What follows belongs to an exercise in optimizing a design on an open flow for small area; a production flow would make more cautious choices.
RTL that was checked went through simulation tests only; none was proved equivalent to the original.
The series may have gaps, and a smaller design here may also do less where the tests do not look.
The RTL of runs 4 to 8, 10 to 15 and 17 was laid out without a check of its function.
No activity file was given, so power comes from the tool's default toggle rates. The clock port is modelled as an ideal driver; clocking choices that lean on that would not hold on a real chip.

$ cat flow/design.v
module meas_comp
#(
parameter C_IWIDTH = 20
)
(
input       [C_IWIDTH-1:0]  I_comp1,
input       [C_IWIDTH-1:0]  I_comp2,
output                      O_res
);
assign O_res = I_comp1 > I_comp2;
endmodule
module meas_mux
#(
parameter C_INUM = 48,
parameter C_IDWIDTH = 20,
parameter C_ISWIDTH = 6
)
(
input           [C_INUM*C_IDWIDTH-1:0]  I_data,
input           [C_ISWIDTH-1:0]         I_sel,
output          [C_IDWIDTH-1:0]         O_data
);
assign O_data = I_data[C_IDWIDTH * I_sel +: C_IDWIDTH];
endmodule
module meas_osc
#(
parameter C_DWIDTH = 20,
parameter C_LWIDTH = 6
)
(
input                     I_clk,
input                     I_osc,
input                     I_rst,     
input                     I_snap,    
input                     I_clr_hi,
output [C_DWIDTH-1:0]     O_data
);
reg S_gated_d;
reg [C_LWIDTH-1:0] S_live;
reg [C_LWIDTH-1:0] S_lo;
reg [C_DWIDTH-C_LWIDTH-1:0] S_hi;
wire gated_osc = I_rst & I_osc;
wire S_edge = gated_osc & ~S_gated_d;
wire [C_LWIDTH:0] S_live_n = S_live + S_edge;
always @(posedge I_clk) begin
    S_gated_d <= gated_osc;
    S_live <= I_rst ? S_live_n[C_LWIDTH-1:0] : {C_LWIDTH{1'b0}};
    if (I_snap)
        S_lo <= S_live;
    if (I_clr_hi)
        S_hi <= 0;
    else
        S_hi <= S_hi + S_live_n[C_LWIDTH];
end
assign O_data = {S_hi, S_lo};
endmodule
module meas
#(
parameter C_IOSCNUM = 48,
parameter C_IOSCDWIDTH = 20,
parameter C_OIDWIDTH = 24,
parameter C_MEMDATAWIDTH = 8,
parameter C_MEMADDRWIDTH = 10
)
(
input                               I_osc_rst,
input       [C_IOSCNUM-1:0]         I_osc,
input                               I_sclk,
input       [C_MEMDATAWIDTH-1:0]    I_mem_data,
output      [C_MEMADDRWIDTH-1:0]    O_mem_addr,
output reg  [C_OIDWIDTH-1:0]        O_prim_id,
output reg                          O_id_v
);
wire [C_IOSCNUM*C_IOSCDWIDTH-1:0] S_osc_data;
wire [C_IOSCDWIDTH-1:0] S_mux_data;
reg [5:0] S_addr;
reg [1:0] S_sub;
wire S_done = S_addr[5] & S_addr[4] & (S_sub == 2'd0);
always @(posedge I_sclk) begin
    if (!I_osc_rst) begin
        S_addr <= 0;
        S_sub <= 0;
        O_id_v <= 0;
    end else if (!S_done) begin
        if (S_addr[0] | (S_sub == 2'd1))
            S_addr <= S_addr + 1'b1;
        if (!S_addr[0])
            S_sub <= S_sub + 1'b1;
    end else begin
        O_id_v <= 1;
    end
end
assign O_mem_addr = {{(C_MEMADDRWIDTH-6){1'b0}}, S_addr};
reg S_osc_rst_d;
always @(posedge I_sclk) begin
    S_osc_rst_d <= I_osc_rst;
end
wire S_snap = S_osc_rst_d & ~I_osc_rst;
wire S_clr_hi = ~O_id_v & (S_snap | (I_osc_rst & S_done));
genvar i;
for (i = 0; i < C_IOSCNUM; i = i + 1) begin: gen_meas_osc
    meas_osc #(.C_DWIDTH(C_IOSCDWIDTH)) m(
        .I_clk(I_sclk),
        .I_osc(I_osc[i]),
        .I_rst(I_osc_rst),
        .I_snap(S_snap),
        .I_clr_hi(S_clr_hi),
        .O_data(S_osc_data[i*C_IOSCDWIDTH +: C_IOSCDWIDTH])
    );
end
meas_mux #(.C_INUM(C_IOSCNUM), .C_IDWIDTH(C_IOSCDWIDTH), .C_ISWIDTH(6)) mux(
    .I_data(S_osc_data),
    .I_sel(I_mem_data[5:0]),
    .O_data(S_mux_data)
);
reg [C_IOSCDWIDTH-1:0] S_first;
always @(posedge I_sclk) begin
    S_first <= S_mux_data;
end
wire S_comp;
meas_comp #(.C_IWIDTH(C_IOSCDWIDTH)) comp(
    .I_comp1(S_first),
    .I_comp2(S_mux_data),
    .O_res(S_comp)
);
always @(posedge I_sclk) begin
    if (S_addr[0])
        O_prim_id <= {O_prim_id[C_OIDWIDTH-2:0], S_comp};
end
endmodule
module control
#(
parameter MODE_BITS = 3,
parameter MEAS_COUNT = 20
)
(
input                               I_clk,
input [MODE_BITS-1:0]               I_mode,
input                               I_start,
input                               I_en,
input                               I_meas_v,
output reg                          O_meas_rst,
output reg                          O_enc_en,
output reg                          O_enc_start,
input                               I_enc_ready,
output reg                          O_dec_en,
output reg                          O_dec_start,
input                               I_dec_ready,
output reg                          O_ready
);
localparam ENCODE = 1;
localparam DECODE = 2;
reg S_start_d;
always @(posedge I_clk) begin
    if (!I_en) begin
        S_start_d <= 0;
    end else begin
        S_start_d <= I_start;
    end
end
reg S_start_up;
always @(posedge I_clk) begin
    if (!I_en) begin
        S_start_up <= 0;
    end else if (S_start_d == 0 && I_start == 1) begin
        S_start_up <= 1;
    end else begin
        S_start_up <= 0;
    end
end
reg [MEAS_COUNT-1:0] S_meas_rst_count;
always @(posedge I_clk) begin
    if (!I_en) begin
        S_meas_rst_count <= 0;
    end else if (S_start_up) begin
        S_meas_rst_count <= 0;
    end else begin
        S_meas_rst_count <= S_meas_rst_count + 1;
    end
end
always @(posedge I_clk) begin
    if (!I_en) begin
        O_meas_rst <= 1;
    end else if (S_start_up || (&S_meas_rst_count)) begin
        O_meas_rst <= 0;
    end else begin
        O_meas_rst <= 1;
    end
end
reg S_meas_fin;
always @(posedge I_clk) begin
    if (!I_en) begin
        S_meas_fin <= 0;
    end else if (!O_meas_rst) begin
        S_meas_fin <= 0;
    end else if (I_meas_v) begin
        S_meas_fin <= 1;
    end
end
reg start_mode_begin;
always @(posedge I_clk) begin
    if (!I_en) begin
        O_enc_en <= 0;
        O_dec_en <= 0;
        start_mode_begin <= 0;
    end else if (S_meas_fin) begin
        if (I_mode == ENCODE) begin
            O_enc_en <= 1;
        end else if (I_mode == DECODE) begin
            O_dec_en <= 1;
        end
        start_mode_begin <= 1;
    end else begin
        O_dec_en <= 0;
        O_enc_en <= 0;
        start_mode_begin <= 0;
    end
end
always @(posedge I_clk) begin
    if (!I_en) begin
        O_enc_start <= 0;
        O_dec_start <= 0;
    end else if (start_mode_begin) begin
        if (I_mode == ENCODE) begin
            O_enc_start <= 1;
        end else if (I_mode == DECODE) begin
            O_dec_start <= 1;
        end
    end else begin
        O_enc_start <= 0;
        O_dec_start <= 0;
    end
end
always @(posedge I_clk) begin
    if (!I_en) begin
        O_ready <= 0;
    end else if (!S_meas_fin) begin
        O_ready <= 0;
    end else if (I_enc_ready || I_dec_ready) begin
        O_ready <= 1;
    end
end
endmodule
module bpuf_core
(
input           clk,
input           en,
input           start,
input  [2:0]    mode,
input  [47:0]   osc,
input  [7:0]    mem_data,
input           enc_ready,
input           dec_ready,
output [9:0]    mem_addr,
output [23:0]   prim_id,
output          id_v,
output          enc_en,
output          enc_start,
output          dec_en,
output          dec_start,
output          ready
);
wire meas_rst;
control #(.MODE_BITS(3), .MEAS_COUNT(20)) u_con (
    .I_clk(clk),
    .I_mode(mode),
    .I_start(start),
    .I_en(en),
    .I_meas_v(id_v),
    .O_meas_rst(meas_rst),
    .O_enc_en(enc_en),
    .O_enc_start(enc_start),
    .I_enc_ready(enc_ready),
    .O_dec_en(dec_en),
    .O_dec_start(dec_start),
    .I_dec_ready(dec_ready),
    .O_ready(ready)
);
meas #(.C_IOSCNUM(48), .C_IOSCDWIDTH(20), .C_OIDWIDTH(24),
    .C_MEMDATAWIDTH(8), .C_MEMADDRWIDTH(10)) u_meas (
    .I_osc_rst(meas_rst),
    .I_osc(osc),
    .I_sclk(clk),
    .I_mem_data(mem_data),
    .O_mem_addr(mem_addr),
    .O_prim_id(prim_id),
    .O_id_v(id_v)
);
endmodule
$ cat flow/run.sh
#!/bin/bash
# synth_recipe.tcl (not shown) runs the flow's synth.tcl, then flattens the netlist and writes it again
# the make line also repeats each setting of config.mk as NAME=value (left out here)
make -C /OpenROAD-flow-scripts/flow DESIGN_CONFIG=/design/flow/config.mk WORK_HOME=/design/flow/orfs CLKGATE_MAP_FILE= SYNTH_SCRIPT=/design/flow/synth_recipe.tcl finish
$ cat flow/config.mk
export PLATFORM = sky130hd
export DESIGN_NAME = bpuf_core
export DESIGN_NICKNAME = bpuf_core
export VERILOG_FILES = /design/flow/design.v
export SDC_FILE = /design/flow/constraint.sdc
export NUM_CORES = 8
export LEC_CHECK = 0
export CAP_MARGIN = 40
export CORE_MARGIN = 2
export CORE_UTILIZATION = 40
export PLACE_DENSITY = 0.6
export SLEW_MARGIN = 20
$ cat flow/constraint.sdc
create_clock -name core_clock -period 10.0 [get_ports {clk}]
set_input_delay 2.0000 -clock core_clock [delete_from_list [all_inputs] [get_ports {clk}]]
set_output_delay 2.0000 -clock core_clock [all_outputs]
set_load 0.01 [all_outputs]
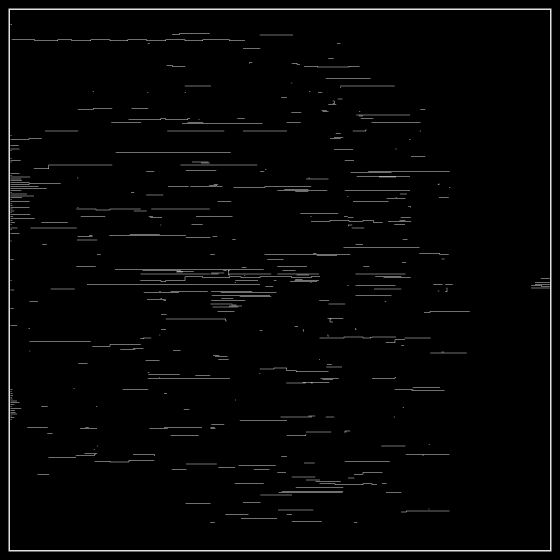
run_1/met3.png
- main direction: horizontal
- nets with wire on the layer: 240
- longest straight run: 125 µm
- wire length on this layer: 5470 µm

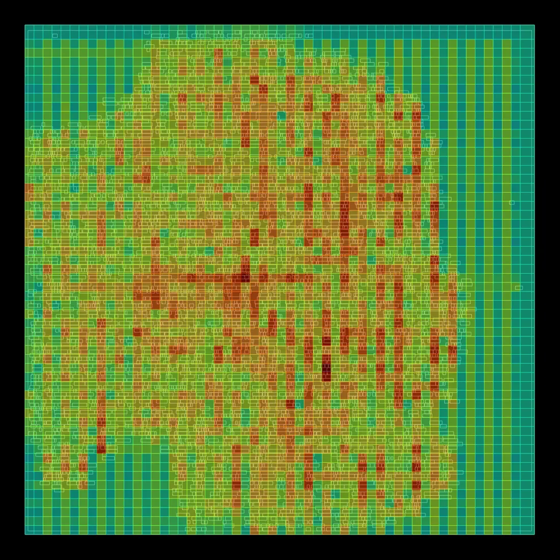
run_1/final_congestion.png
GR Util met3: 0.0269
wire per inst: 17.4 µm
Total GRT Usage: 0.171

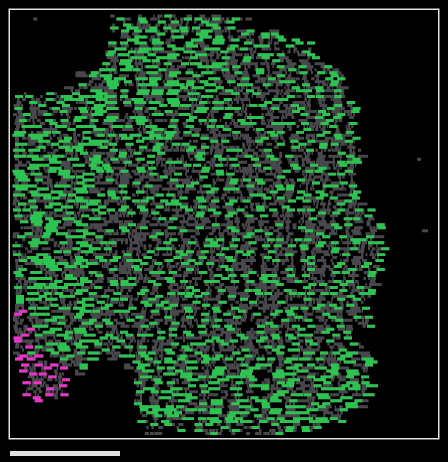
run_1/hierarchy.png
Scale bar: 100 µm.
- green: u_meas (placed flops 1350; where all over the die)
- magenta: u_con (placed flops 30; where bottom left)

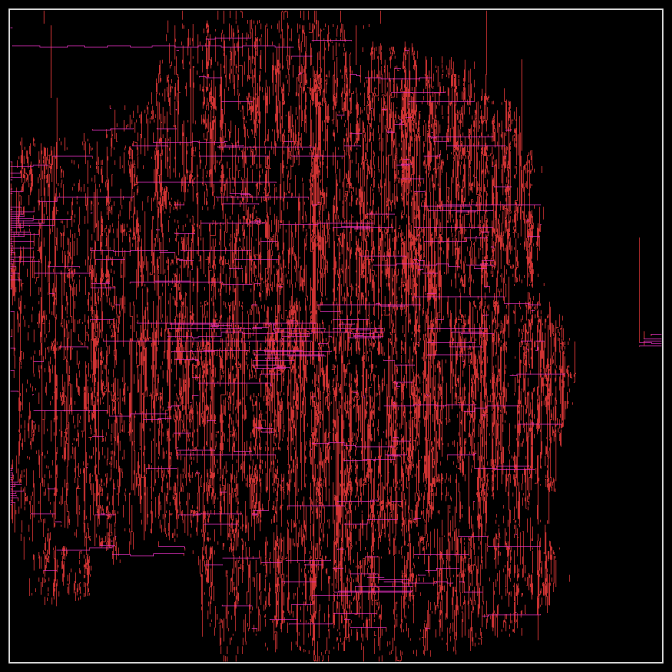
run_1/metal_stack.png
Two of the layers only.
- magenta: met3 (wire length 5470 µm)
- red: met2 (wire length 61.7 mm)

==> summary.txt, run 1 <==
post-synthesis sequential area ratio = 0.515
Multi-input gate area = 27900 µm²
worst hold start = u_con.S_start_d
Post-synth EDFFs = 312
clock network power = 5.55 mW
Critical Path RT = 10.45 ns
IO Count = 104
layout cells sized above 1 = 0.102
critical path's largest stage delay = 0.72 ns
crit path DAT = 6.75 ns
status = no timing/DRC/antenna violations
Clock power frac = 0.421
Die Ht = 390 µm
Critical Setup Path Class = in2reg
NonClk Buf Share = 0.0217
post-synthesis compound-gate area fraction = 0.0402
WL met2 = 61.7 mm
top fanout value on the critical path = 25
crit path launch type = primary input
max reg flops = 672
Worst IR Drop VDD = 0.165 mV
Seq area share = 0.455
Seq. pwr = 6.64 mW
NumNets Final = 5692
vias per cell = 5.16
placed insts = 7191
Final Critical Period = 6.31 ns
#FFs+latches synth = 1380
warning count from the yosys run = 3
fin crit share = 0.631
Final WS setup = 3.69 ns
Worst Hold Class = reg2reg
Top Family by Delay on Critical Path = compound AO/OA/AOI/OAI gates
post-synthesis mux area share = 0.0969
Power Density = 195 nW/µm²
dominant class by area = flip-flops and latches
Yosys top cell by area = dfxtp_1
comb pwr = 1.01 mW
worst path bufs/invs = 3
Slew @ Worst Pin = 1.12 ns
internal power = 10.1 mW
most frequent cells in the layout = dfxtp_1 (1067), nor2_1 (631), xor2_1 (363)
Antenna diodes = 0
Synth Area in Simple Gates = 0.185
Post-Route WL = 130 mm
routability cong. = 0.822
crit end category = flop
## Run 2: what changed since run 1
--- a/flow/config.mk
+++ b/flow/config.mk
@@ -10,2 +10,3 @@
 export CORE_UTILIZATION = 40
+export CTS_BUF_LIST = sky130_fd_sc_hd__clkbuf_4
 export PLACE_DENSITY = 0.6
==> summary.txt, run 2 <==
dominant class by area = flip-flops and latches
Critical Setup Path Class = in2reg
placed insts = 7191
Worst Hold Class = reg2reg
max reg flops = 672
critical path's largest stage delay = 0.69 ns
post-synthesis compound-gate area fraction = 0.0402
worst path bufs/invs = 3
internal power = 9.53 mW
WL met2 = 62.5 mm
warning count from the yosys run = 3
worst hold start = u_meas.gen_meas_osc[8].m.S_live[5]
Multi-input gate area = 27900 µm²
fin crit share = 0.577
post-synthesis sequential area ratio = 0.515
crit path launch type = primary input
layout cells sized above 1 = 0.157
Slew @ Worst Pin = 1.09 ns
crit end category = flop
top fanout value on the critical path = 25
clock network power = 4.98 mW
Worst IR Drop VDD = 0.161 mV
NonClk Buf Share = 0.0218
GR Util met3 = 0.0388
IO Count = 104
most frequent cells in the layout = dfxtp_1 (1067), nor2_1 (631), clkbuf_4 (590)
status = no timing/DRC/antenna violations
Critical Path RT = 10.94 ns
Seq. pwr = 6.64 mW
Power Density = 187 nW/µm²
Post-Route WL = 132 mm
NumNets Final = 5919
#FFs+latches synth = 1380
Clock power frac = 0.395
wire per inst = 16.8 µm
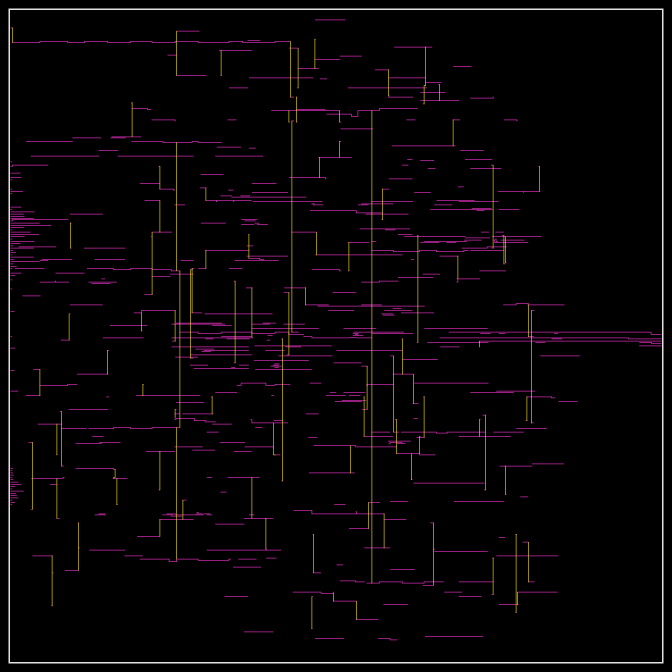
run_2/metal_stack.png
Two of the layers only.
- magenta: met3 (wire length 6920 µm)
- yellow: met4 (wire length 2590 µm)

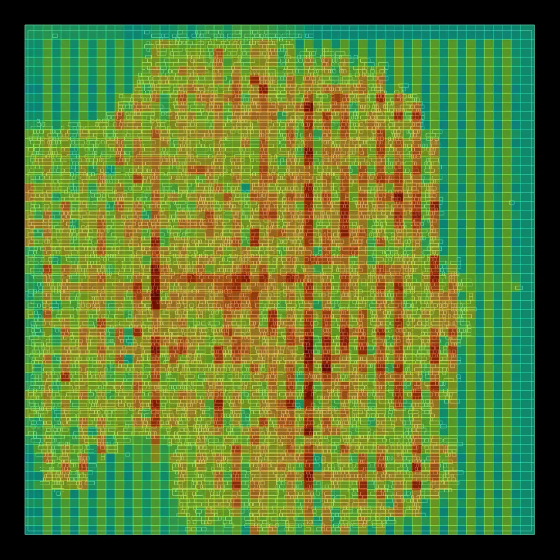
run_2/final_congestion.png
Total GRT Usage: 0.174
routing usage on met2: 0.285
final core occ: 0.456
GRT busiest layer: met2

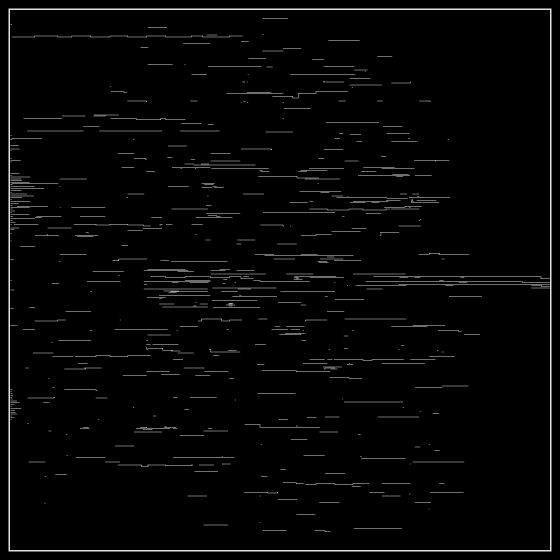
run_2/met3.png
- share of all routed wire: 5.2%
- main direction: horizontal
- longest straight run: 121 µm
- wire length on this layer: 6920 µm

## Run 3: what changed since run 2
--- a/flow/config.mk
+++ b/flow/config.mk
@@ -9,5 +9,6 @@
 export CORE_MARGIN = 2
-export CORE_UTILIZATION = 40
-export CTS_BUF_LIST = sky130_fd_sc_hd__clkbuf_4
-export PLACE_DENSITY = 0.6
+export CORE_UTILIZATION = 65
+export CTS_BUF_LIST = sky130_fd_sc_hd__clkbuf_8
+export CTS_CLUSTER_SIZE = 24
+export PLACE_DENSITY = 0.8
 export SLEW_MARGIN = 20
==> summary.txt, run 3 <==
Top Family by Delay on Critical Path = buffers and inverters
Synth Area in Adders = 0.0452
WL met2 = 60.0 mm
post-synthesis sequential area ratio = 0.515
Post-synth EDFFs = 312
final core occ = 0.724
wire per inst = 18.5 µm
Post-Route WL = 127 mm
Worst IR Drop VDD = 0.200 mV
GR Util met3 = 0.0455
Seq area share = 0.465
layout cells sized above 1 = 0.113
placed insts = 6437
crit path DAT = 6.58 ns
critical path's largest stage delay = 0.65 ns
Seq. pwr = 6.65 mW
#FFs+latches synth = 1380
Slew @ Worst Pin = 0.933 ns
Final WS setup = 4.01 ns
IO Count = 104
dominant class by area = flip-flops and latches
crit path launch type = primary input
post-synthesis mux area share = 0.0969
worst path bufs/invs = 2
Antenna diodes = 5
Critical Setup Path Class = in2reg
status = no timing/DRC/antenna violations
Max Slew Vio Count = 0
most frequent cells in the layout = dfxtp_1 (1067), nor2_1 (631), xor2_1 (363)
Critical Path RT = 10.59 ns
routability cong. = 0.927
CTS tree = done
warning count from the yosys run = 3
vias per cell = 5.87
top fanout value on the critical path = 78
max reg flops = 672
NonClk Buf Share = 0.0210
crit end category = flop
Clock power frac = 0.384
routing usage on met2 = 0.435
Power Density = 188 nW/µm²
Synth Area in Simple Gates = 0.185
hold path cells = 1
Final Critical Period = 5.99 ns
Multi-input gate area = 27900 µm²
Worst Hold Class = reg2reg
worst hold start = u_con.S_start_d
internal power = 9.38 mW
Total GRT Usage = 0.270
Hold EP = u_con.S_start_up
Largest Register = u_meas.gen_meas_osc.m.S_hi
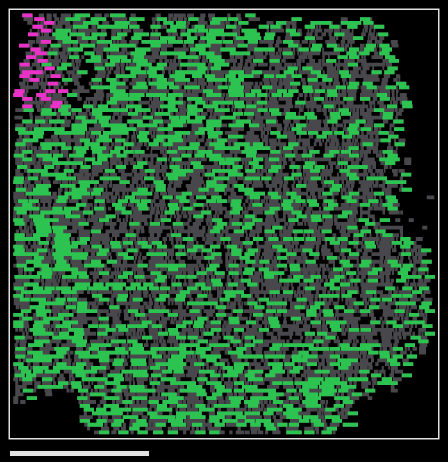
run_3/hierarchy.png
Scale bar: 100 µm.
- green: u_meas (placed flops 1350; where all over the die)
- magenta: u_con (placed flops 30; where top left)

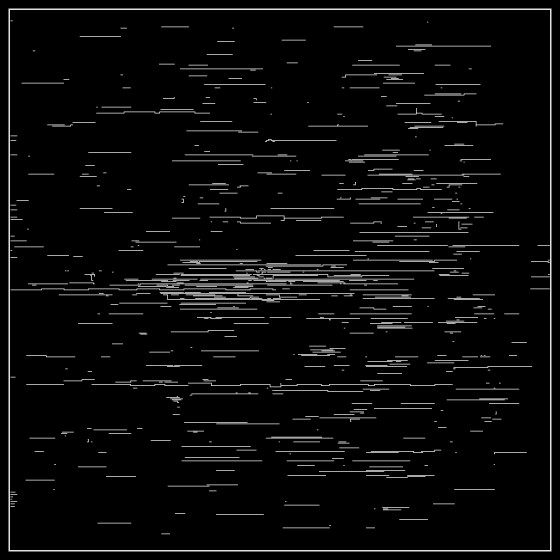
run_3/met3.png
- main direction: horizontal
- longest straight run: 110 µm
- share of all routed wire: 6.2%
- wire length on this layer: 7910 µm
- nets with wire on the layer: 347

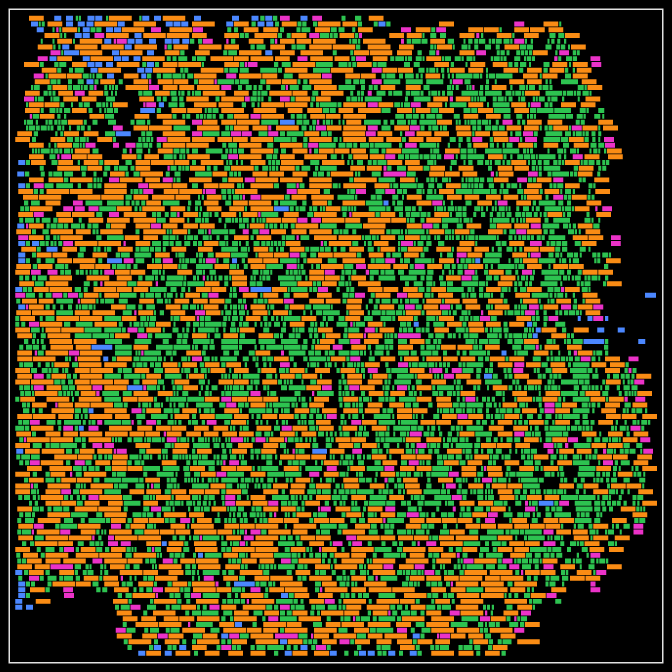
run_3/cell_classes.png
- orange: flip-flops (cells 1380; share of their area 48%)
- green: all other logic (cells 3746; share of their area 43%)
- blue: other buffers and delay cells (cells 127; share of their area 2.2%)
- magenta: clock drivers and dummy loads (cells 400; share of their area 6.9%)

## Run 4: what changed since run 3
--- a/flow/design.v
+++ b/flow/design.v
@@ -26,4 +26,5 @@
 #(
-parameter C_DWIDTH = 20,
-parameter C_LWIDTH = 6
+parameter C_L = 6,       
+parameter C_R = 2,       
+parameter C_P = 7        
 )
@@ -34,23 +35,39 @@
 input                     I_snap,    
-input                     I_clr_hi,
-output [C_DWIDTH-1:0]     O_data
+input                     I_take,    
+input                     I_last,    
+input                     I_keep,    
+output [C_R*C_P-1:0]      O_ring,    
+output                    O_c,
+output [C_L:0]            O_lo
 );
 reg S_gated_d;
-reg [C_LWIDTH-1:0] S_live;
-reg [C_LWIDTH-1:0] S_lo;
-reg [C_DWIDTH-C_LWIDTH-1:0] S_hi;
+reg [C_L:0] S_live;
+reg [C_L:0] S_lo;
+reg [C_R*C_P-1:0] S_ring;
+reg S_c;
 wire gated_osc = I_rst & I_osc;
-wire S_edge = gated_osc & ~S_gated_d;
-wire [C_LWIDTH:0] S_live_n = S_live + S_edge;
+wire [C_L:0] S_t;
+assign S_t[0] = gated_osc & ~S_gated_d;
+genvar j;
+for (j = 0; j < C_L; j = j + 1) begin: gen_live
+    assign S_t[j+1] = S_t[j] & S_live[j];
+end
+wire [C_R:0] S_tc;
+assign S_tc[0] = S_c;
+for (j = 0; j < C_R; j = j + 1) begin: gen_tap
+    assign S_tc[j+1] = S_tc[j] & S_ring[j];
+end
+wire [C_R-1:0] S_digit = {C_R{I_keep}} & (S_ring[C_R-1:0] ^ S_tc[C_R-1:0]);
 always @(posedge I_clk) begin
     S_gated_d <= gated_osc;
-    S_live <= I_rst ? S_live_n[C_LWIDTH-1:0] : {C_LWIDTH{1'b0}};
+    S_live[C_L-1:0] <= {C_L{I_rst}} & (S_live[C_L-1:0] ^ S_t[C_L-1:0]);
+    S_live[C_L] <= I_rst & (S_t[C_L] | (S_live[C_L] & ~I_take));
     if (I_snap)
         S_lo <= S_live;
-    if (I_clr_hi)
-        S_hi <= 0;
-    else
-        S_hi <= S_hi + S_live_n[C_LWIDTH];
+    S_ring <= {S_digit, S_ring[C_R*C_P-1:C_R]};
+    S_c <= I_last ? (S_live[C_L] & I_take) : (S_tc[C_R] & I_keep);
 end
-assign O_data = {S_hi, S_lo};
+assign O_ring = S_ring;
+assign O_c = S_c;
+assign O_lo = S_lo;
 endmodule
@@ -73,4 +90,7 @@
 );
-wire [C_IOSCNUM*C_IOSCDWIDTH-1:0] S_osc_data;
-wire [C_IOSCDWIDTH-1:0] S_mux_data;
+localparam C_L = 6;
+localparam C_R = 2;
+localparam C_P = 7;
+localparam C_H = C_R * C_P;              
+localparam C_W = C_L + 1 + 1 + C_H;      
 reg [5:0] S_addr;
@@ -98,6 +118,27 @@
 wire S_snap = S_osc_rst_d & ~I_osc_rst;
-wire S_clr_hi = ~O_id_v & (S_snap | (I_osc_rst & S_done));
+reg [2:0] S_phase;
+always @(posedge I_sclk) begin
+    S_phase <= (S_phase == C_P - 1) ? 3'd0 : S_phase + 1'b1;
+end
+wire S_last = (S_phase == C_P - 1);
+reg [2:0] S_clr_cnt;
+wire S_clearing = (S_clr_cnt != 0);
+wire S_xfer = I_osc_rst & S_done & ~O_id_v;
+wire S_zero_snap = S_snap & ~(O_id_v & ~S_clearing);
+always @(posedge I_sclk) begin
+    if (S_xfer | S_zero_snap)
+        S_clr_cnt <= C_P;
+    else if (S_clearing)
+        S_clr_cnt <= S_clr_cnt - 1'b1;
+end
+reg S_zero;
+always @(posedge I_sclk) begin
+    if (S_snap)
+        S_zero <= S_zero_snap;
+end
+wire S_take = S_last & ~S_clearing & I_osc_rst;
+wire [C_IOSCNUM*C_W-1:0] S_osc_data;
 genvar i;
 for (i = 0; i < C_IOSCNUM; i = i + 1) begin: gen_meas_osc
-    meas_osc #(.C_DWIDTH(C_IOSCDWIDTH)) m(
+    meas_osc #(.C_L(C_L), .C_R(C_R), .C_P(C_P)) m(
         .I_clk(I_sclk),
@@ -106,7 +147,12 @@
         .I_snap(S_snap),
-        .I_clr_hi(S_clr_hi),
-        .O_data(S_osc_data[i*C_IOSCDWIDTH +: C_IOSCDWIDTH])
+        .I_take(S_take),
+        .I_last(S_last),
+        .I_keep(~S_clearing),
+        .O_ring(S_osc_data[i*C_W +: C_H]),
+        .O_c(S_osc_data[i*C_W + C_H]),
+        .O_lo(S_osc_data[i*C_W + C_H + 1 +: C_L + 1])
     );
 end
-meas_mux #(.C_INUM(C_IOSCNUM), .C_IDWIDTH(C_IOSCDWIDTH), .C_ISWIDTH(6)) mux(
+wire [C_W-1:0] S_mux_data;
+meas_mux #(.C_INUM(C_IOSCNUM), .C_IDWIDTH(C_W), .C_ISWIDTH(6)) mux(
     .I_data(S_osc_data),
@@ -115,5 +161,12 @@
 );
+wire [C_IOSCDWIDTH-1:0] S_value;
+meas_value #(.C_L(C_L), .C_R(C_R), .C_P(C_P), .C_DWIDTH(C_IOSCDWIDTH)) value(
+    .I_data(S_mux_data),
+    .I_phase(S_phase),
+    .I_zero(S_zero),
+    .O_value(S_value)
+);
 reg [C_IOSCDWIDTH-1:0] S_first;
 always @(posedge I_sclk) begin
-    S_first <= S_mux_data;
+    S_first <= S_value;
 end
@@ -122,3 +175,3 @@
     .I_comp1(S_first),
-    .I_comp2(S_mux_data),
+    .I_comp2(S_value),
     .O_res(S_comp)
@@ -130,2 +183,30 @@
 endmodule
+module meas_value
+#(
+parameter C_L = 6,
+parameter C_R = 2,
+parameter C_P = 7,
+parameter C_DWIDTH = 20
+)
+(
+input       [C_L+1+C_R*C_P:0]   I_data,      
+input       [2:0]               I_phase,
+input                           I_zero,
+output      [C_DWIDTH-1:0]      O_value
+);
+localparam C_H = C_R * C_P;
+wire [C_H-1:0] S_ring = I_data[C_H-1:0];
+wire S_c = I_data[C_H];
+wire [C_L:0] S_lo = I_data[C_H+1 +: C_L + 1];
+wire [C_H-1:0] S_ring_c = S_ring + S_c;    
+reg [C_H-1:0] S_hi;
+integer d;
+always @(*) begin
+    S_hi = 0;
+    for (d = 0; d < C_P; d = d + 1)
+        S_hi[d*C_R +: C_R] = S_ring_c[((d + C_P - I_phase) % C_P)*C_R +: C_R];
+end
+assign O_value =
+    {{(C_DWIDTH-C_H-C_L){1'b0}}, (I_zero ? {C_H{1'b0}} : S_hi), {C_L{1'b0}}} + S_lo;
+endmodule
 module control
--- a/flow/config.mk
+++ b/flow/config.mk
@@ -9,6 +9,4 @@
 export CORE_MARGIN = 2
-export CORE_UTILIZATION = 65
-export CTS_BUF_LIST = sky130_fd_sc_hd__clkbuf_8
-export CTS_CLUSTER_SIZE = 24
-export PLACE_DENSITY = 0.8
+export CORE_UTILIZATION = 40
+export PLACE_DENSITY = 0.6
 export SLEW_MARGIN = 20
==> summary.txt, run 4 <==
comb pwr = 1.10 mW
internal power = 11.1 mW
top fanout value on the critical path = 44
Yosys top cell by area = dfxtp_1
most frequent cells in the layout = dfxtp_1 (1169), and2_1 (453), ha_1 (439)
worst path bufs/invs = 5
routability cong. = 0.888
Hold EP = u_meas.gen_meas_osc[28].m.S_ring[9]
Die Ht = 383 µm
Power Density = 216 nW/µm²
Post-synth EDFFs = 361
Top Family by Delay on Critical Path = simple AND/OR/NAND/NOR gates
NumNets Final = 4695
routing usage on met2 = 0.256
hold path cells = 0
crit path DAT = 8.80 ns
Clock power frac = 0.421
Seq area share = 0.521
post-synthesis compound-gate area fraction = 0.0496
crit path launch type = primary input
GR Util met3 = 0.0299
layout cells sized above 1 = 0.144
post-synthesis sequential area ratio = 0.597
dominant class by area = flip-flops and latches
critical path's largest stage delay = 0.61 ns
worst hold start = u_meas.gen_meas_osc[28].m.S_ring[11]
CTS tree = done
Final WS setup = 1.75 ns
Slew @ Worst Pin = 0.785 ns
warning count from the yosys run = 4
Critical Setup Path Class = in2reg
WL met2 = 54.4 mm
Seq. pwr = 7.13 mW
clock network power = 5.97 mW
crit end category = flop
Critical Path RT = 10.55 ns
Worst Hold Class = reg2reg
Multi-input gate area = 21900 µm²
Max Slew Vio Count = 0
placed insts = 5920
post-synthesis mux area share = 0.129
Largest Register = u_meas.gen_meas_osc.m.S_ring
IO Count = 104
Worst IR Drop VDD = 0.174 mV
Synth Area in Adders = 0.0961
Antenna diodes = 0
GRT busiest layer = met2
fin crit share = 0.825
global route overflow = 0
vias per cell = 4.98
status = no timing/DRC/antenna violations
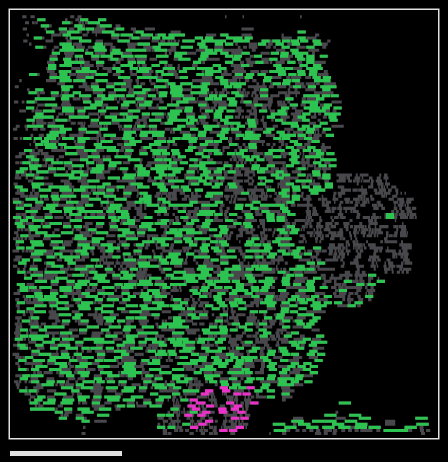
run_4/hierarchy.png
Scale bar: 100 µm.
- green: u_meas (placed flops 1501)
- magenta: u_con (placed flops 30; where bottom middle)

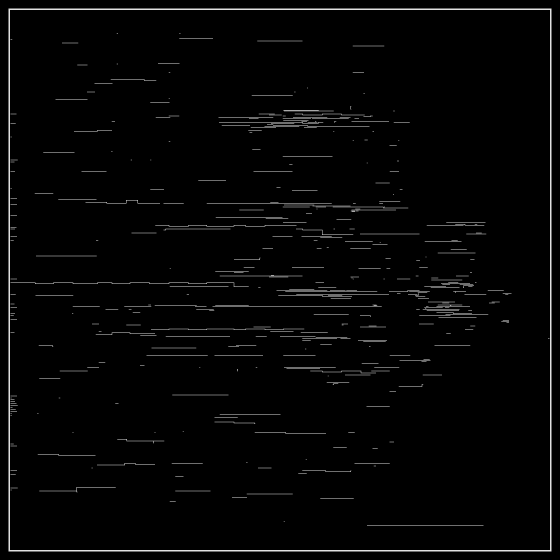
run_4/met3.png
- main direction: horizontal
- nets with wire on the layer: 208
- longest straight run: 120 µm
- share of all routed wire: 4.6%
- wire length on this layer: 5430 µm

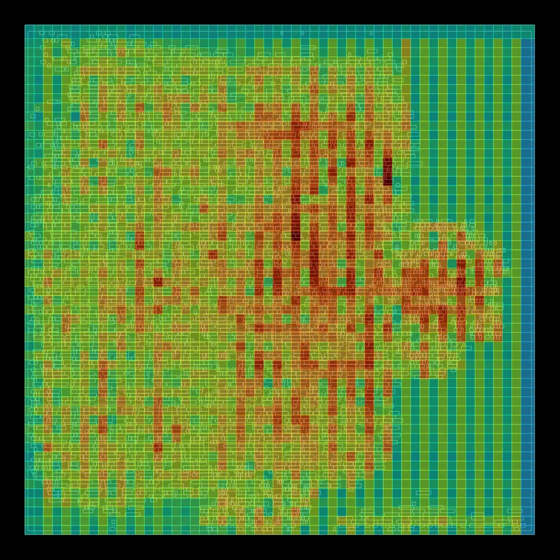
run_4/final_congestion.png
Total GRT Usage: 0.163
wire per inst: 19.2 µm
met1 usage: 0.228

## Run 5: what changed since run 4
==> flow/flow/run.sh (new file) <==
#!/bin/bash
# Standard ORFS flow, with CTS that inserts no dummy loads and small port buffers.
set -e
export CTS_ARGS="-sink_clustering_enable -repair_clock_nets -dont_use_dummy_load"
export BUFFER_PORTS_ARGS="-buffer_cell sky130_fd_sc_hd__buf_1"
bash standard.sh > standard.log 2>&1
==> flow/standard.sh (new file) <==
#!/bin/bash
# synth_recipe.tcl (not shown) runs the flow's synth.tcl, then flattens the netlist and writes it again
# the make line also repeats each setting of config.mk as NAME=value (left out here)
make -C /OpenROAD-flow-scripts/flow DESIGN_CONFIG=/design/flow/config.mk WORK_HOME=/design/flow/orfs CLKGATE_MAP_FILE= SYNTH_SCRIPT=/design/flow/synth_recipe.tcl "${@:-finish}"
removed: flow/run.sh
==> summary.txt, run 5 <==
Seq area share = 0.538
IO Count = 104
global route overflow = 0
Power Density = 205 nW/µm²
Critical Setup Path Class = in2reg
post-synthesis compound-gate area fraction = 0.0496
routing usage on met2 = 0.252
Multi-input gate area = 21900 µm²
crit path launch type = primary input
Worst IR Drop VDD = 0.162 mV
fin crit share = 0.844
post-synthesis sequential area ratio = 0.597
met1 usage = 0.226
CTS tree = done
internal power = 10.2 mW
post-synthesis mux area share = 0.129
placed insts = 5918
Post-synth EDFFs = 361
Hold EP = u_meas.gen_meas_osc[0].m.S_ring[8]
routability cong. = 0.853
worst hold start = u_meas.gen_meas_osc[0].m.S_ring[10]
worst path bufs/invs = 2
Max Slew Vio Count = 0
Final WS setup = 1.56 ns
GRT busiest layer = met2
Top Family by Delay on Critical Path = multiplexers
warning count from the yosys run = 4
vias per cell = 5.05
status = no timing/DRC/antenna violations
Largest Register = u_meas.gen_meas_osc.m.S_ring
crit path DAT = 8.98 ns
Final Critical Period = 8.44 ns
clock network power = 4.90 mW
critical path's largest stage delay = 0.54 ns
Slew @ Worst Pin = 1.05 ns
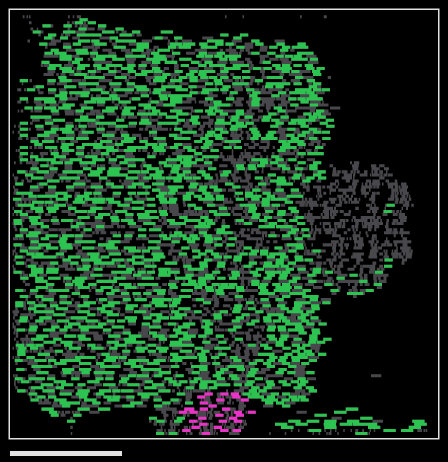
run_5/hierarchy.png
Scale bar: 100 µm.
- green: u_meas (placed flops 1501)
- magenta: u_con (placed flops 30; where bottom middle)

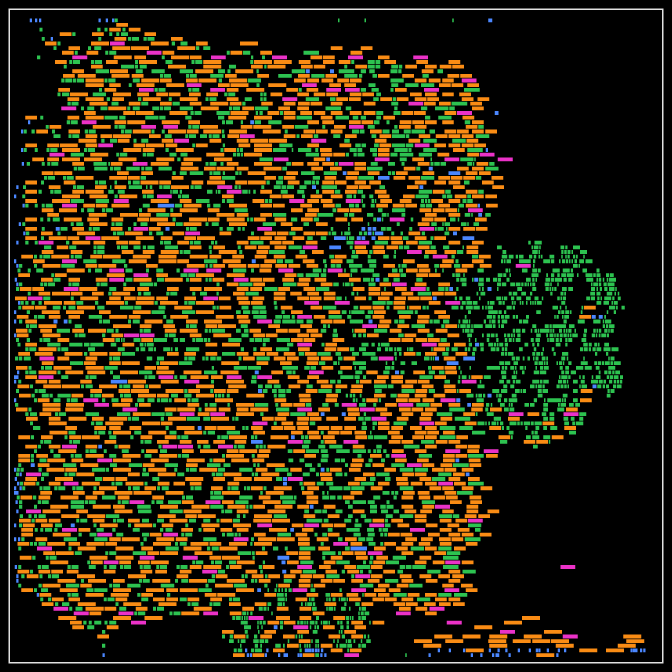
run_5/cell_classes.png
- orange: flip-flops (cells 1531; share of their area 56%)
- blue: other buffers and delay cells (cells 167; share of their area 1.8%)
- green: all other logic (cells 2333; share of their area 36%)
- magenta: cells driving clock nets (cells 159; share of their area 6.5%)

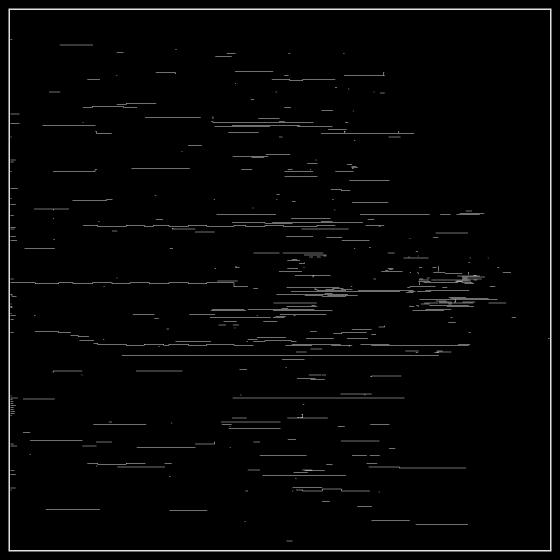
run_5/met3.png
- longest straight run: 225 µm
- wire length on this layer: 5330 µm
- share of all routed wire: 4.5%
- main direction: horizontal

## Run 6: what changed since run 5
--- a/flow/design.v
+++ b/flow/design.v
@@ -22,3 +22,43 @@
 );
-assign O_data = I_data[C_IDWIDTH * I_sel +: C_IDWIDTH];
+wire [C_INUM-1:0] S_onehot;
+meas_dec #(.C_INUM(C_INUM), .C_ISWIDTH(C_ISWIDTH)) dec(
+    .I_sel(I_sel),
+    .O_onehot(S_onehot)
+);
+meas_andor #(.C_INUM(C_INUM), .C_IDWIDTH(C_IDWIDTH)) andor(
+    .I_data(I_data),
+    .I_onehot(S_onehot),
+    .O_data(O_data)
+);
+endmodule
+module meas_dec
+#(
+parameter C_INUM = 48,
+parameter C_ISWIDTH = 6
+)
+(
+input           [C_ISWIDTH-1:0]         I_sel,
+output          [C_INUM-1:0]            O_onehot
+);
+genvar i;
+for (i = 0; i < C_INUM; i = i + 1) begin: gen_dec
+    assign O_onehot[i] = (I_sel == i);
+end
+endmodule
+module meas_andor
+#(
+parameter C_INUM = 48,
+parameter C_IDWIDTH = 20
+)
+(
+input           [C_INUM*C_IDWIDTH-1:0]  I_data,
+input           [C_INUM-1:0]            I_onehot,
+output reg      [C_IDWIDTH-1:0]         O_data
+);
+integer i;
+always @(*) begin
+    O_data = {C_IDWIDTH{1'b0}};
+    for (i = 0; i < C_INUM; i = i + 1)
+        O_data = O_data | ({C_IDWIDTH{I_onehot[i]}} & I_data[i*C_IDWIDTH +: C_IDWIDTH]);
+end
 endmodule
@@ -200,12 +240,31 @@
 wire [C_L:0] S_lo = I_data[C_H+1 +: C_L + 1];
-wire [C_H-1:0] S_ring_c = S_ring + S_c;    
+wire [C_P-1:0] S_ph;
+genvar k;
+for (k = 0; k < C_P; k = k + 1) begin: gen_ph
+    assign S_ph[k] = (I_phase == k) & ~I_zero;
+end
 reg [C_H-1:0] S_hi;
-integer d;
+integer d, p;
 always @(*) begin
     S_hi = 0;
-    for (d = 0; d < C_P; d = d + 1)
-        S_hi[d*C_R +: C_R] = S_ring_c[((d + C_P - I_phase) % C_P)*C_R +: C_R];
+    for (p = 0; p < C_P; p = p + 1)
+        for (d = 0; d < C_P; d = d + 1)
+            S_hi[d*C_R +: C_R] = S_hi[d*C_R +: C_R] |
+                ({C_R{S_ph[p]}} & S_ring[((d + C_P - p) % C_P)*C_R +: C_R]);
+end
+wire [C_H:0] S_t;
+wire [C_H-1:0] S_sum;
+genvar j;
+for (j = 0; j < C_H; j = j + 1) begin: gen_inc
+    if (j % C_R == 0) begin: g_in
+        wire S_cin = (j == 0 ? S_lo[C_L] : S_t[j]) | (S_c & S_ph[j / C_R]);
+        assign S_sum[j] = S_hi[j] ^ S_cin;
+        assign S_t[j+1] = S_hi[j] & S_cin;
+    end else begin: g_mid
+        assign S_sum[j] = S_hi[j] ^ S_t[j];
+        assign S_t[j+1] = S_hi[j] & S_t[j];
+    end
 end
-assign O_value =
-    {{(C_DWIDTH-C_H-C_L){1'b0}}, (I_zero ? {C_H{1'b0}} : S_hi), {C_L{1'b0}}} + S_lo;
+assign S_t[0] = 1'b0;
+assign O_value = {{(C_DWIDTH-C_H-C_L){1'b0}}, S_sum, S_lo[C_L-1:0]};
 endmodule
==> flow/flow/run.sh (replaced) <==
#!/bin/bash
# Standard ORFS flow, with CTS that inserts no dummy loads and small port buffers.
set -e
export CTS_ARGS="-sink_clustering_enable -repair_clock_nets -dont_use_dummy_load -sink_clustering_size 20 -sink_clustering_max_diameter 60 -buf_list sky130_fd_sc_hd__clkbuf_8"
export BUFFER_PORTS_ARGS="-buffer_cell sky130_fd_sc_hd__buf_1"
bash standard.sh > standard.log 2>&1
--- a/flow/config.mk
+++ b/flow/config.mk
@@ -12 +12,3 @@
 export SLEW_MARGIN = 20
+export SYNTH_HIERARCHICAL = 1
+export SYNTH_MINIMUM_KEEP_SIZE = 0
==> summary.txt, run 6 <==
status = no timing/DRC/antenna violations
Max Slew Vio Count = 0
most frequent cells in the layout = dfxtp_1 (1169), ha_1 (425), edfxtp_1 (361)
Synth Area in Adders = 0.100
internal power = 8.42 mW
worst hold start = u_meas.gen_meas_osc[46].m.S_ring[4]
post-synthesis mux area share = 0.00494
Seq area share = 0.576
NonClk Buf Share = 0.0521
worst path bufs/invs = 6
Largest Register = u_meas.gen_meas_osc.m.S_ring
Synth Area in Simple Gates = 0.121
wire per inst = 27.5 µm
GR Util met3 = 0.0443
GRT busiest layer = met2
max reg flops = 672
routing usage on met2 = 0.378
layout cells sized above 1 = 0.214
Worst IR Drop VDD = 0.130 mV
Top Family by Delay on Critical Path = adder cells
Worst Hold Class = reg2reg
Post-Route WL = 165 mm
global route overflow = 0
Clock power frac = 0.265
Multi-input gate area = 18200 µm²
Slew @ Worst Pin = 1.11 ns
critical path's largest stage delay = 0.52 ns
post-synthesis sequential area ratio = 0.644
Antenna diodes = 4
placed insts = 5868
crit path DAT = 10.06 ns
Post-synth EDFFs = 361
comb pwr = 0.889 mW
Die Ht = 369 µm
vias per cell = 5.45
Critical Path RT = 10.55 ns
Final Critical Period = 9.51 ns
IO Count = 104
top fanout value on the critical path = 8
dominant class by area = flip-flops and latches
WL met2 = 73.8 mm
NumNets Final = 4721
hold path cells = 0
#FFs+latches synth = 1531
clock network power = 2.91 mW
Critical Setup Path Class = in2reg
warning count from the yosys run = 11
fin crit share = 0.951
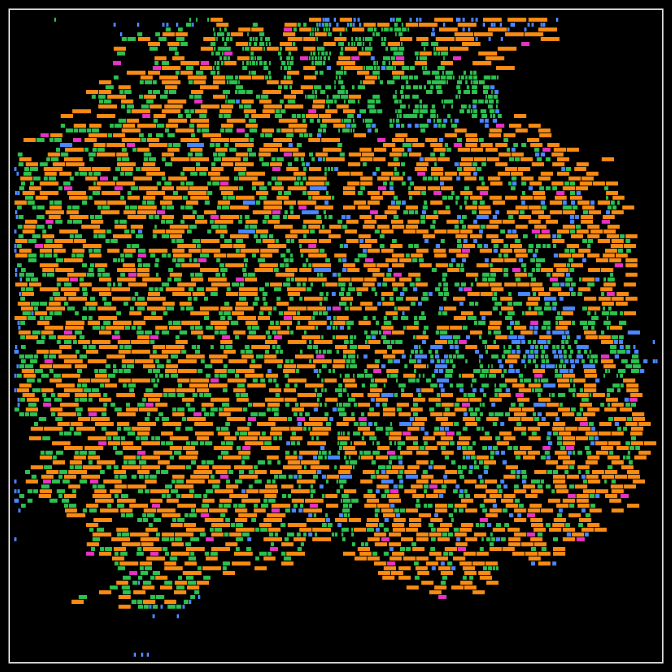
run_6/cell_classes.png
- blue: other buffers and delay cells (cells 402; share of their area 5.4%)
- magenta: cells driving clock nets (cells 115; share of their area 2.8%)
- orange: flip-flops (cells 1531; share of their area 60%)
- green: all other logic (cells 2182; share of their area 32%)

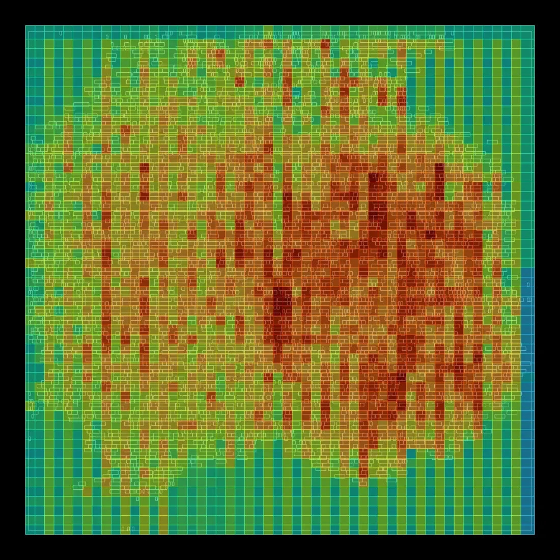
run_6/final_congestion.png
final core occ: 0.451
Total GRT Usage: 0.239

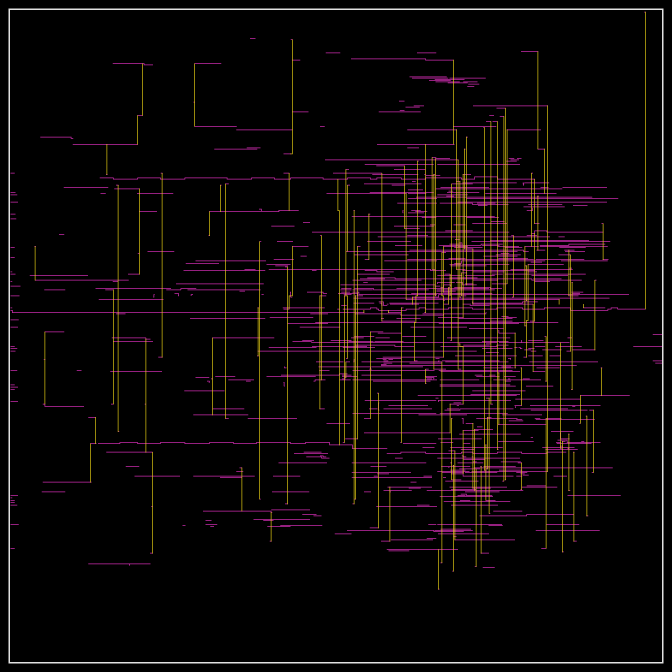
run_6/metal_stack.png
Two of the layers only.
- magenta: met3 (wire length 12100 µm)
- yellow: met4 (wire length 7160 µm)

## Run 7: what changed since run 6
==> flow/flow/run.sh (replaced) <==
#!/bin/bash
# Standard ORFS flow, with CTS that inserts no dummy loads and small port buffers.
set -e
export CTS_ARGS="-sink_clustering_enable -repair_clock_nets -dont_use_dummy_load -sink_clustering_size 30 -sink_clustering_max_diameter 80 -buf_list sky130_fd_sc_hd__clkbuf_16"
export BUFFER_PORTS_ARGS="-buffer_cell sky130_fd_sc_hd__buf_1"
bash standard.sh > standard.log 2>&1
==> summary.txt, run 7 <==
critical path's largest stage delay = 0.52 ns
Seq. pwr = 7.15 mW
top fanout value on the critical path = 10
Clock power frac = 0.276
NonClk Buf Share = 0.0521
Worst IR Drop VDD = 0.127 mV
fin crit share = 0.956
Post-synth EDFFs = 361
clock network power = 3.06 mW
Largest Register = u_meas.gen_meas_osc.m.S_ring
Multi-input gate area = 18200 µm²
Max Slew Vio Count = 0
Critical Path RT = 10.38 ns
Slew @ Worst Pin = 1.11 ns
final core occ = 0.452
Power Density = 187 nW/µm²
worst path bufs/invs = 5
max reg flops = 672
status = no timing/DRC/antenna violations
vias per cell = 5.46
Synth Area in Simple Gates = 0.121
GRT busiest layer = met2
wire per inst = 27.6 µm
global route overflow = 0
Final Critical Period = 9.56 ns
crit end category = flop
Worst Hold Class = reg2reg
CTS tree = done
Top Family by Delay on Critical Path = adder cells
WL met2 = 73.3 mm
GR Util met3 = 0.0406
#FFs+latches synth = 1531
post-synthesis sequential area ratio = 0.644
layout cells sized above 1 = 0.205
Synth Area in Adders = 0.100
Die Ht = 369 µm
Seq area share = 0.576
Final WS setup = 0.443 ns
hold path cells = 0
crit path DAT = 9.94 ns
Antenna diodes = 4
Yosys top cell by area = dfxtp_1
warning count from the yosys run = 11
post-synthesis compound-gate area fraction = 0.110
Critical Setup Path Class = in2reg
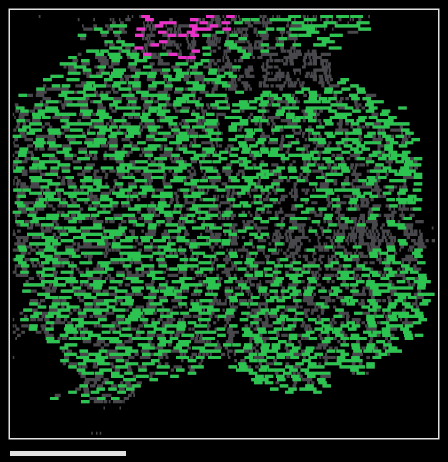
run_7/hierarchy.png
Scale bar: 100 µm.
- magenta: u_con (placed flops 30; where top middle)
- green: u_meas (placed flops 1501)

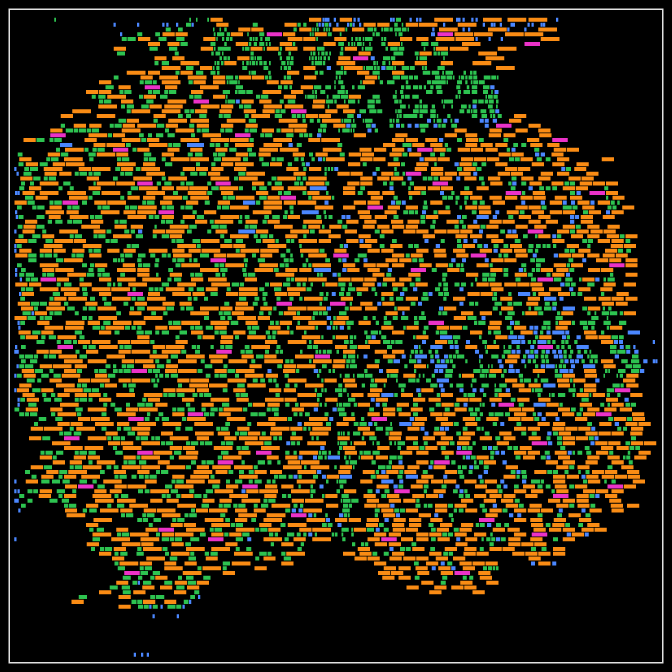
run_7/cell_classes.png
- green: all other logic (cells 2182; share of their area 32%)
- blue: other buffers and delay cells (cells 402; share of their area 5.4%)
- magenta: cells driving clock nets (cells 66; share of their area 2.9%)
- orange: flip-flops (cells 1531; share of their area 60%)

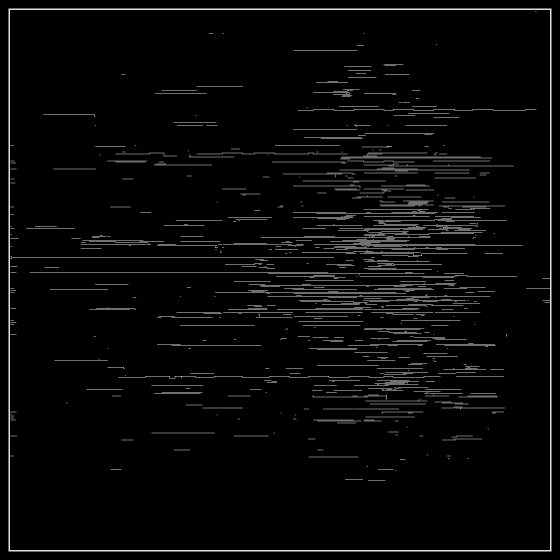
run_7/met3.png
- wire length on this layer: 11300 µm
- main direction: horizontal
- longest straight run: 220 µm
- nets with wire on the layer: 433
- share of all routed wire: 6.9%

## Run 8: what changed since run 7
--- a/flow/design.v
+++ b/flow/design.v
@@ -55,11 +55,31 @@
 input           [C_INUM-1:0]            I_onehot,
-output reg      [C_IDWIDTH-1:0]         O_data
+output          [C_IDWIDTH-1:0]         O_data
 );
-integer i;
-always @(*) begin
-    O_data = {C_IDWIDTH{1'b0}};
-    for (i = 0; i < C_INUM; i = i + 1)
-        O_data = O_data | ({C_IDWIDTH{I_onehot[i]}} & I_data[i*C_IDWIDTH +: C_IDWIDTH]);
+localparam C_NG = (C_INUM + 2) / 3;
+wire [3*C_NG-1:0] S_sel = {{(3*C_NG-C_INUM){1'b0}}, I_onehot};
+genvar b, g;
+for (b = 0; b < C_IDWIDTH; b = b + 1) begin: gen_bit
+    wire [3*C_NG-1:0] S_bit;
+    for (g = 0; g < 3*C_NG; g = g + 1) begin: gen_in
+        assign S_bit[g] = (g < C_INUM) ? I_data[g*C_IDWIDTH + b] : 1'b0;
+    end
+    wire [C_NG-1:0] S_n;
+    for (g = 0; g < C_NG; g = g + 1) begin: gen_grp
+        meas_ao222n ao(
+            .I_a0(S_sel[3*g]),   .I_b0(S_bit[3*g]),
+            .I_a1(S_sel[3*g+1]), .I_b1(S_bit[3*g+1]),
+            .I_a2(S_sel[3*g+2]), .I_b2(S_bit[3*g+2]),
+            .O_y(S_n[g])
+        );
+    end
+    assign O_data[b] = ~(&S_n);
 end
 endmodule
+module meas_ao222n
+(
+input   I_a0, I_b0, I_a1, I_b1, I_a2, I_b2,
+output  O_y
+);
+assign O_y = ~((I_a0 & I_b0) | (I_a1 & I_b1) | (I_a2 & I_b2));
+endmodule
 module meas_osc
@@ -311,2 +331,5 @@
 reg [MEAS_COUNT-1:0] S_meas_rst_count;
+wire S_count_low_zero = ~|S_meas_rst_count[MEAS_COUNT-2:0];
+wire S_count_fb = S_meas_rst_count[MEAS_COUNT-1] ^ S_meas_rst_count[2] ^ S_count_low_zero;
+wire S_count_last = S_meas_rst_count[MEAS_COUNT-1] & S_count_low_zero;
 always @(posedge I_clk) begin
@@ -317,3 +340,3 @@
     end else begin
-        S_meas_rst_count <= S_meas_rst_count + 1;
+        S_meas_rst_count <= {S_meas_rst_count[MEAS_COUNT-2:0], S_count_fb};
     end
@@ -323,3 +346,3 @@
         O_meas_rst <= 1;
-    end else if (S_start_up || (&S_meas_rst_count)) begin
+    end else if (S_start_up || S_count_last) begin
         O_meas_rst <= 0;
==> flow/flow/run.sh (replaced) <==
#!/bin/bash
# Standard ORFS flow with a leaner clock tree: CTS without dummy loads and with
# larger sink clusters, and the smallest buffer on the ports.
set -e
export CTS_ARGS="-sink_clustering_enable -repair_clock_nets -dont_use_dummy_load -sink_clustering_size 24 -sink_clustering_max_diameter 60 -buf_list sky130_fd_sc_hd__clkbuf_16"
export BUFFER_PORTS_ARGS="-buffer_cell sky130_fd_sc_hd__buf_1"
bash standard.sh > standard.log 2>&1
==> summary.txt, run 8 <==
dominant class by area = flip-flops and latches
Power Density = 201 nW/µm²
post-synthesis sequential area ratio = 0.667
Die Ht = 362 µm
comb pwr = 0.839 mW
clock network power = 3.73 mW
worst path bufs/invs = 5
warning count from the yosys run = 10
Post-synth EDFFs = 361
GRT busiest layer = met2
hold path cells = 0
placed insts = 5492
internal power = 9.19 mW
GR Util met3 = 0.0261
status = no timing/DRC/antenna violations
Final WS setup = 0.605 ns
WL met2 = 46.4 mm
layout cells sized above 1 = 0.196
critical path's largest stage delay = 0.49 ns
Total GRT Usage = 0.158
Largest Register = u_meas.gen_meas_osc.m.S_ring
vias per cell = 5.20
Seq area share = 0.589
Post-Route WL = 105 mm
Worst IR Drop VDD = 0.152 mV
worst hold start = u_meas.gen_meas_osc[34].m.S_ring[8]
Synth Area in Adders = 0.103
Synth Area in Simple Gates = 0.126
Multi-input gate area = 16800 µm²
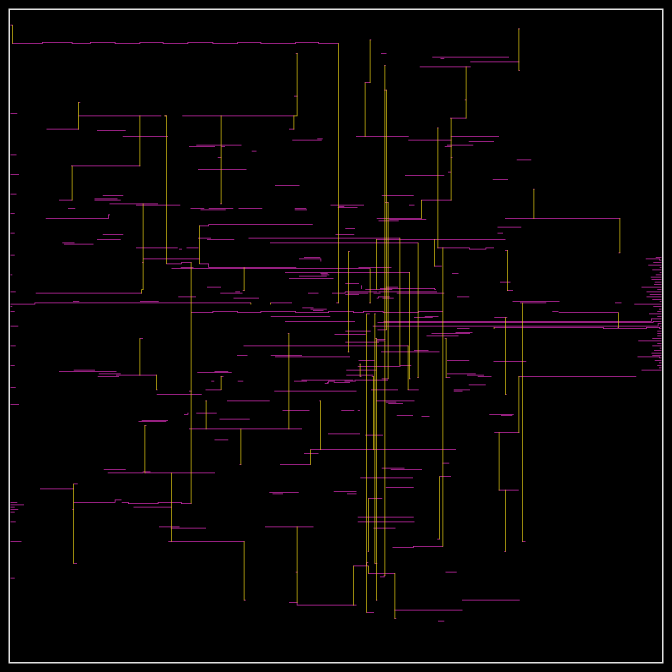
run_8/metal_stack.png
Two of the layers only.
- magenta: met3 (wire length 5580 µm)
- yellow: met4 (wire length 3180 µm)

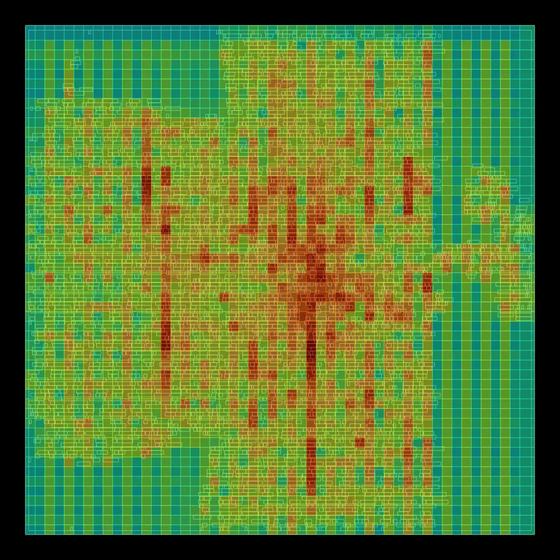
run_8/final_congestion.png
routing usage on met2: 0.246
met1 usage: 0.221

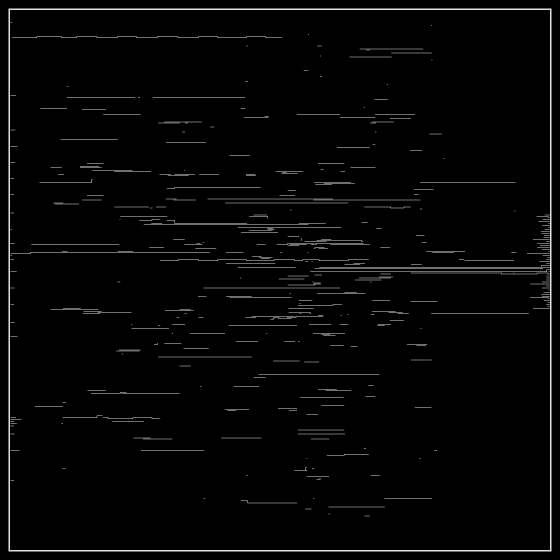
run_8/met3.png
- nets with wire on the layer: 241
- main direction: horizontal
- wire length on this layer: 5580 µm

## Run 9: what changed since run 8
--- a/flow/design.v
+++ b/flow/design.v
@@ -221,6 +221,11 @@
 );
+reg [C_W-1:0] S_read;
+always @(posedge I_sclk) begin
+    S_read <= S_mux_data;
+end
+wire [2:0] S_phase_prev = (S_phase == 3'd0) ? C_P - 1 : S_phase - 1'b1;
 wire [C_IOSCDWIDTH-1:0] S_value;
 meas_value #(.C_L(C_L), .C_R(C_R), .C_P(C_P), .C_DWIDTH(C_IOSCDWIDTH)) value(
-    .I_data(S_mux_data),
-    .I_phase(S_phase),
+    .I_data(S_read),
+    .I_phase(S_phase_prev),
     .I_zero(S_zero),
@@ -239,3 +244,3 @@
 always @(posedge I_sclk) begin
-    if (S_addr[0])
+    if (S_sub == 2'd2 && !S_addr[0])
         O_prim_id <= {O_prim_id[C_OIDWIDTH-2:0], S_comp};
--- a/flow/config.mk
+++ b/flow/config.mk
@@ -10,2 +10,3 @@
 export CORE_UTILIZATION = 40
+export GPL_TIMING_DRIVEN = 0
 export PLACE_DENSITY = 0.6
==> summary.txt, run 9 <==
status = no timing/DRC/antenna violations
Post-Route WL = 106 mm
top fanout value on the critical path = 10
Critical Path RT = 10.45 ns
worst path bufs/invs = 5
WL met2 = 45.7 mm
Die Ht = 364 µm
GRT busiest layer = met2
Hold EP = u_meas.gen_meas_osc[31].m.S_ring[7]
crit path launch type = flop
placed insts = 5474
NonClk Buf Share = 0.0284
crit path DAT = 7.77 ns
Final WS setup = 2.68 ns
Seq area share = 0.595
NumNets Final = 4332
Clock power frac = 0.321
comb pwr = 0.866 mW
Worst Hold Class = reg2reg
warning count from the yosys run = 10
dominant class by area = flip-flops and latches
crit end category = flop
post-synthesis compound-gate area fraction = 0.0909
Worst IR Drop VDD = 0.131 mV
CTS tree = done
fin crit share = 0.732
Top Family by Delay on Critical Path = adder cells
Multi-input gate area = 17000 µm²
post-synthesis sequential area ratio = 0.668
routability cong. = 0.916
Post-synth EDFFs = 361
#FFs+latches synth = 1553
critical path's largest stage delay = 0.39 ns
layout cells sized above 1 = 0.177
internal power = 9.38 mW
Synth Area in Simple Gates = 0.125
hold path cells = 0
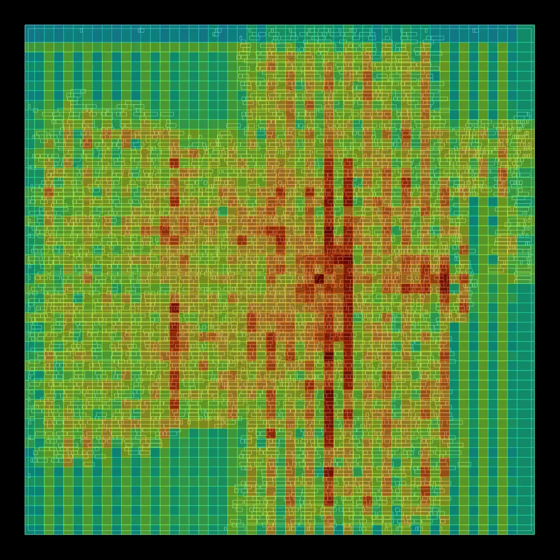
run_9/final_congestion.png
met1 usage: 0.218
routing usage on met2: 0.242
Total GRT Usage: 0.158
wire per inst: 18.9 µm

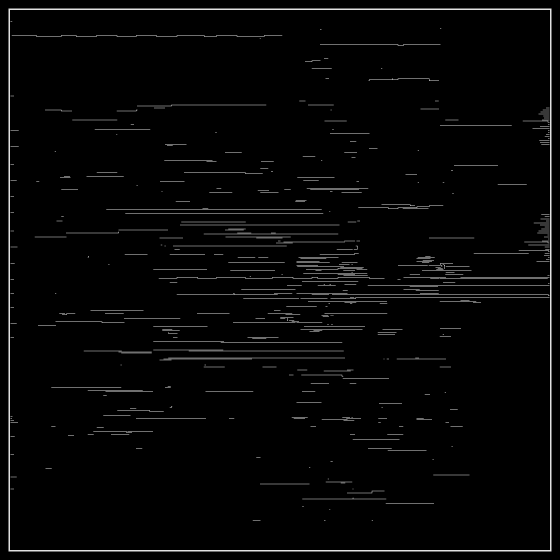
run_9/met3.png
- longest straight run: 146 µm
- share of all routed wire: 6.2%
- wire length on this layer: 6500 µm
- main direction: horizontal
- nets with wire on the layer: 266

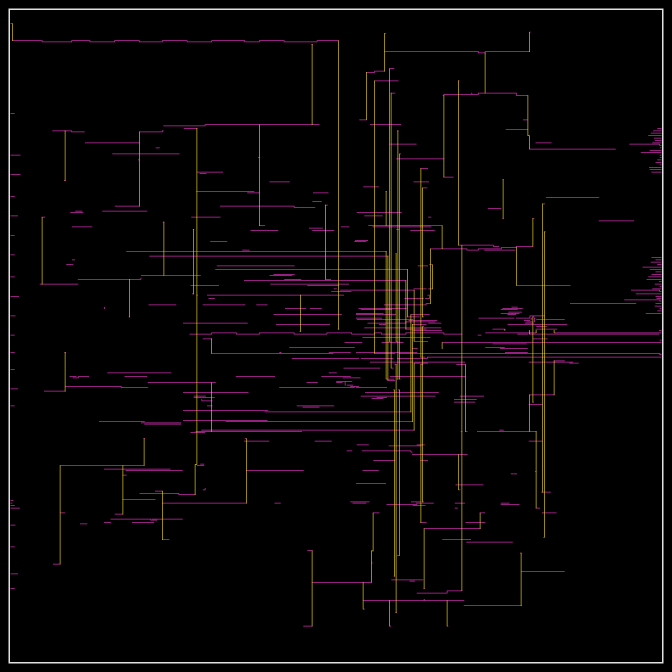
run_9/metal_stack.png
Two of the layers only.
- magenta: met3 (wire length 6500 µm)
- yellow: met4 (wire length 4090 µm)

## Run 10: what changed since run 9
--- a/flow/design.v
+++ b/flow/design.v
@@ -84,50 +84,48 @@
 endmodule
-module meas_osc
+module meas_value
 #(
-parameter C_L = 6,       
-parameter C_R = 2,       
-parameter C_P = 7        
+parameter C_L = 6,
+parameter C_R = 2,
+parameter C_P = 7,
+parameter C_DWIDTH = 20
 )
 (
-input                     I_clk,
-input                     I_osc,
-input                     I_rst,     
-input                     I_snap,    
-input                     I_take,    
-input                     I_last,    
-input                     I_keep,    
-output [C_R*C_P-1:0]      O_ring,    
-output                    O_c,
-output [C_L:0]            O_lo
+input       [C_L+1+C_R*C_P:0]   I_data,      
+input       [2:0]               I_phase,
+input                           I_zero,
+output      [C_DWIDTH-1:0]      O_value
 );
-reg S_gated_d;
-reg [C_L:0] S_live;
-reg [C_L:0] S_lo;
-reg [C_R*C_P-1:0] S_ring;
-reg S_c;
-wire gated_osc = I_rst & I_osc;
-wire [C_L:0] S_t;
-assign S_t[0] = gated_osc & ~S_gated_d;
+localparam C_H = C_R * C_P;
+wire [C_H-1:0] S_ring = I_data[C_H-1:0];
+wire S_c = I_data[C_H];
+wire [C_L:0] S_lo = I_data[C_H+1 +: C_L + 1];
+wire [C_P-1:0] S_ph;
+genvar k;
+for (k = 0; k < C_P; k = k + 1) begin: gen_ph
+    assign S_ph[k] = (I_phase == k) & ~I_zero;
+end
+reg [C_H-1:0] S_hi;
+integer d, p;
+always @(*) begin
+    S_hi = 0;
+    for (p = 0; p < C_P; p = p + 1)
+        for (d = 0; d < C_P; d = d + 1)
+            S_hi[d*C_R +: C_R] = S_hi[d*C_R +: C_R] |
+                ({C_R{S_ph[p]}} & S_ring[((d + C_P - p) % C_P)*C_R +: C_R]);
+end
+wire [C_H:0] S_t;
+wire [C_H-1:0] S_sum;
 genvar j;
-for (j = 0; j < C_L; j = j + 1) begin: gen_live
-    assign S_t[j+1] = S_t[j] & S_live[j];
+for (j = 0; j < C_H; j = j + 1) begin: gen_inc
+    if (j % C_R == 0) begin: g_in
+        wire S_cin = (j == 0 ? S_lo[C_L] : S_t[j]) | (S_c & S_ph[j / C_R]);
+        assign S_sum[j] = S_hi[j] ^ S_cin;
+        assign S_t[j+1] = S_hi[j] & S_cin;
+    end else begin: g_mid
+        assign S_sum[j] = S_hi[j] ^ S_t[j];
+        assign S_t[j+1] = S_hi[j] & S_t[j];
+    end
 end
-wire [C_R:0] S_tc;
-assign S_tc[0] = S_c;
-for (j = 0; j < C_R; j = j + 1) begin: gen_tap
-    assign S_tc[j+1] = S_tc[j] & S_ring[j];
-end
-wire [C_R-1:0] S_digit = {C_R{I_keep}} & (S_ring[C_R-1:0] ^ S_tc[C_R-1:0]);
-always @(posedge I_clk) begin
-    S_gated_d <= gated_osc;
-    S_live[C_L-1:0] <= {C_L{I_rst}} & (S_live[C_L-1:0] ^ S_t[C_L-1:0]);
-    S_live[C_L] <= I_rst & (S_t[C_L] | (S_live[C_L] & ~I_take));
-    if (I_snap)
-        S_lo <= S_live;
-    S_ring <= {S_digit, S_ring[C_R*C_P-1:C_R]};
-    S_c <= I_last ? (S_live[C_L] & I_take) : (S_tc[C_R] & I_keep);
-end
-assign O_ring = S_ring;
-assign O_c = S_c;
-assign O_lo = S_lo;
+assign S_t[0] = 1'b0;
+assign O_value = {{(C_DWIDTH-C_H-C_L){1'b0}}, S_sum, S_lo[C_L-1:0]};
 endmodule
@@ -199,17 +197,33 @@
 wire S_take = S_last & ~S_clearing & I_osc_rst;
+wire S_keep = ~S_clearing;
 wire [C_IOSCNUM*C_W-1:0] S_osc_data;
-genvar i;
+genvar i, j;
 for (i = 0; i < C_IOSCNUM; i = i + 1) begin: gen_meas_osc
-    meas_osc #(.C_L(C_L), .C_R(C_R), .C_P(C_P)) m(
-        .I_clk(I_sclk),
-        .I_osc(I_osc[i]),
-        .I_rst(I_osc_rst),
-        .I_snap(S_snap),
-        .I_take(S_take),
-        .I_last(S_last),
-        .I_keep(~S_clearing),
-        .O_ring(S_osc_data[i*C_W +: C_H]),
-        .O_c(S_osc_data[i*C_W + C_H]),
-        .O_lo(S_osc_data[i*C_W + C_H + 1 +: C_L + 1])
-    );
+    reg S_gated_d;
+    reg [C_L:0] S_live;
+    reg [C_L:0] S_lo;
+    reg [C_H-1:0] S_ring;
+    reg S_c;
+    wire gated_osc = I_osc_rst & I_osc[i];
+    wire [C_L:0] S_t;
+    assign S_t[0] = gated_osc & ~S_gated_d;
+    for (j = 0; j < C_L; j = j + 1) begin: gen_live
+        assign S_t[j+1] = S_t[j] & S_live[j];
+    end
+    wire [C_R:0] S_tc;
+    assign S_tc[0] = S_c;
+    for (j = 0; j < C_R; j = j + 1) begin: gen_tap
+        assign S_tc[j+1] = S_tc[j] & S_ring[j];
+    end
+    wire [C_R-1:0] S_digit = {C_R{S_keep}} & (S_ring[C_R-1:0] ^ S_tc[C_R-1:0]);
+    always @(posedge I_sclk) begin
+        S_gated_d <= gated_osc;
+        S_live[C_L-1:0] <= {C_L{I_osc_rst}} & (S_live[C_L-1:0] ^ S_t[C_L-1:0]);
+        S_live[C_L] <= I_osc_rst & (S_t[C_L] | (S_live[C_L] & ~S_take));
+        if (S_snap)
+            S_lo <= S_live;
+        S_ring <= {S_digit, S_ring[C_H-1:C_R]};
+        S_c <= S_last ? (S_live[C_L] & S_take) : (S_tc[C_R] & S_keep);
+    end
+    assign S_osc_data[i*C_W +: C_W] = {S_lo, S_c, S_ring};
 end
@@ -248,49 +262,2 @@
 endmodule
-module meas_value
-#(
-parameter C_L = 6,
-parameter C_R = 2,
-parameter C_P = 7,
-parameter C_DWIDTH = 20
-)
-(
-input       [C_L+1+C_R*C_P:0]   I_data,      
-input       [2:0]               I_phase,
-input                           I_zero,
-output      [C_DWIDTH-1:0]      O_value
-);
-localparam C_H = C_R * C_P;
-wire [C_H-1:0] S_ring = I_data[C_H-1:0];
-wire S_c = I_data[C_H];
-wire [C_L:0] S_lo = I_data[C_H+1 +: C_L + 1];
-wire [C_P-1:0] S_ph;
-genvar k;
-for (k = 0; k < C_P; k = k + 1) begin: gen_ph
-    assign S_ph[k] = (I_phase == k) & ~I_zero;
-end
-reg [C_H-1:0] S_hi;
-integer d, p;
-always @(*) begin
-    S_hi = 0;
-    for (p = 0; p < C_P; p = p + 1)
-        for (d = 0; d < C_P; d = d + 1)
-            S_hi[d*C_R +: C_R] = S_hi[d*C_R +: C_R] |
-                ({C_R{S_ph[p]}} & S_ring[((d + C_P - p) % C_P)*C_R +: C_R]);
-end
-wire [C_H:0] S_t;
-wire [C_H-1:0] S_sum;
-genvar j;
-for (j = 0; j < C_H; j = j + 1) begin: gen_inc
-    if (j % C_R == 0) begin: g_in
-        wire S_cin = (j == 0 ? S_lo[C_L] : S_t[j]) | (S_c & S_ph[j / C_R]);
-        assign S_sum[j] = S_hi[j] ^ S_cin;
-        assign S_t[j+1] = S_hi[j] & S_cin;
-    end else begin: g_mid
-        assign S_sum[j] = S_hi[j] ^ S_t[j];
-        assign S_t[j+1] = S_hi[j] & S_t[j];
-    end
-end
-assign S_t[0] = 1'b0;
-assign O_value = {{(C_DWIDTH-C_H-C_L){1'b0}}, S_sum, S_lo[C_L-1:0]};
-endmodule
 module control
==> flow/flow/run.sh (replaced) <==
#!/bin/bash
# Standard ORFS flow with a leaner clock tree: CTS without dummy loads and with
# larger sink clusters, and the smallest buffer on the ports.
set -e
export CTS_ARGS="-sink_clustering_enable -repair_clock_nets -dont_use_dummy_load -sink_clustering_size 28 -sink_clustering_max_diameter 60 -buf_list sky130_fd_sc_hd__clkbuf_16"
export BUFFER_PORTS_ARGS="-buffer_cell sky130_fd_sc_hd__buf_1"
bash standard.sh > standard.log 2>&1
==> summary.txt, run 10 <==
Largest Register = u_meas.gen_meas_osc.S_ring
Worst Hold Class = reg2reg
post-synthesis sequential area ratio = 0.680
global route overflow = 0
GRT busiest layer = met2
Multi-input gate area = 15800 µm²
status = no timing/DRC/antenna violations
most frequent cells in the layout = dfxtp_1 (1192), and2_1 (457), ha_1 (427)
dominant class by area = flip-flops and latches
worst hold start = u_meas.gen_meas_osc[35].S_ring[12]
crit path launch type = flop
met1 usage = 0.232
routability cong. = 0.825
fin crit share = 0.780
final core occ = 0.448
Antenna diodes = 2
Yosys top cell by area = dfxtp_1
Post-synth EDFFs = 361
Hold EP = u_meas.gen_meas_osc[35].S_ring[10]
Critical Setup Path Class = reg2reg
internal power = 9.24 mW
worst path bufs/invs = 5
clock network power = 3.78 mW
placed insts = 5346
Final Critical Period = 7.80 ns
CTS tree = done
warning count from the yosys run = 9
Top Family by Delay on Critical Path = adder cells
Post-Route WL = 108 mm
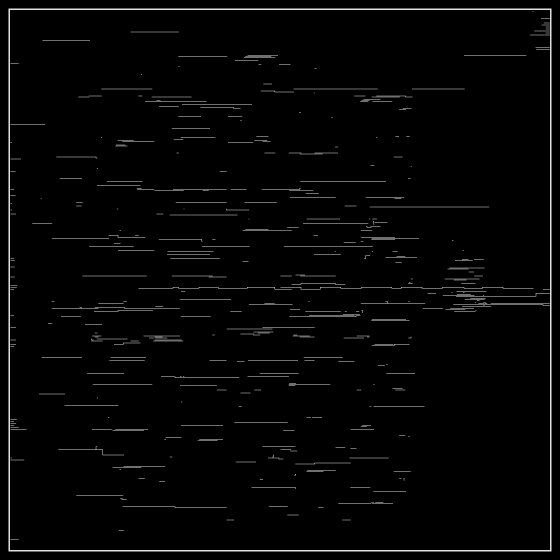
run_10/met3.png
- share of all routed wire: 4.9%
- longest straight run: 79.6 µm
- wire length on this layer: 5260 µm
- nets with wire on the layer: 227
- main direction: horizontal

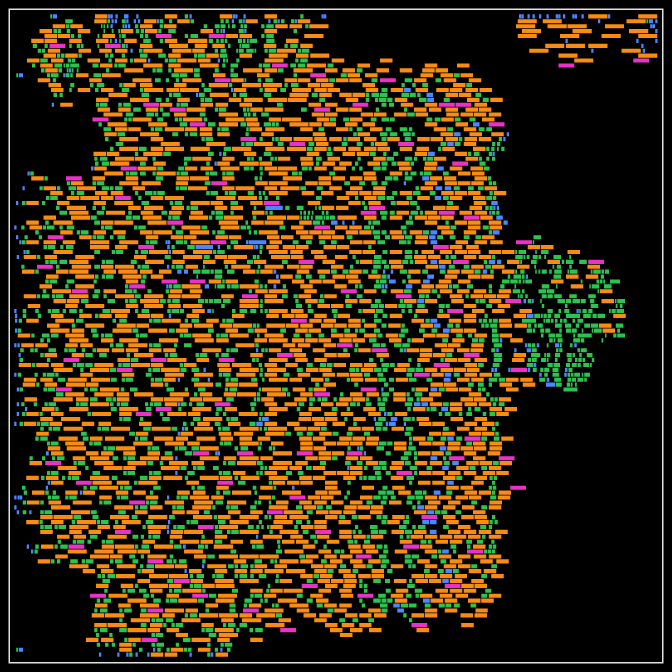
run_10/cell_classes.png
- blue: other buffers and delay cells (cells 259; share of their area 2.9%)
- magenta: cells driving clock nets (cells 105; share of their area 4.8%)
- orange: flip-flops (cells 1553; share of their area 63%)
- green: all other logic (cells 1872; share of their area 29%)

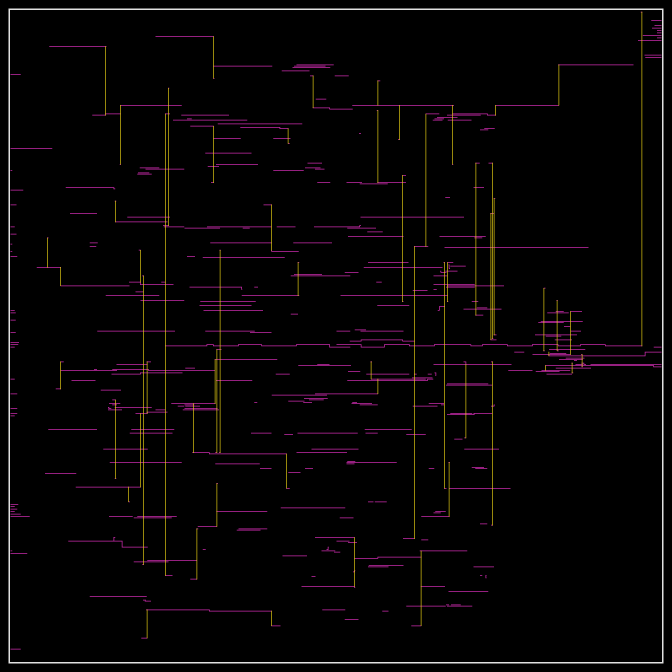
run_10/metal_stack.png
Two of the layers only.
- yellow: met4 (wire length 2640 µm)
- magenta: met3 (wire length 5260 µm)

## Run 11: what changed since run 10
==> flow/flow/run.sh (replaced) <==
#!/bin/bash
# Standard ORFS flow with a leaner clock tree: CTS without dummy loads and with
# larger sink clusters, and the smallest buffer on the ports.
set -e
export CTS_ARGS="-sink_clustering_enable -repair_clock_nets -dont_use_dummy_load -sink_clustering_size 32 -sink_clustering_max_diameter 50 -buf_list sky130_fd_sc_hd__clkbuf_16"
export BUFFER_PORTS_ARGS="-buffer_cell sky130_fd_sc_hd__buf_1"
bash standard.sh > standard.log 2>&1
==> summary.txt, run 11 <==
Antenna diodes = 4
most frequent cells in the layout = dfxtp_1 (1192), and2_1 (457), ha_1 (427)
Clock power frac = 0.336
crit path DAT = 8.26 ns
GR Util met3 = 0.0231
Final WS setup = 2.20 ns
post-synthesis mux area share = 0.00537
CTS tree = done
Synth Area in Simple Gates = 0.102
crit end category = flop
Top Family by Delay on Critical Path = adder cells
Seq. pwr = 7.24 mW
worst path bufs/invs = 5
routability cong. = 0.825
wire per inst = 19.8 µm
status = no timing/DRC/antenna violations
WL met2 = 48.9 mm
IO Count = 104
vias per cell = 5.20
layout cells sized above 1 = 0.0813
Worst IR Drop VDD = 0.131 mV
Max Slew Vio Count = 0
Slew @ Worst Pin = 0.915 ns
Final Critical Period = 7.80 ns
met1 usage = 0.231
Seq area share = 0.606
fin crit share = 0.780
hold path cells = 0
Hold EP = u_meas.gen_meas_osc[46].S_ring[10]
clock network power = 4.06 mW
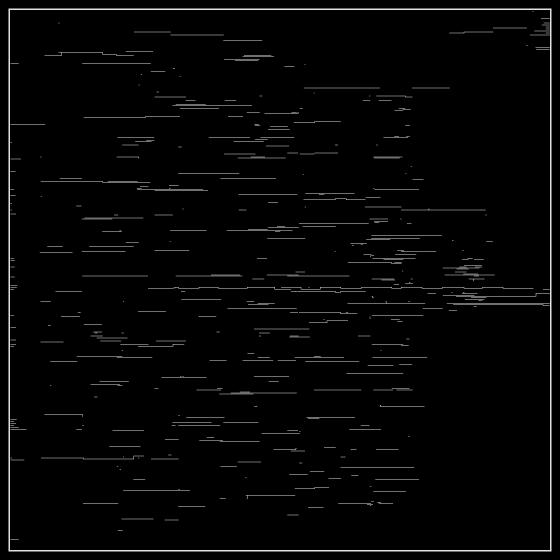
run_11/met3.png
- longest straight run: 68.5 µm
- wire length on this layer: 5580 µm

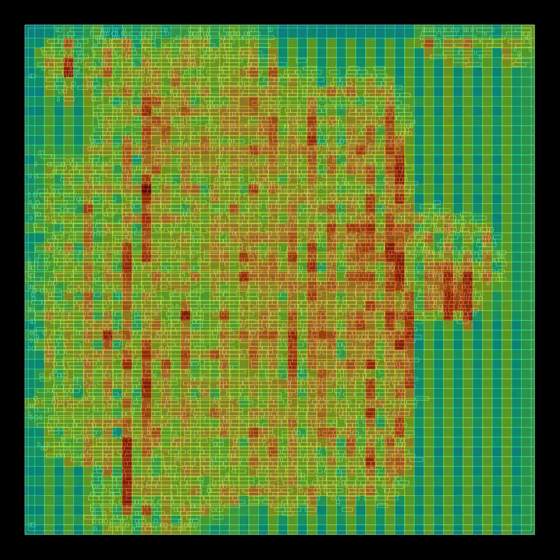
run_11/final_congestion.png
Total GRT Usage: 0.164
final core occ: 0.451

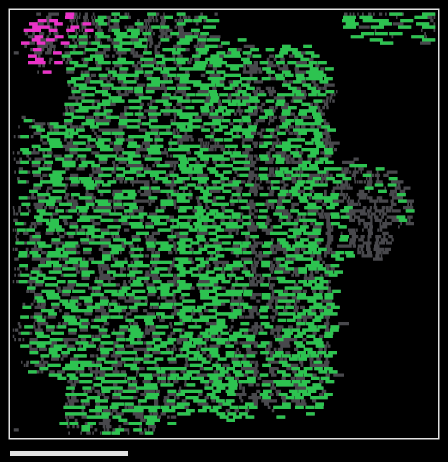
run_11/hierarchy.png
Scale bar: 100 µm.
- magenta: u_con (placed flops 30; where top left)
- green: u_meas (placed flops 1523)

## Run 12: what changed since run 11
==> flow/flow/run.sh (replaced) <==
#!/bin/bash
# Standard ORFS flow with a leaner clock tree: CTS without dummy loads and with
# larger sink clusters, and the smallest buffer on the ports.
set -e
export CTS_ARGS="-sink_clustering_enable -repair_clock_nets -dont_use_dummy_load -sink_clustering_size 40 -sink_clustering_max_diameter 65 -buf_list sky130_fd_sc_hd__clkbuf_16"
export REMOVE_ABC_BUFFERS=1
export BUFFER_PORTS_ARGS="-buffer_cell sky130_fd_sc_hd__buf_1"
bash standard.sh > standard.log 2>&1
==> summary.txt, run 12 <==
status = no timing/DRC/antenna violations
Synth Area in Adders = 0.105
clock network power = 3.66 mW
GRT busiest layer = met2
Worst IR Drop VDD = 0.154 mV
met1 usage = 0.216
worst hold start = u_meas.gen_meas_osc[0].S_ring[8]
wire per inst = 19.5 µm
comb pwr = 0.774 mW
CTS tree = done
Final WS setup = 2.10 ns
final core occ = 0.446
IO Count = 104
most frequent cells in the layout = dfxtp_1 (1191), and2_1 (457), ha_1 (427)
hold path cells = 0
vias per cell = 5.27
GR Util met3 = 0.0247
NumNets Final = 4185
Antenna diodes = 4
max reg flops = 672
WL met2 = 47.4 mm
crit path launch type = flop
Worst Hold Class = reg2reg
warning count from the yosys run = 9
worst path bufs/invs = 3
Hold EP = u_meas.gen_meas_osc[0].S_ring[6]
dominant class by area = flip-flops and latches
Max Slew Vio Count = 0
internal power = 9.15 mW
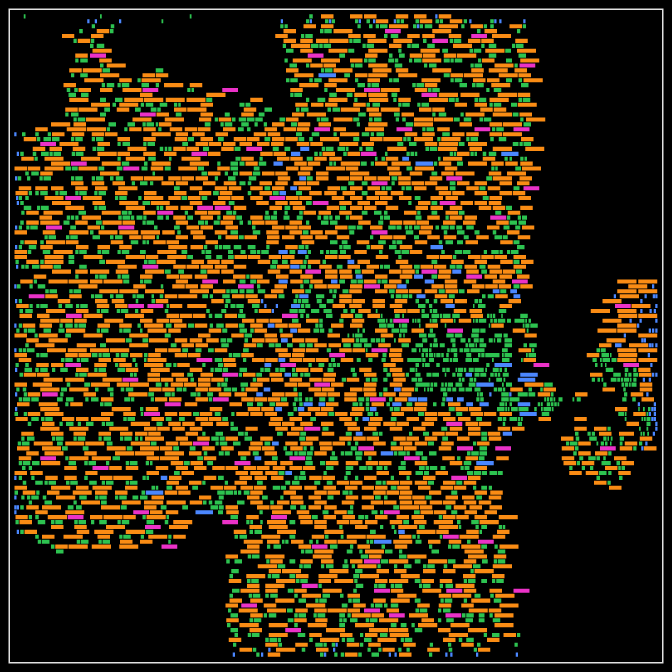
run_12/cell_classes.png
- green: all other logic (cells 1872; share of their area 29%)
- magenta: cells driving clock nets (cells 99; share of their area 4.5%)
- orange: flip-flops (cells 1553; share of their area 64%)
- blue: other buffers and delay cells (cells 168; share of their area 2.7%)

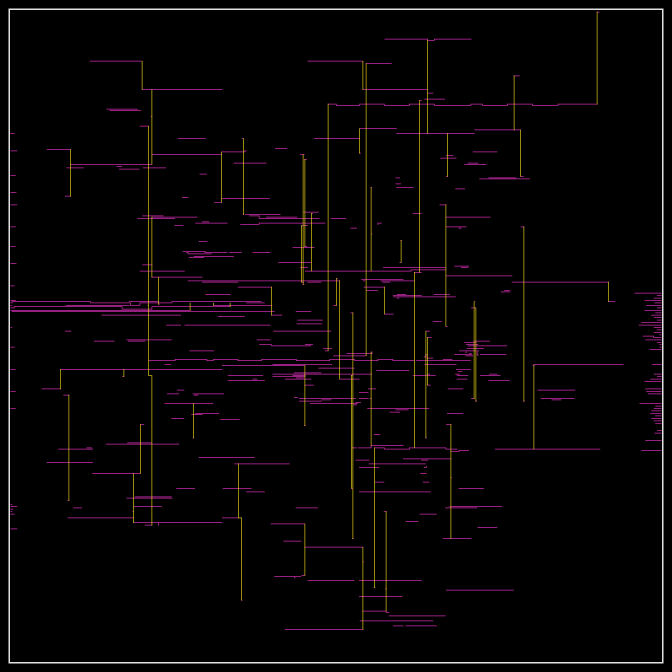
run_12/metal_stack.png
Two of the layers only.
- magenta: met3 (wire length 5360 µm)
- yellow: met4 (wire length 2660 µm)

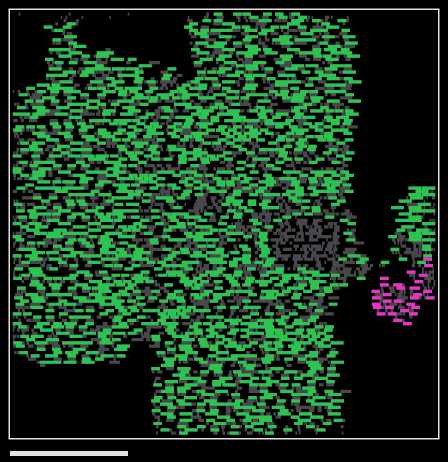
run_12/hierarchy.png
Scale bar: 100 µm.
- green: u_meas (placed flops 1523; where all over the die)
- magenta: u_con (placed flops 30)

## Run 13: what changed since run 12
--- a/flow/flow/run.sh
+++ b/flow/flow/run.sh
@@ -4,3 +4,3 @@
 set -e
-export CTS_ARGS="-sink_clustering_enable -repair_clock_nets -dont_use_dummy_load -sink_clustering_size 40 -sink_clustering_max_diameter 65 -buf_list sky130_fd_sc_hd__clkbuf_16"
+export CTS_ARGS="-sink_clustering_enable -repair_clock_nets -dont_use_dummy_load -sink_clustering_size 30 -sink_clustering_max_diameter 100 -buf_list sky130_fd_sc_hd__clkbuf_16"
 export REMOVE_ABC_BUFFERS=1
==> summary.txt, run 13 <==
Clock power frac = 0.263
Seq. pwr = 7.23 mW
WL met2 = 46.8 mm
worst rel slew slack = 0.271
max reg flops = 672
#FFs+latches synth = 1553
global-route wire length before repair = 159 mm
layout cells sized above 1 = 0.0613
comb pwr = 0.772 mW
Yosys top cell by area = dfxtp_1
most frequent cells in the layout = dfxtp_1 (1191), and2_1 (457), ha_1 (427)
placed insts = 5255
mapped cell area = 51000 µm²
hold path cells = 0
status = no timing/DRC/antenna violations
Post-synth top cells = dfxtp_1 (1192), and2_1 (457), ha_1 (427), edfxtp_1 (361), a222oi_1 (353)
warning count from the yosys run = 9
IO Count = 104
clock network power = 2.85 mW
Antenna diodes = 5
Critical Path RT = 10.47 ns
CTS Buf Count = 60
post-synthesis mux area share = 0.00537
dominant class by area = flip-flops and latches
reg-to-reg endpoint = u_meas.O_prim_id[0]
NonClk Buf Share = 0.0263
post-synthesis compound-gate area fraction = 0.0944
routed wl met3 = 5.06 mm
Worst IR Drop VDD = 0.150 mV
post-synthesis sequential area ratio = 0.680
Post-synth EDFFs = 361
GRT busiest layer = met2
Final WS setup = 2.10 ns
crit end category = flop
Slew @ Worst Pin = 1.09 ns
routability cong. = 0.834
Multi-input gate area = 15800 µm²
Max Slew Vio Count = 0
Post-Route WL = 103 mm
vias per cell = 5.24
top fanout value on the critical path = 35
Largest Register = u_meas.gen_meas_osc.S_ring
worst path bufs/invs = 3
CTS tree = done
wire per inst = 19.3 µm
worst hold start = u_meas.gen_meas_osc[30].S_ring[7]
Top Family by Delay on Critical Path = adder cells
critical path's largest stage delay = 0.42 ns
most frequent cell after synthesis = dfxtp_1
Final Critical Period = 7.90 ns
Critical Setup Path Class = reg2reg
Die Ht = 361 µm
fin crit share = 0.790
Hold EP = u_meas.gen_meas_osc[30].S_ring[5]
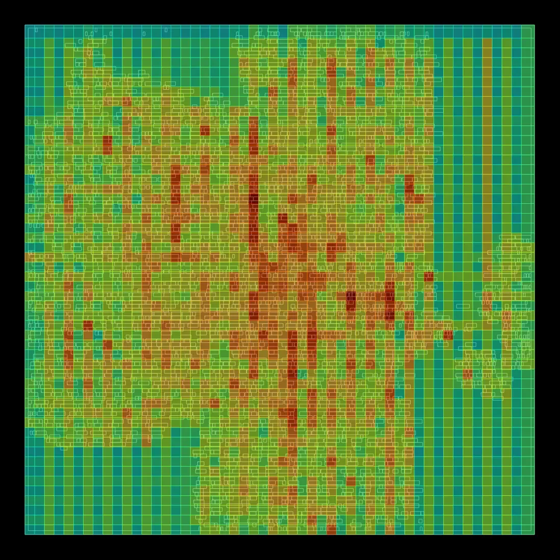
run_13/final_congestion.png
GR Util met3: 0.0203
met1 usage: 0.216
Total GRT Usage: 0.154
final core occ: 0.439

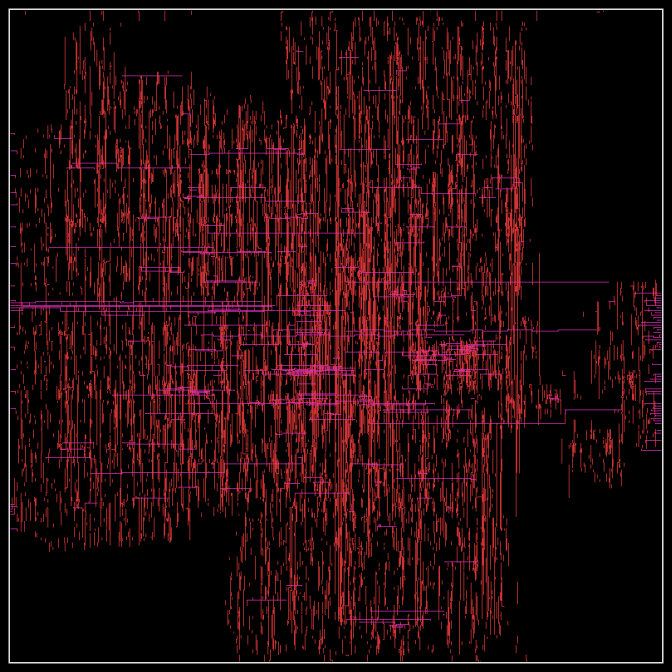
run_13/metal_stack.png
Two of the layers only.
- magenta: met3 (wire length 5060 µm)
- red: met2 (wire length 46.8 mm)

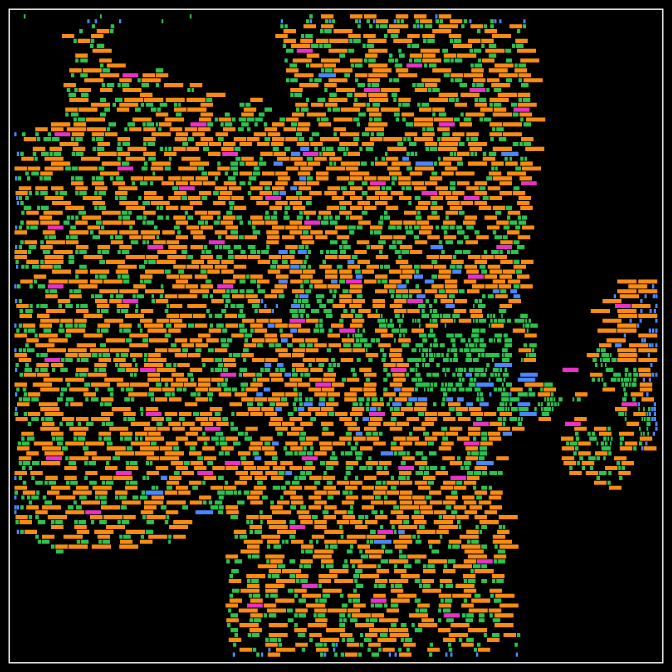
run_13/cell_classes.png
- magenta: cells driving clock nets (cells 60; share of their area 2.8%)
- orange: flip-flops (cells 1553; share of their area 65%)
- blue: other buffers and delay cells (cells 168; share of their area 2.7%)
- green: all other logic (cells 1872; share of their area 30%)

## Run 14: what changed since run 13
--- a/flow/design.v
+++ b/flow/design.v
@@ -89,2 +89,3 @@
 parameter C_P = 7,
+parameter C_PB = 3,
 parameter C_DWIDTH = 20
@@ -93,3 +94,3 @@
 input       [C_L+1+C_R*C_P:0]   I_data,      
-input       [2:0]               I_phase,
+input       [C_PB-1:0]          I_phase,
 input                           I_zero,
@@ -229,2 +230,6 @@
 end
+reg [5:0] S_sel;
+always @(posedge I_sclk) begin
+    S_sel <= I_mem_data[5:0];
+end
 wire [C_W-1:0] S_mux_data;
@@ -232,14 +237,9 @@
     .I_data(S_osc_data),
-    .I_sel(I_mem_data[5:0]),
+    .I_sel(S_sel),
     .O_data(S_mux_data)
 );
-reg [C_W-1:0] S_read;
-always @(posedge I_sclk) begin
-    S_read <= S_mux_data;
-end
-wire [2:0] S_phase_prev = (S_phase == 3'd0) ? C_P - 1 : S_phase - 1'b1;
 wire [C_IOSCDWIDTH-1:0] S_value;
 meas_value #(.C_L(C_L), .C_R(C_R), .C_P(C_P), .C_DWIDTH(C_IOSCDWIDTH)) value(
-    .I_data(S_read),
-    .I_phase(S_phase_prev),
+    .I_data(S_mux_data),
+    .I_phase(S_phase),
     .I_zero(S_zero),
--- a/flow/config.mk
+++ b/flow/config.mk
@@ -9,5 +9,5 @@
 export CORE_MARGIN = 2
-export CORE_UTILIZATION = 40
+export CORE_UTILIZATION = 60
 export GPL_TIMING_DRIVEN = 0
-export PLACE_DENSITY = 0.6
+export PLACE_DENSITY = 0.75
 export SLEW_MARGIN = 20
==> summary.txt, run 14 <==
reg-to-reg endpoint = u_meas.O_prim_id[0]
post-synthesis compound-gate area fraction = 0.0946
Worst Hold Class = reg2reg
internal power = 8.36 mW
most frequent cells in the layout = dfxtp_1 (1174), and2_1 (457), ha_1 (425)
status = no timing/DRC/antenna violations
crit path launch type = flop
most frequent cell after synthesis = dfxtp_1
routed wl met3 = 6.11 mm
Antenna diodes = 0
critical path's largest stage delay = 0.80 ns
global route overflow = 0
vias per cell = 6.04
Multi-input gate area = 15800 µm²
post-synthesis mux area share = 0.00563
Largest Register = u_meas.gen_meas_osc.S_ring
final core occ = 0.652
crit end category = flop
Post-Route WL = 98.8 mm
Yosys top cell by area = dfxtp_1
Hold EP = u_meas.gen_meas_osc[4].S_ring[6]
worst rel slew slack = 0.400
WL met2 = 45.2 mm
GR Util met3 = 0.0295
worst path bufs/invs = 2
Worst IR Drop VDD = 0.180 mV
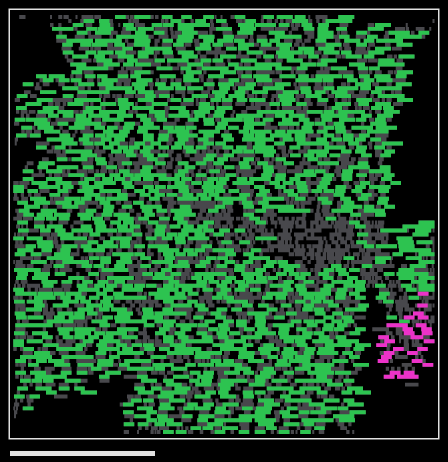
run_14/hierarchy.png
Scale bar: 100 µm.
- magenta: u_con (placed flops 30; where bottom right)
- green: u_meas (placed flops 1507; where all over the die)

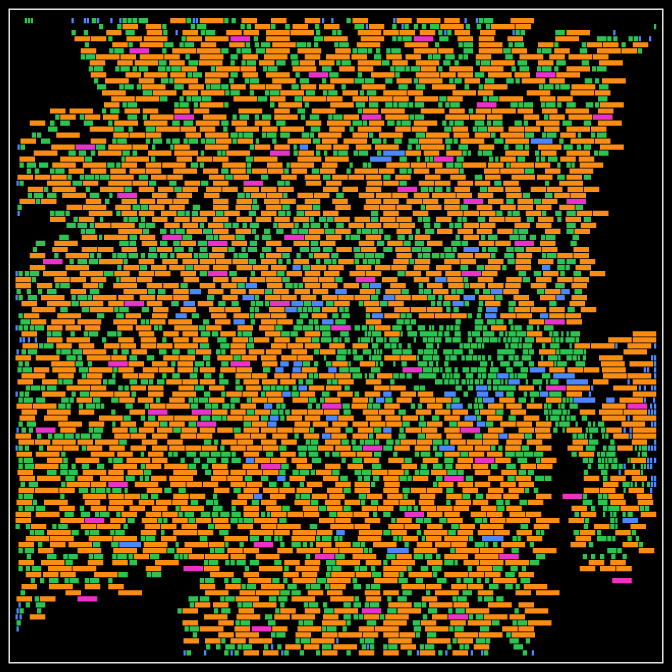
run_14/cell_classes.png
- magenta: cells driving clock nets (cells 57; share of their area 2.7%)
- orange: flip-flops (cells 1537; share of their area 65%)
- green: all other logic (cells 1863; share of their area 30%)
- blue: other buffers and delay cells (cells 168; share of their area 2.7%)

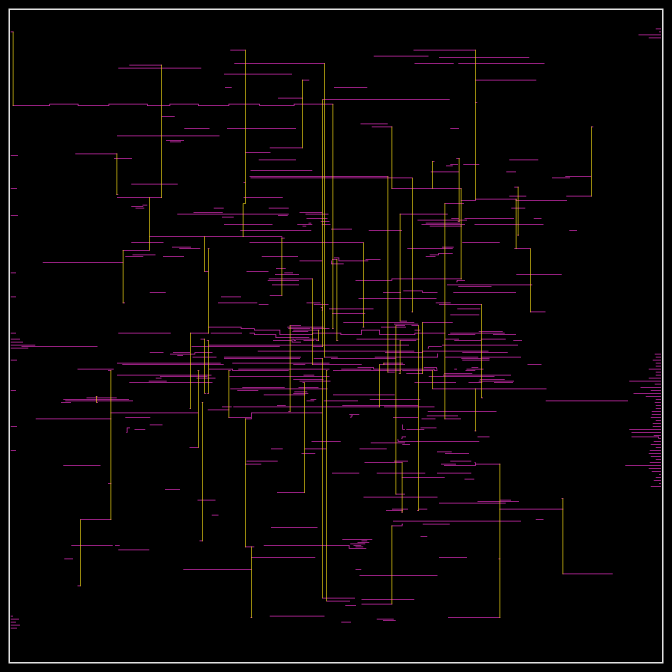
run_14/metal_stack.png
Two of the layers only.
- magenta: met3 (wire length 6110 µm)
- yellow: met4 (wire length 2530 µm)

## Run 15: what changed since run 14
--- a/flow/config.mk
+++ b/flow/config.mk
@@ -7,3 +7,3 @@
 export LEC_CHECK = 0
-export CAP_MARGIN = 40
+export CAP_MARGIN = 10
 export CORE_MARGIN = 2
@@ -12,3 +12,3 @@
 export PLACE_DENSITY = 0.75
-export SLEW_MARGIN = 20
+export SLEW_MARGIN = 10
 export SYNTH_HIERARCHICAL = 1
==> summary.txt, run 15 <==
status = no timing/DRC/antenna violations
Worst IR Drop VDD = 0.183 mV
dominant class by area = flip-flops and latches
placed insts = 4630
crit end category = flop
Power Density = 197 nW/µm²
Multi-input gate area = 15800 µm²
post-synthesis sequential area ratio = 0.679
hold path cells = 0
top fanout value on the critical path = 22
IO Count = 104
Critical Path RT = 10.37 ns
mapped cell area = 50600 µm²
fin crit share = 0.952
clock network power = 2.74 mW
#FFs+latches synth = 1537
global route overflow = 0
met1 usage = 0.325
WL met2 = 45.2 mm
NonClk Buf Share = 0.0229
Synth Area in Adders = 0.105
routing usage on met2 = 0.365
global-route wire length before repair = 154 mm
Slew @ Worst Pin = 1.22 ns
final core occ = 0.650
crit path launch type = flop
Final WS setup = 0.479 ns
Critical Setup Path Class = reg2reg
Max Slew Vio Count = 0
Top Family by Delay on Critical Path = simple AND/OR/NAND/NOR gates
worst rel slew slack = 0.182
Hold EP = u_meas.gen_meas_osc[40].S_ring[0]
Largest Register = u_meas.gen_meas_osc.S_ring
CTS Buf Count = 57
GR Util met3 = 0.0292
post-synthesis mux area share = 0.00563
crit path DAT = 9.89 ns
Yosys top cell by area = dfxtp_1
layout cells sized above 1 = 0.0563
Seq. pwr = 7.17 mW
GRT busiest layer = met2
post-synthesis compound-gate area fraction = 0.0946
worst path bufs/invs = 1
most frequent cell after synthesis = dfxtp_1
most frequent cells in the layout = dfxtp_1 (1174), and2_1 (457), ha_1 (425)
warning count from the yosys run = 9
routed wl met3 = 6.07 mm
Seq area share = 0.633
worst hold start = u_meas.gen_meas_osc[40].S_ring[2]
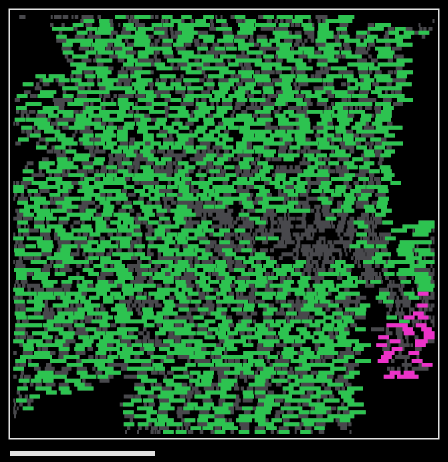
run_15/hierarchy.png
Scale bar: 100 µm.
- magenta: u_con (placed flops 30; where bottom right)
- green: u_meas (placed flops 1507; where all over the die)

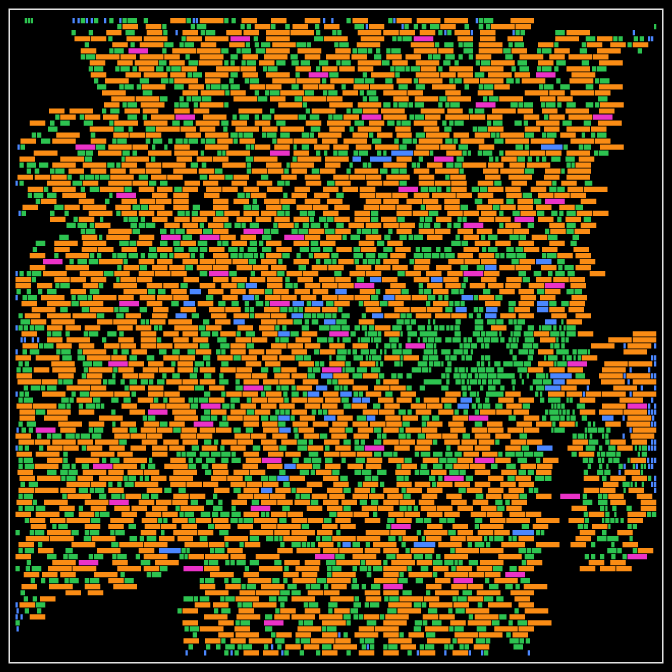
run_15/cell_classes.png
- green: all other logic (cells 1863; share of their area 30%)
- blue: other buffers and delay cells (cells 150; share of their area 2.3%)
- orange: flip-flops (cells 1537; share of their area 65%)
- magenta: cells driving clock nets (cells 57; share of their area 2.7%)

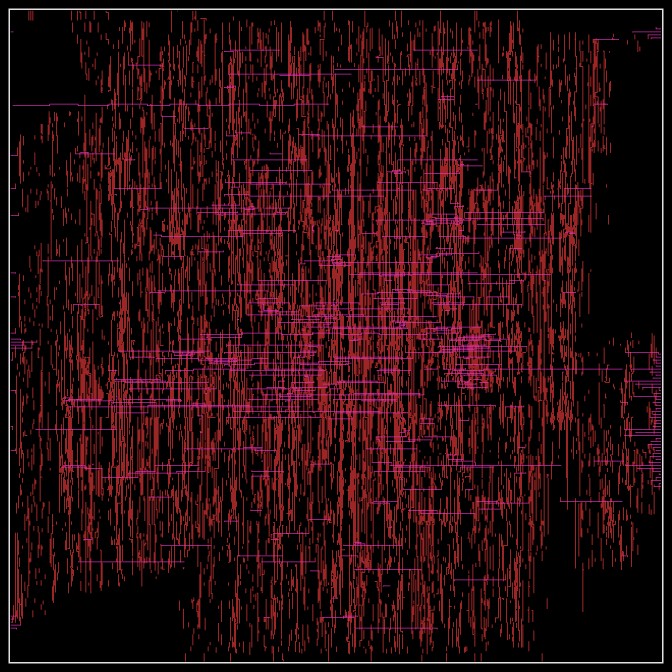
run_15/metal_stack.png
Two of the layers only.
- red: met2 (wire length 45.2 mm)
- magenta: met3 (wire length 6070 µm)

## Run 16: what changed since run 15
--- a/flow/design.v
+++ b/flow/design.v
@@ -116,16 +116,22 @@
 end
-wire [C_H:0] S_t;
-wire [C_H-1:0] S_sum;
-genvar j;
-for (j = 0; j < C_H; j = j + 1) begin: gen_inc
-    if (j % C_R == 0) begin: g_in
-        wire S_cin = (j == 0 ? S_lo[C_L] : S_t[j]) | (S_c & S_ph[j / C_R]);
-        assign S_sum[j] = S_hi[j] ^ S_cin;
-        assign S_t[j+1] = S_hi[j] & S_cin;
-    end else begin: g_mid
-        assign S_sum[j] = S_hi[j] ^ S_t[j];
-        assign S_t[j+1] = S_hi[j] & S_t[j];
+wire [C_P-1:0] S_inj;
+for (k = 0; k < C_P; k = k + 1) begin: gen_inj
+    assign S_inj[k] = (S_c & S_ph[k]) | ((k == 0) ? S_lo[C_L] : 1'b0);
+end
+reg [C_H-1:0] S_cy;
+reg S_run;
+integer q, b;
+always @(*) begin
+    for (q = 0; q < C_H; q = q + 1) begin
+        S_cy[q] = 1'b0;
+        for (p = 0; p < C_P; p = p + 1)
+            if (p * C_R <= q) begin
+                S_run = S_inj[p];
+                for (b = p * C_R; b < q; b = b + 1)
+                    S_run = S_run & S_hi[b];
+                S_cy[q] = S_cy[q] | S_run;
+            end
     end
 end
-assign S_t[0] = 1'b0;
+wire [C_H-1:0] S_sum = S_hi ^ S_cy;
 assign O_value = {{(C_DWIDTH-C_H-C_L){1'b0}}, S_sum, S_lo[C_L-1:0]};
==> summary.txt, run 16 <==
placed insts = 4762
Synth Area in Simple Gates = 0.107
Post-synth EDFFs = 361
most frequent cells in the layout = dfxtp_1 (1172), and2_1 (456), ha_1 (414)
critical path's largest stage delay = 0.96 ns
Worst IR Drop VDD = 0.197 mV
max reg flops = 672
Worst Hold Class = reg2reg
Top Family by Delay on Critical Path = simple AND/OR/NAND/NOR gates
GRT busiest layer = met2
Post-Route WL = 99.0 mm
Seq area share = 0.630
internal power = 8.38 mW
routability cong. = 0.912
top fanout value on the critical path = 22
Die Ht = 295 µm
dominant class by area = flip-flops and latches
hold path cells = 0
most frequent cell after synthesis = dfxtp_1
layout cells sized above 1 = 0.0572
Critical Setup Path Class = reg2reg
IO Count = 104
wire per inst = 20.5 µm
crit end category = flop
Largest Register = u_meas.gen_meas_osc.S_ring
Antenna diodes = 0
global-route wire length before repair = 154 mm
Total GRT Usage = 0.225
WL met2 = 44.9 mm
CTS Buf Count = 57
warning count from the yosys run = 9
vias per cell = 5.98
crit path launch type = flop
Final WS setup = 2.48 ns
Yosys top cell by area = dfxtp_1
Seq. pwr = 7.19 mW
fin crit share = 0.752
Critical Path RT = 10.38 ns
clock network power = 2.74 mW
CTS tree = done
worst path bufs/invs = 1
Hold EP = u_meas.gen_meas_osc[10].S_ring[4]
status = no timing/DRC/antenna violations
crit path DAT = 7.90 ns
Slew @ Worst Pin = 1.09 ns
worst rel slew slack = 0.272
reg-to-reg endpoint = u_meas.O_prim_id[0]
Max Slew Vio Count = 0
Final Critical Period = 7.52 ns
post-synthesis compound-gate area fraction = 0.0971
worst hold start = u_meas.gen_meas_osc[10].S_ring[6]
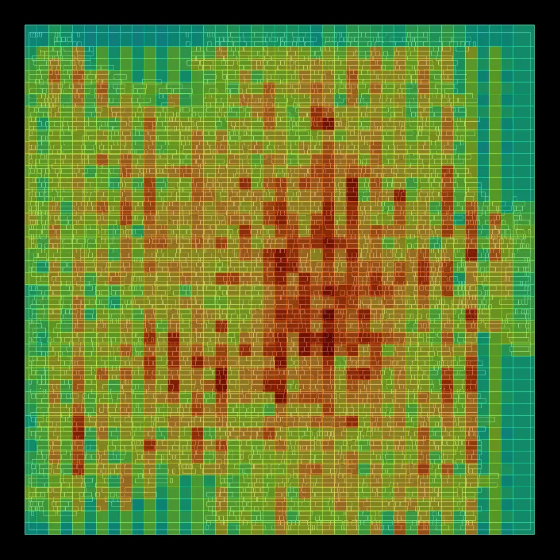
run_16/final_congestion.png
routing usage on met2: 0.359
met1 usage: 0.316
GR Util met3: 0.0373

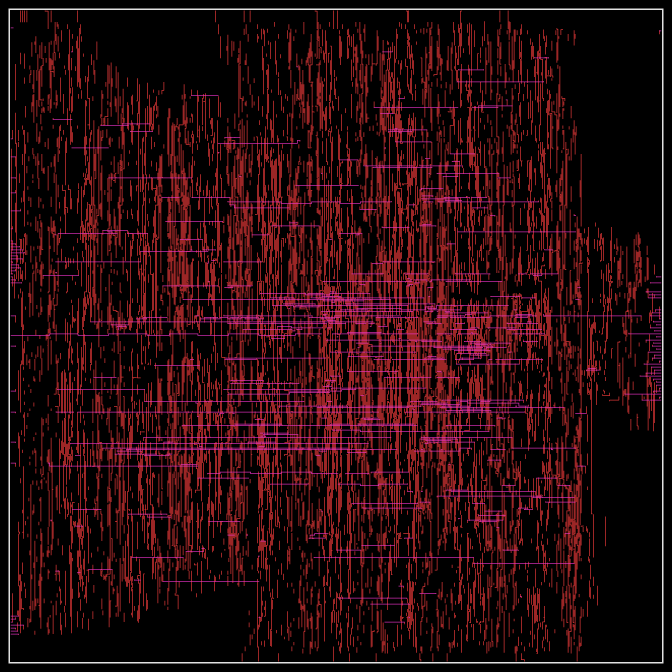
run_16/metal_stack.png
Two of the layers only.
- red: met2 (wire length 44.9 mm)
- magenta: met3 (wire length 6370 µm)

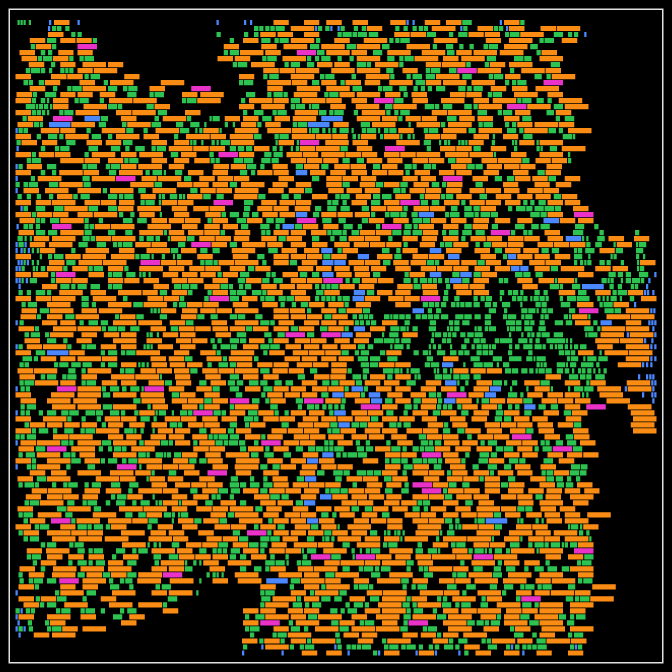
run_16/cell_classes.png
- magenta: cells driving clock nets (cells 57; share of their area 2.7%)
- blue: other buffers and delay cells (cells 148; share of their area 2.3%)
- green: all other logic (cells 1944; share of their area 30%)
- orange: flip-flops (cells 1537; share of their area 65%)

## Run 17: what changed since run 16
--- a/flow/design.v
+++ b/flow/design.v
@@ -2,3 +2,3 @@
 #(
-parameter C_IWIDTH = 20
+parameter C_IWIDTH = 24
 )
@@ -9,3 +9,9 @@
 );
-assign O_res = I_comp1 > I_comp2;
+wire [C_IWIDTH:0] S_c;
+assign S_c[0] = 1'b1;
+genvar i;
+for (i = 0; i < C_IWIDTH; i = i + 1) begin: gen_c
+    assign S_c[i+1] = (I_comp2[i] & ~I_comp1[i]) | ((I_comp2[i] | ~I_comp1[i]) & S_c[i]);
+end
+assign O_res = ~S_c[C_IWIDTH];
 endmodule
@@ -190,6 +196,7 @@
 wire S_clearing = (S_clr_cnt != 0);
-wire S_xfer = I_osc_rst & S_done & ~O_id_v;
-wire S_zero_snap = S_snap & ~(O_id_v & ~S_clearing);
+reg S_valid;     
+wire S_zero_snap = S_snap & ~S_valid;
+wire S_reads_done = I_osc_rst & S_addr[5] & S_addr[4] & (S_sub == 2'd2);
 always @(posedge I_sclk) begin
-    if (S_xfer | S_zero_snap)
+    if (S_reads_done | S_zero_snap)
         S_clr_cnt <= C_P;
@@ -198,2 +205,8 @@
 end
+always @(posedge I_sclk) begin
+    if (S_snap)
+        S_valid <= 1'b0;
+    else if (S_clr_cnt == 3'd1)
+        S_valid <= 1'b1;
+end
 reg S_zero;
@@ -203,3 +216,3 @@
 end
-wire S_take = S_last & ~S_clearing & I_osc_rst;
+wire S_take = S_last & ~S_clearing;
 wire S_keep = ~S_clearing;
@@ -210,3 +223,3 @@
     reg [C_L:0] S_live;
-    reg [C_L:0] S_lo;
+    reg [C_L-1:0] S_lo;
     reg [C_H-1:0] S_ring;
@@ -228,5 +241,5 @@
         S_live[C_L-1:0] <= {C_L{I_osc_rst}} & (S_live[C_L-1:0] ^ S_t[C_L-1:0]);
-        S_live[C_L] <= I_osc_rst & (S_t[C_L] | (S_live[C_L] & ~S_take));
+        S_live[C_L] <= ~S_zero_snap & (S_t[C_L] | (S_live[C_L] & ~S_take));
         if (S_snap)
-            S_lo <= S_live;
+            S_lo <= S_live[C_L-1:0];
         S_ring <= {S_digit, S_ring[C_H-1:C_R]};
@@ -234,3 +247,3 @@
     end
-    assign S_osc_data[i*C_W +: C_W] = {S_lo, S_c, S_ring};
+    assign S_osc_data[i*C_W +: C_W] = {S_live[C_L], S_lo, S_c, S_ring};
 end
--- a/flow/config.mk
+++ b/flow/config.mk
@@ -7,8 +7,8 @@
 export LEC_CHECK = 0
-export CAP_MARGIN = 10
+export CAP_MARGIN = 0
 export CORE_MARGIN = 2
-export CORE_UTILIZATION = 60
+export CORE_UTILIZATION = 65
 export GPL_TIMING_DRIVEN = 0
-export PLACE_DENSITY = 0.75
-export SLEW_MARGIN = 10
+export PLACE_DENSITY = 0.85
+export SLEW_MARGIN = 0
 export SYNTH_HIERARCHICAL = 1
==> summary.txt, run 17 <==
status = no timing/DRC/antenna violations
Final Critical Period = 7.56 ns
layout cells sized above 1 = 0.0505
Clock power frac = 0.253
Multi-input gate area = 15600 µm²
crit end category = flop
GRT busiest layer = met2
synthesized instance count = 3477
Worst IR Drop VDD = 0.223 mV
Largest Register = u_meas.gen_meas_osc.S_ring
Final WS setup = 2.44 ns
reg-to-reg endpoint = u_meas.O_prim_id[0]
worst hold start = u_meas.gen_meas_osc[31].S_ring[2]
crit path DAT = 7.97 ns
Hold EP = u_meas.gen_meas_osc[31].S_ring[0]
placed insts = 4476
fin crit share = 0.756
dominant class by area = flip-flops and latches
most frequent cells in the layout = dfxtp_1 (1176), and2_1 (457), ha_1 (395)
clock network power = 2.64 mW
Max Slew Vio Count = 0
Yosys top cell by area = dfxtp_1
Post-Route WL = 98.4 mm
Post-synth top cells = dfxtp_1 (1177), and2_1 (457), ha_1 (395), a222oi_1 (356), edfxtp_1 (313)
warning count from the yosys run = 9
Die Ht = 279 µm
Post-synth EDFFs = 313
post-synthesis mux area share = 0.00311
max reg flops = 672
vias per cell = 6.29
Antenna diodes = 0
Worst Hold Class = reg2reg
routed wl met3 = 7.94 mm
NumNets Final = 4023
NonClk Buf Share = 0.0195
post-synthesis compound-gate area fraction = 0.102
Critical Setup Path Class = reg2reg
CTS Buf Count = 55
Synth Area in Adders = 0.102
top fanout value on the critical path = 22
Top Family by Delay on Critical Path = compound AO/OA/AOI/OAI gates
IO Count = 104
worst rel slew slack = 0.0508
global-route wire length before repair = 153 mm
#FFs+latches synth = 1490
comb pwr = 0.829 mW
wire per inst = 21.7 µm
Seq area share = 0.630
worst path bufs/invs = 0
CTS tree = done
Critical Path RT = 10.42 ns
Starting Density = 0.658
Synth Area in Simple Gates = 0.106
Seq. pwr = 6.96 mW
mapped cell area = 49100 µm²
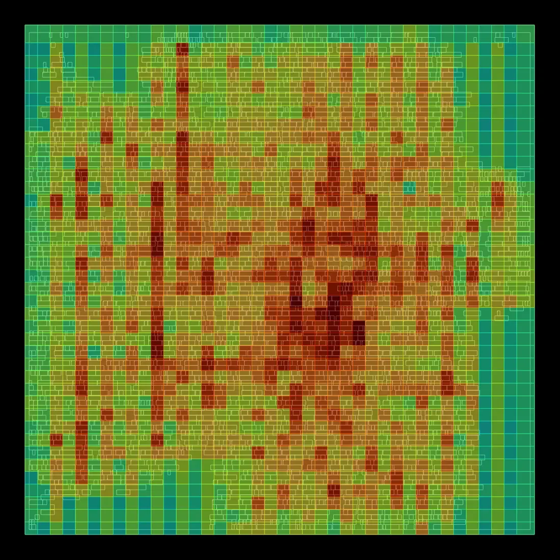
run_17/final_congestion.png
final core occ: 0.702
met1 usage: 0.335
routing usage on met2: 0.405
Total GRT Usage: 0.250

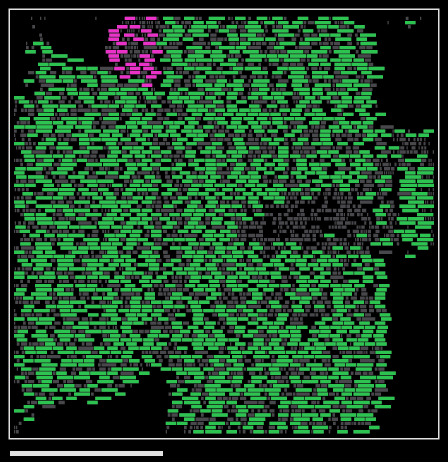
run_17/hierarchy.png
Scale bar: 100 µm.
- green: u_meas (placed flops 1460; where all over the die)
- magenta: u_con (placed flops 30)

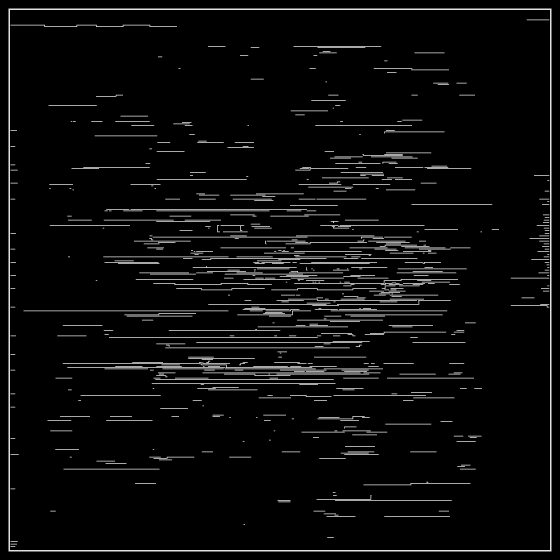
run_17/met3.png
- main direction: horizontal
- share of all routed wire: 8.1%


==> layout pictures side by side <==
Placement by cell class.
shot_01.png
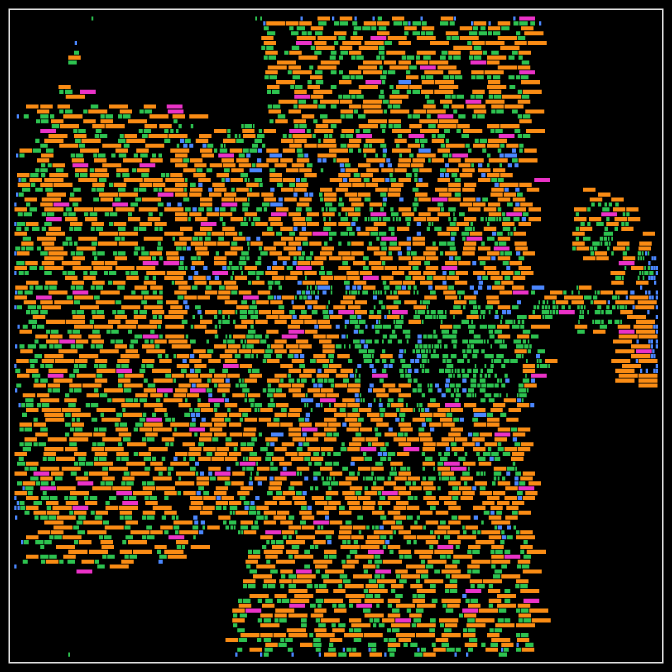
shot_02.png
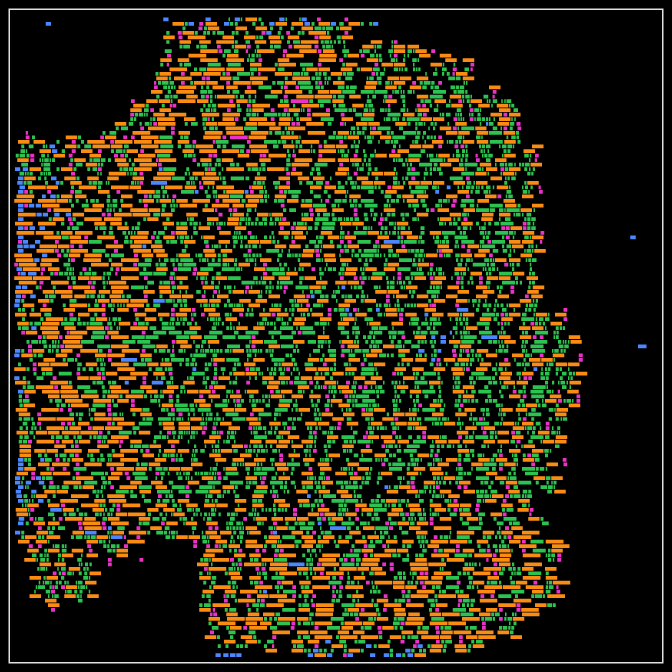
shot_03.png
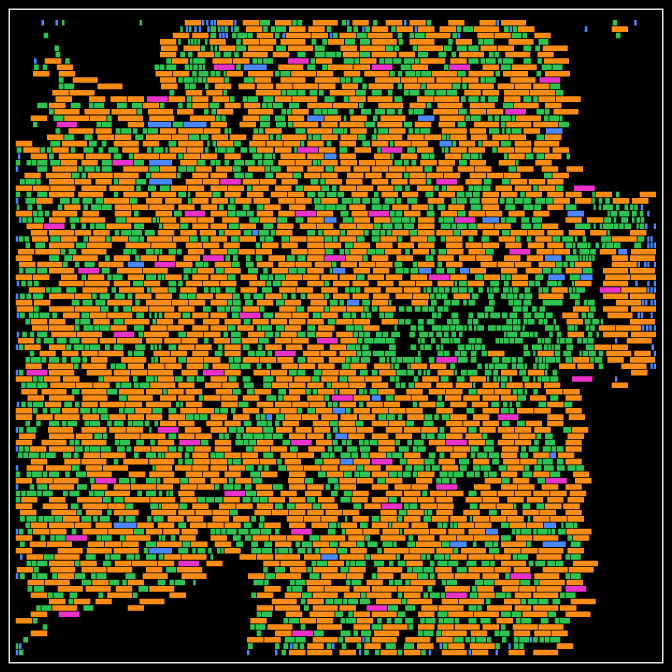
shot_04.png
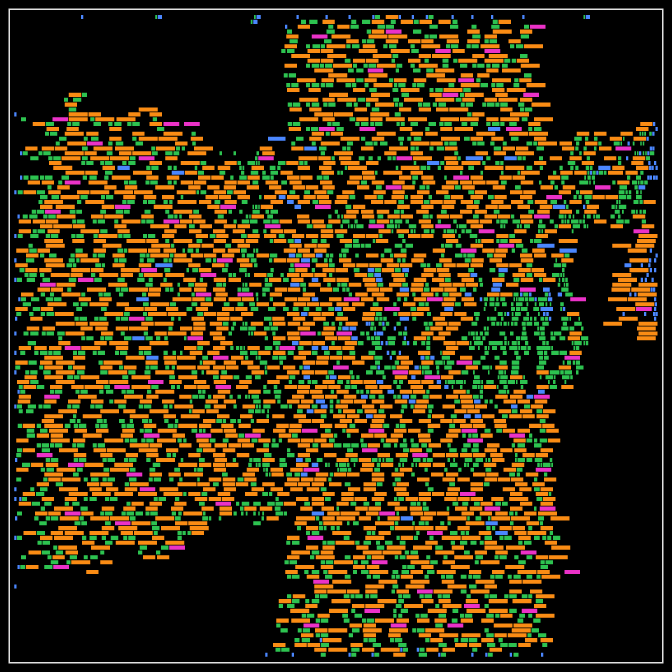
shot_05.png
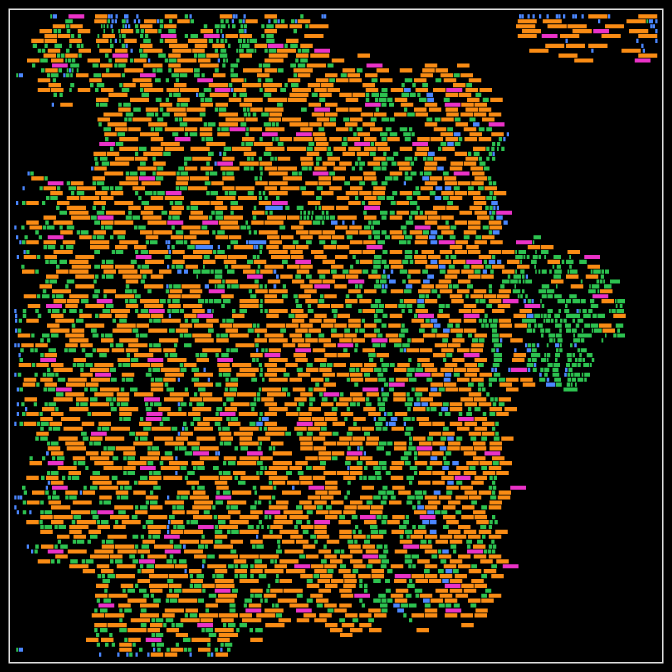
shot_06.png
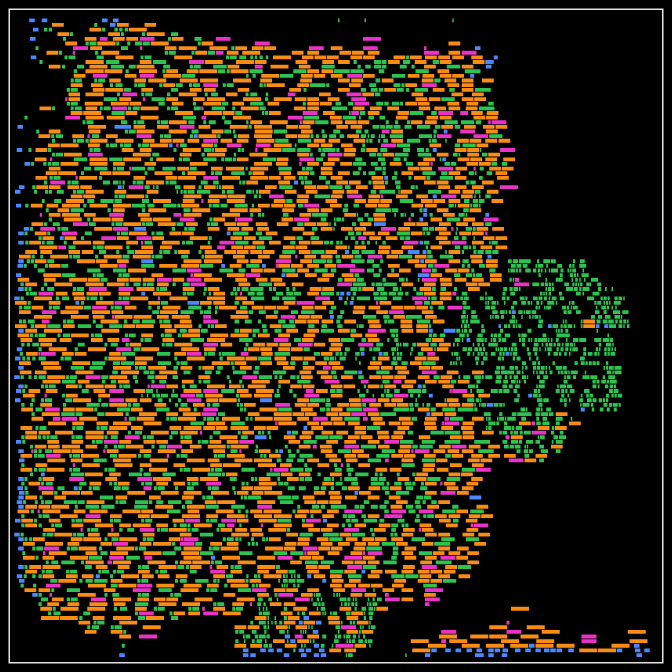
- fewest cells: shot_03.png
- most cells: shot_02.png
run 2 -> shot_02.png
run 17 -> shot_03.png
run 8 -> shot_01.png
run 4 -> shot_06.png
run 9 -> shot_04.png
run 11 -> shot_05.png

Key to shot_03.png:
- blue: other buffers and delay cells (cells 133; share of their area 2.0%)
- magenta: cells driving clock nets (cells 55; share of their area 2.7%)
- orange: flip-flops (cells 1490; share of their area 64%)
- green: all other logic (cells 1884; share of their area 31%)


==> notes/layouts.md <==
Pictures saved along the way, in no particular order.

Metal 3.
image #1
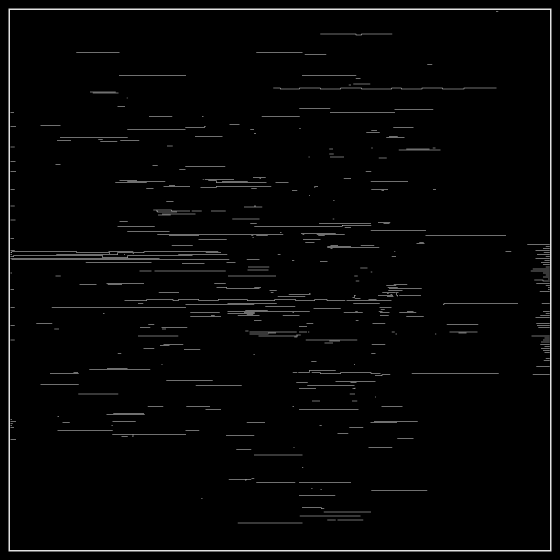
image #2
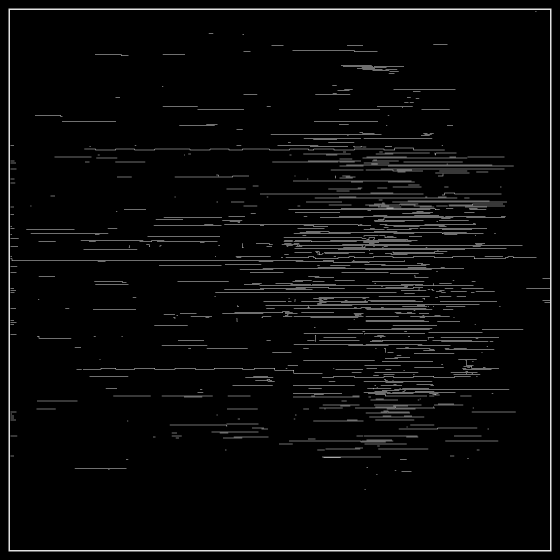
image #3
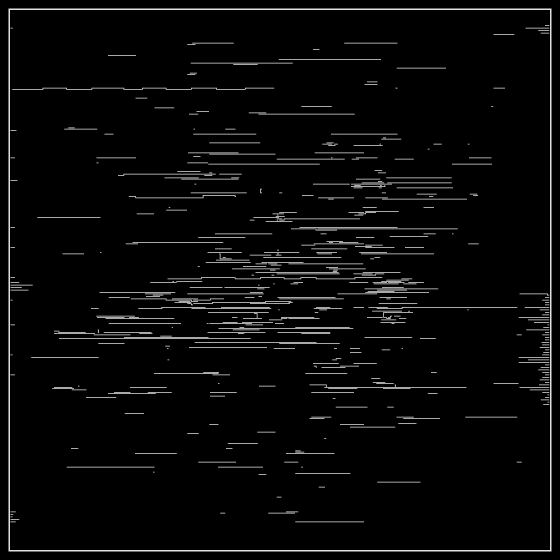
run 6 -> image #2
run 15 -> image #3
run 12 -> image #1

Key to image #1:
- share of all routed wire: 5.1%
- nets with wire on the layer: 244
- main direction: horizontal
- wire length on this layer: 5360 µm

==> re-timing with driven ports <==
How much do the figures lean on ideal ports? The routed layouts below were timed once more, with nothing changed but the port constraints. Step 1: set_driving_cell puts a clkbuf_16 on clk and a buf_2 on each other input, an assumption about the parent block. Step 2, shift: input delay + t, output delay - t, t = (earliest + latest rising clock arrival at the registers) / 2. This alone moves slack from input paths to output paths. a / b / c = ideal ports / drivers / drivers and shift; a / b = the first two.
run	t, ns	setup slack, ns
run 1	0.839	3.695 / 3.713 / 2.873
run 2	1.304	4.230 / 4.241 / 2.938
run 3	0.959	4.014 / 4.019 / 3.060
run 4	0.822	1.754 / 1.764 / 0.943
run 5	0.812	1.562 / 1.608 / 0.796
run 6	0.897	0.488 / 0.530 / -0.367
run 7	0.728	0.443 / 0.489 / -0.239
run 8	0.769	0.605 / 0.502 / -0.267
run 9	0.778	2.683 / 2.683 / 2.683
run 10	0.750	2.201 / 2.201 / 2.201
run 11	0.770	2.202 / 2.202 / 2.202
run 12	0.763	2.095 / 2.095 / 2.095
run 13	0.734	2.099 / 2.099 / 2.099
run 14	0.714	0.663 / 0.663 / 0.663
run 15	0.714	0.479 / 0.479 / 0.479
run 16	0.711	2.477 / 2.477 / 2.477
run 17	0.717	2.443 / 2.443 / 2.443
With both steps, setup timing fails in run 6, run 7 and run 8, where it was met with ideal ports.
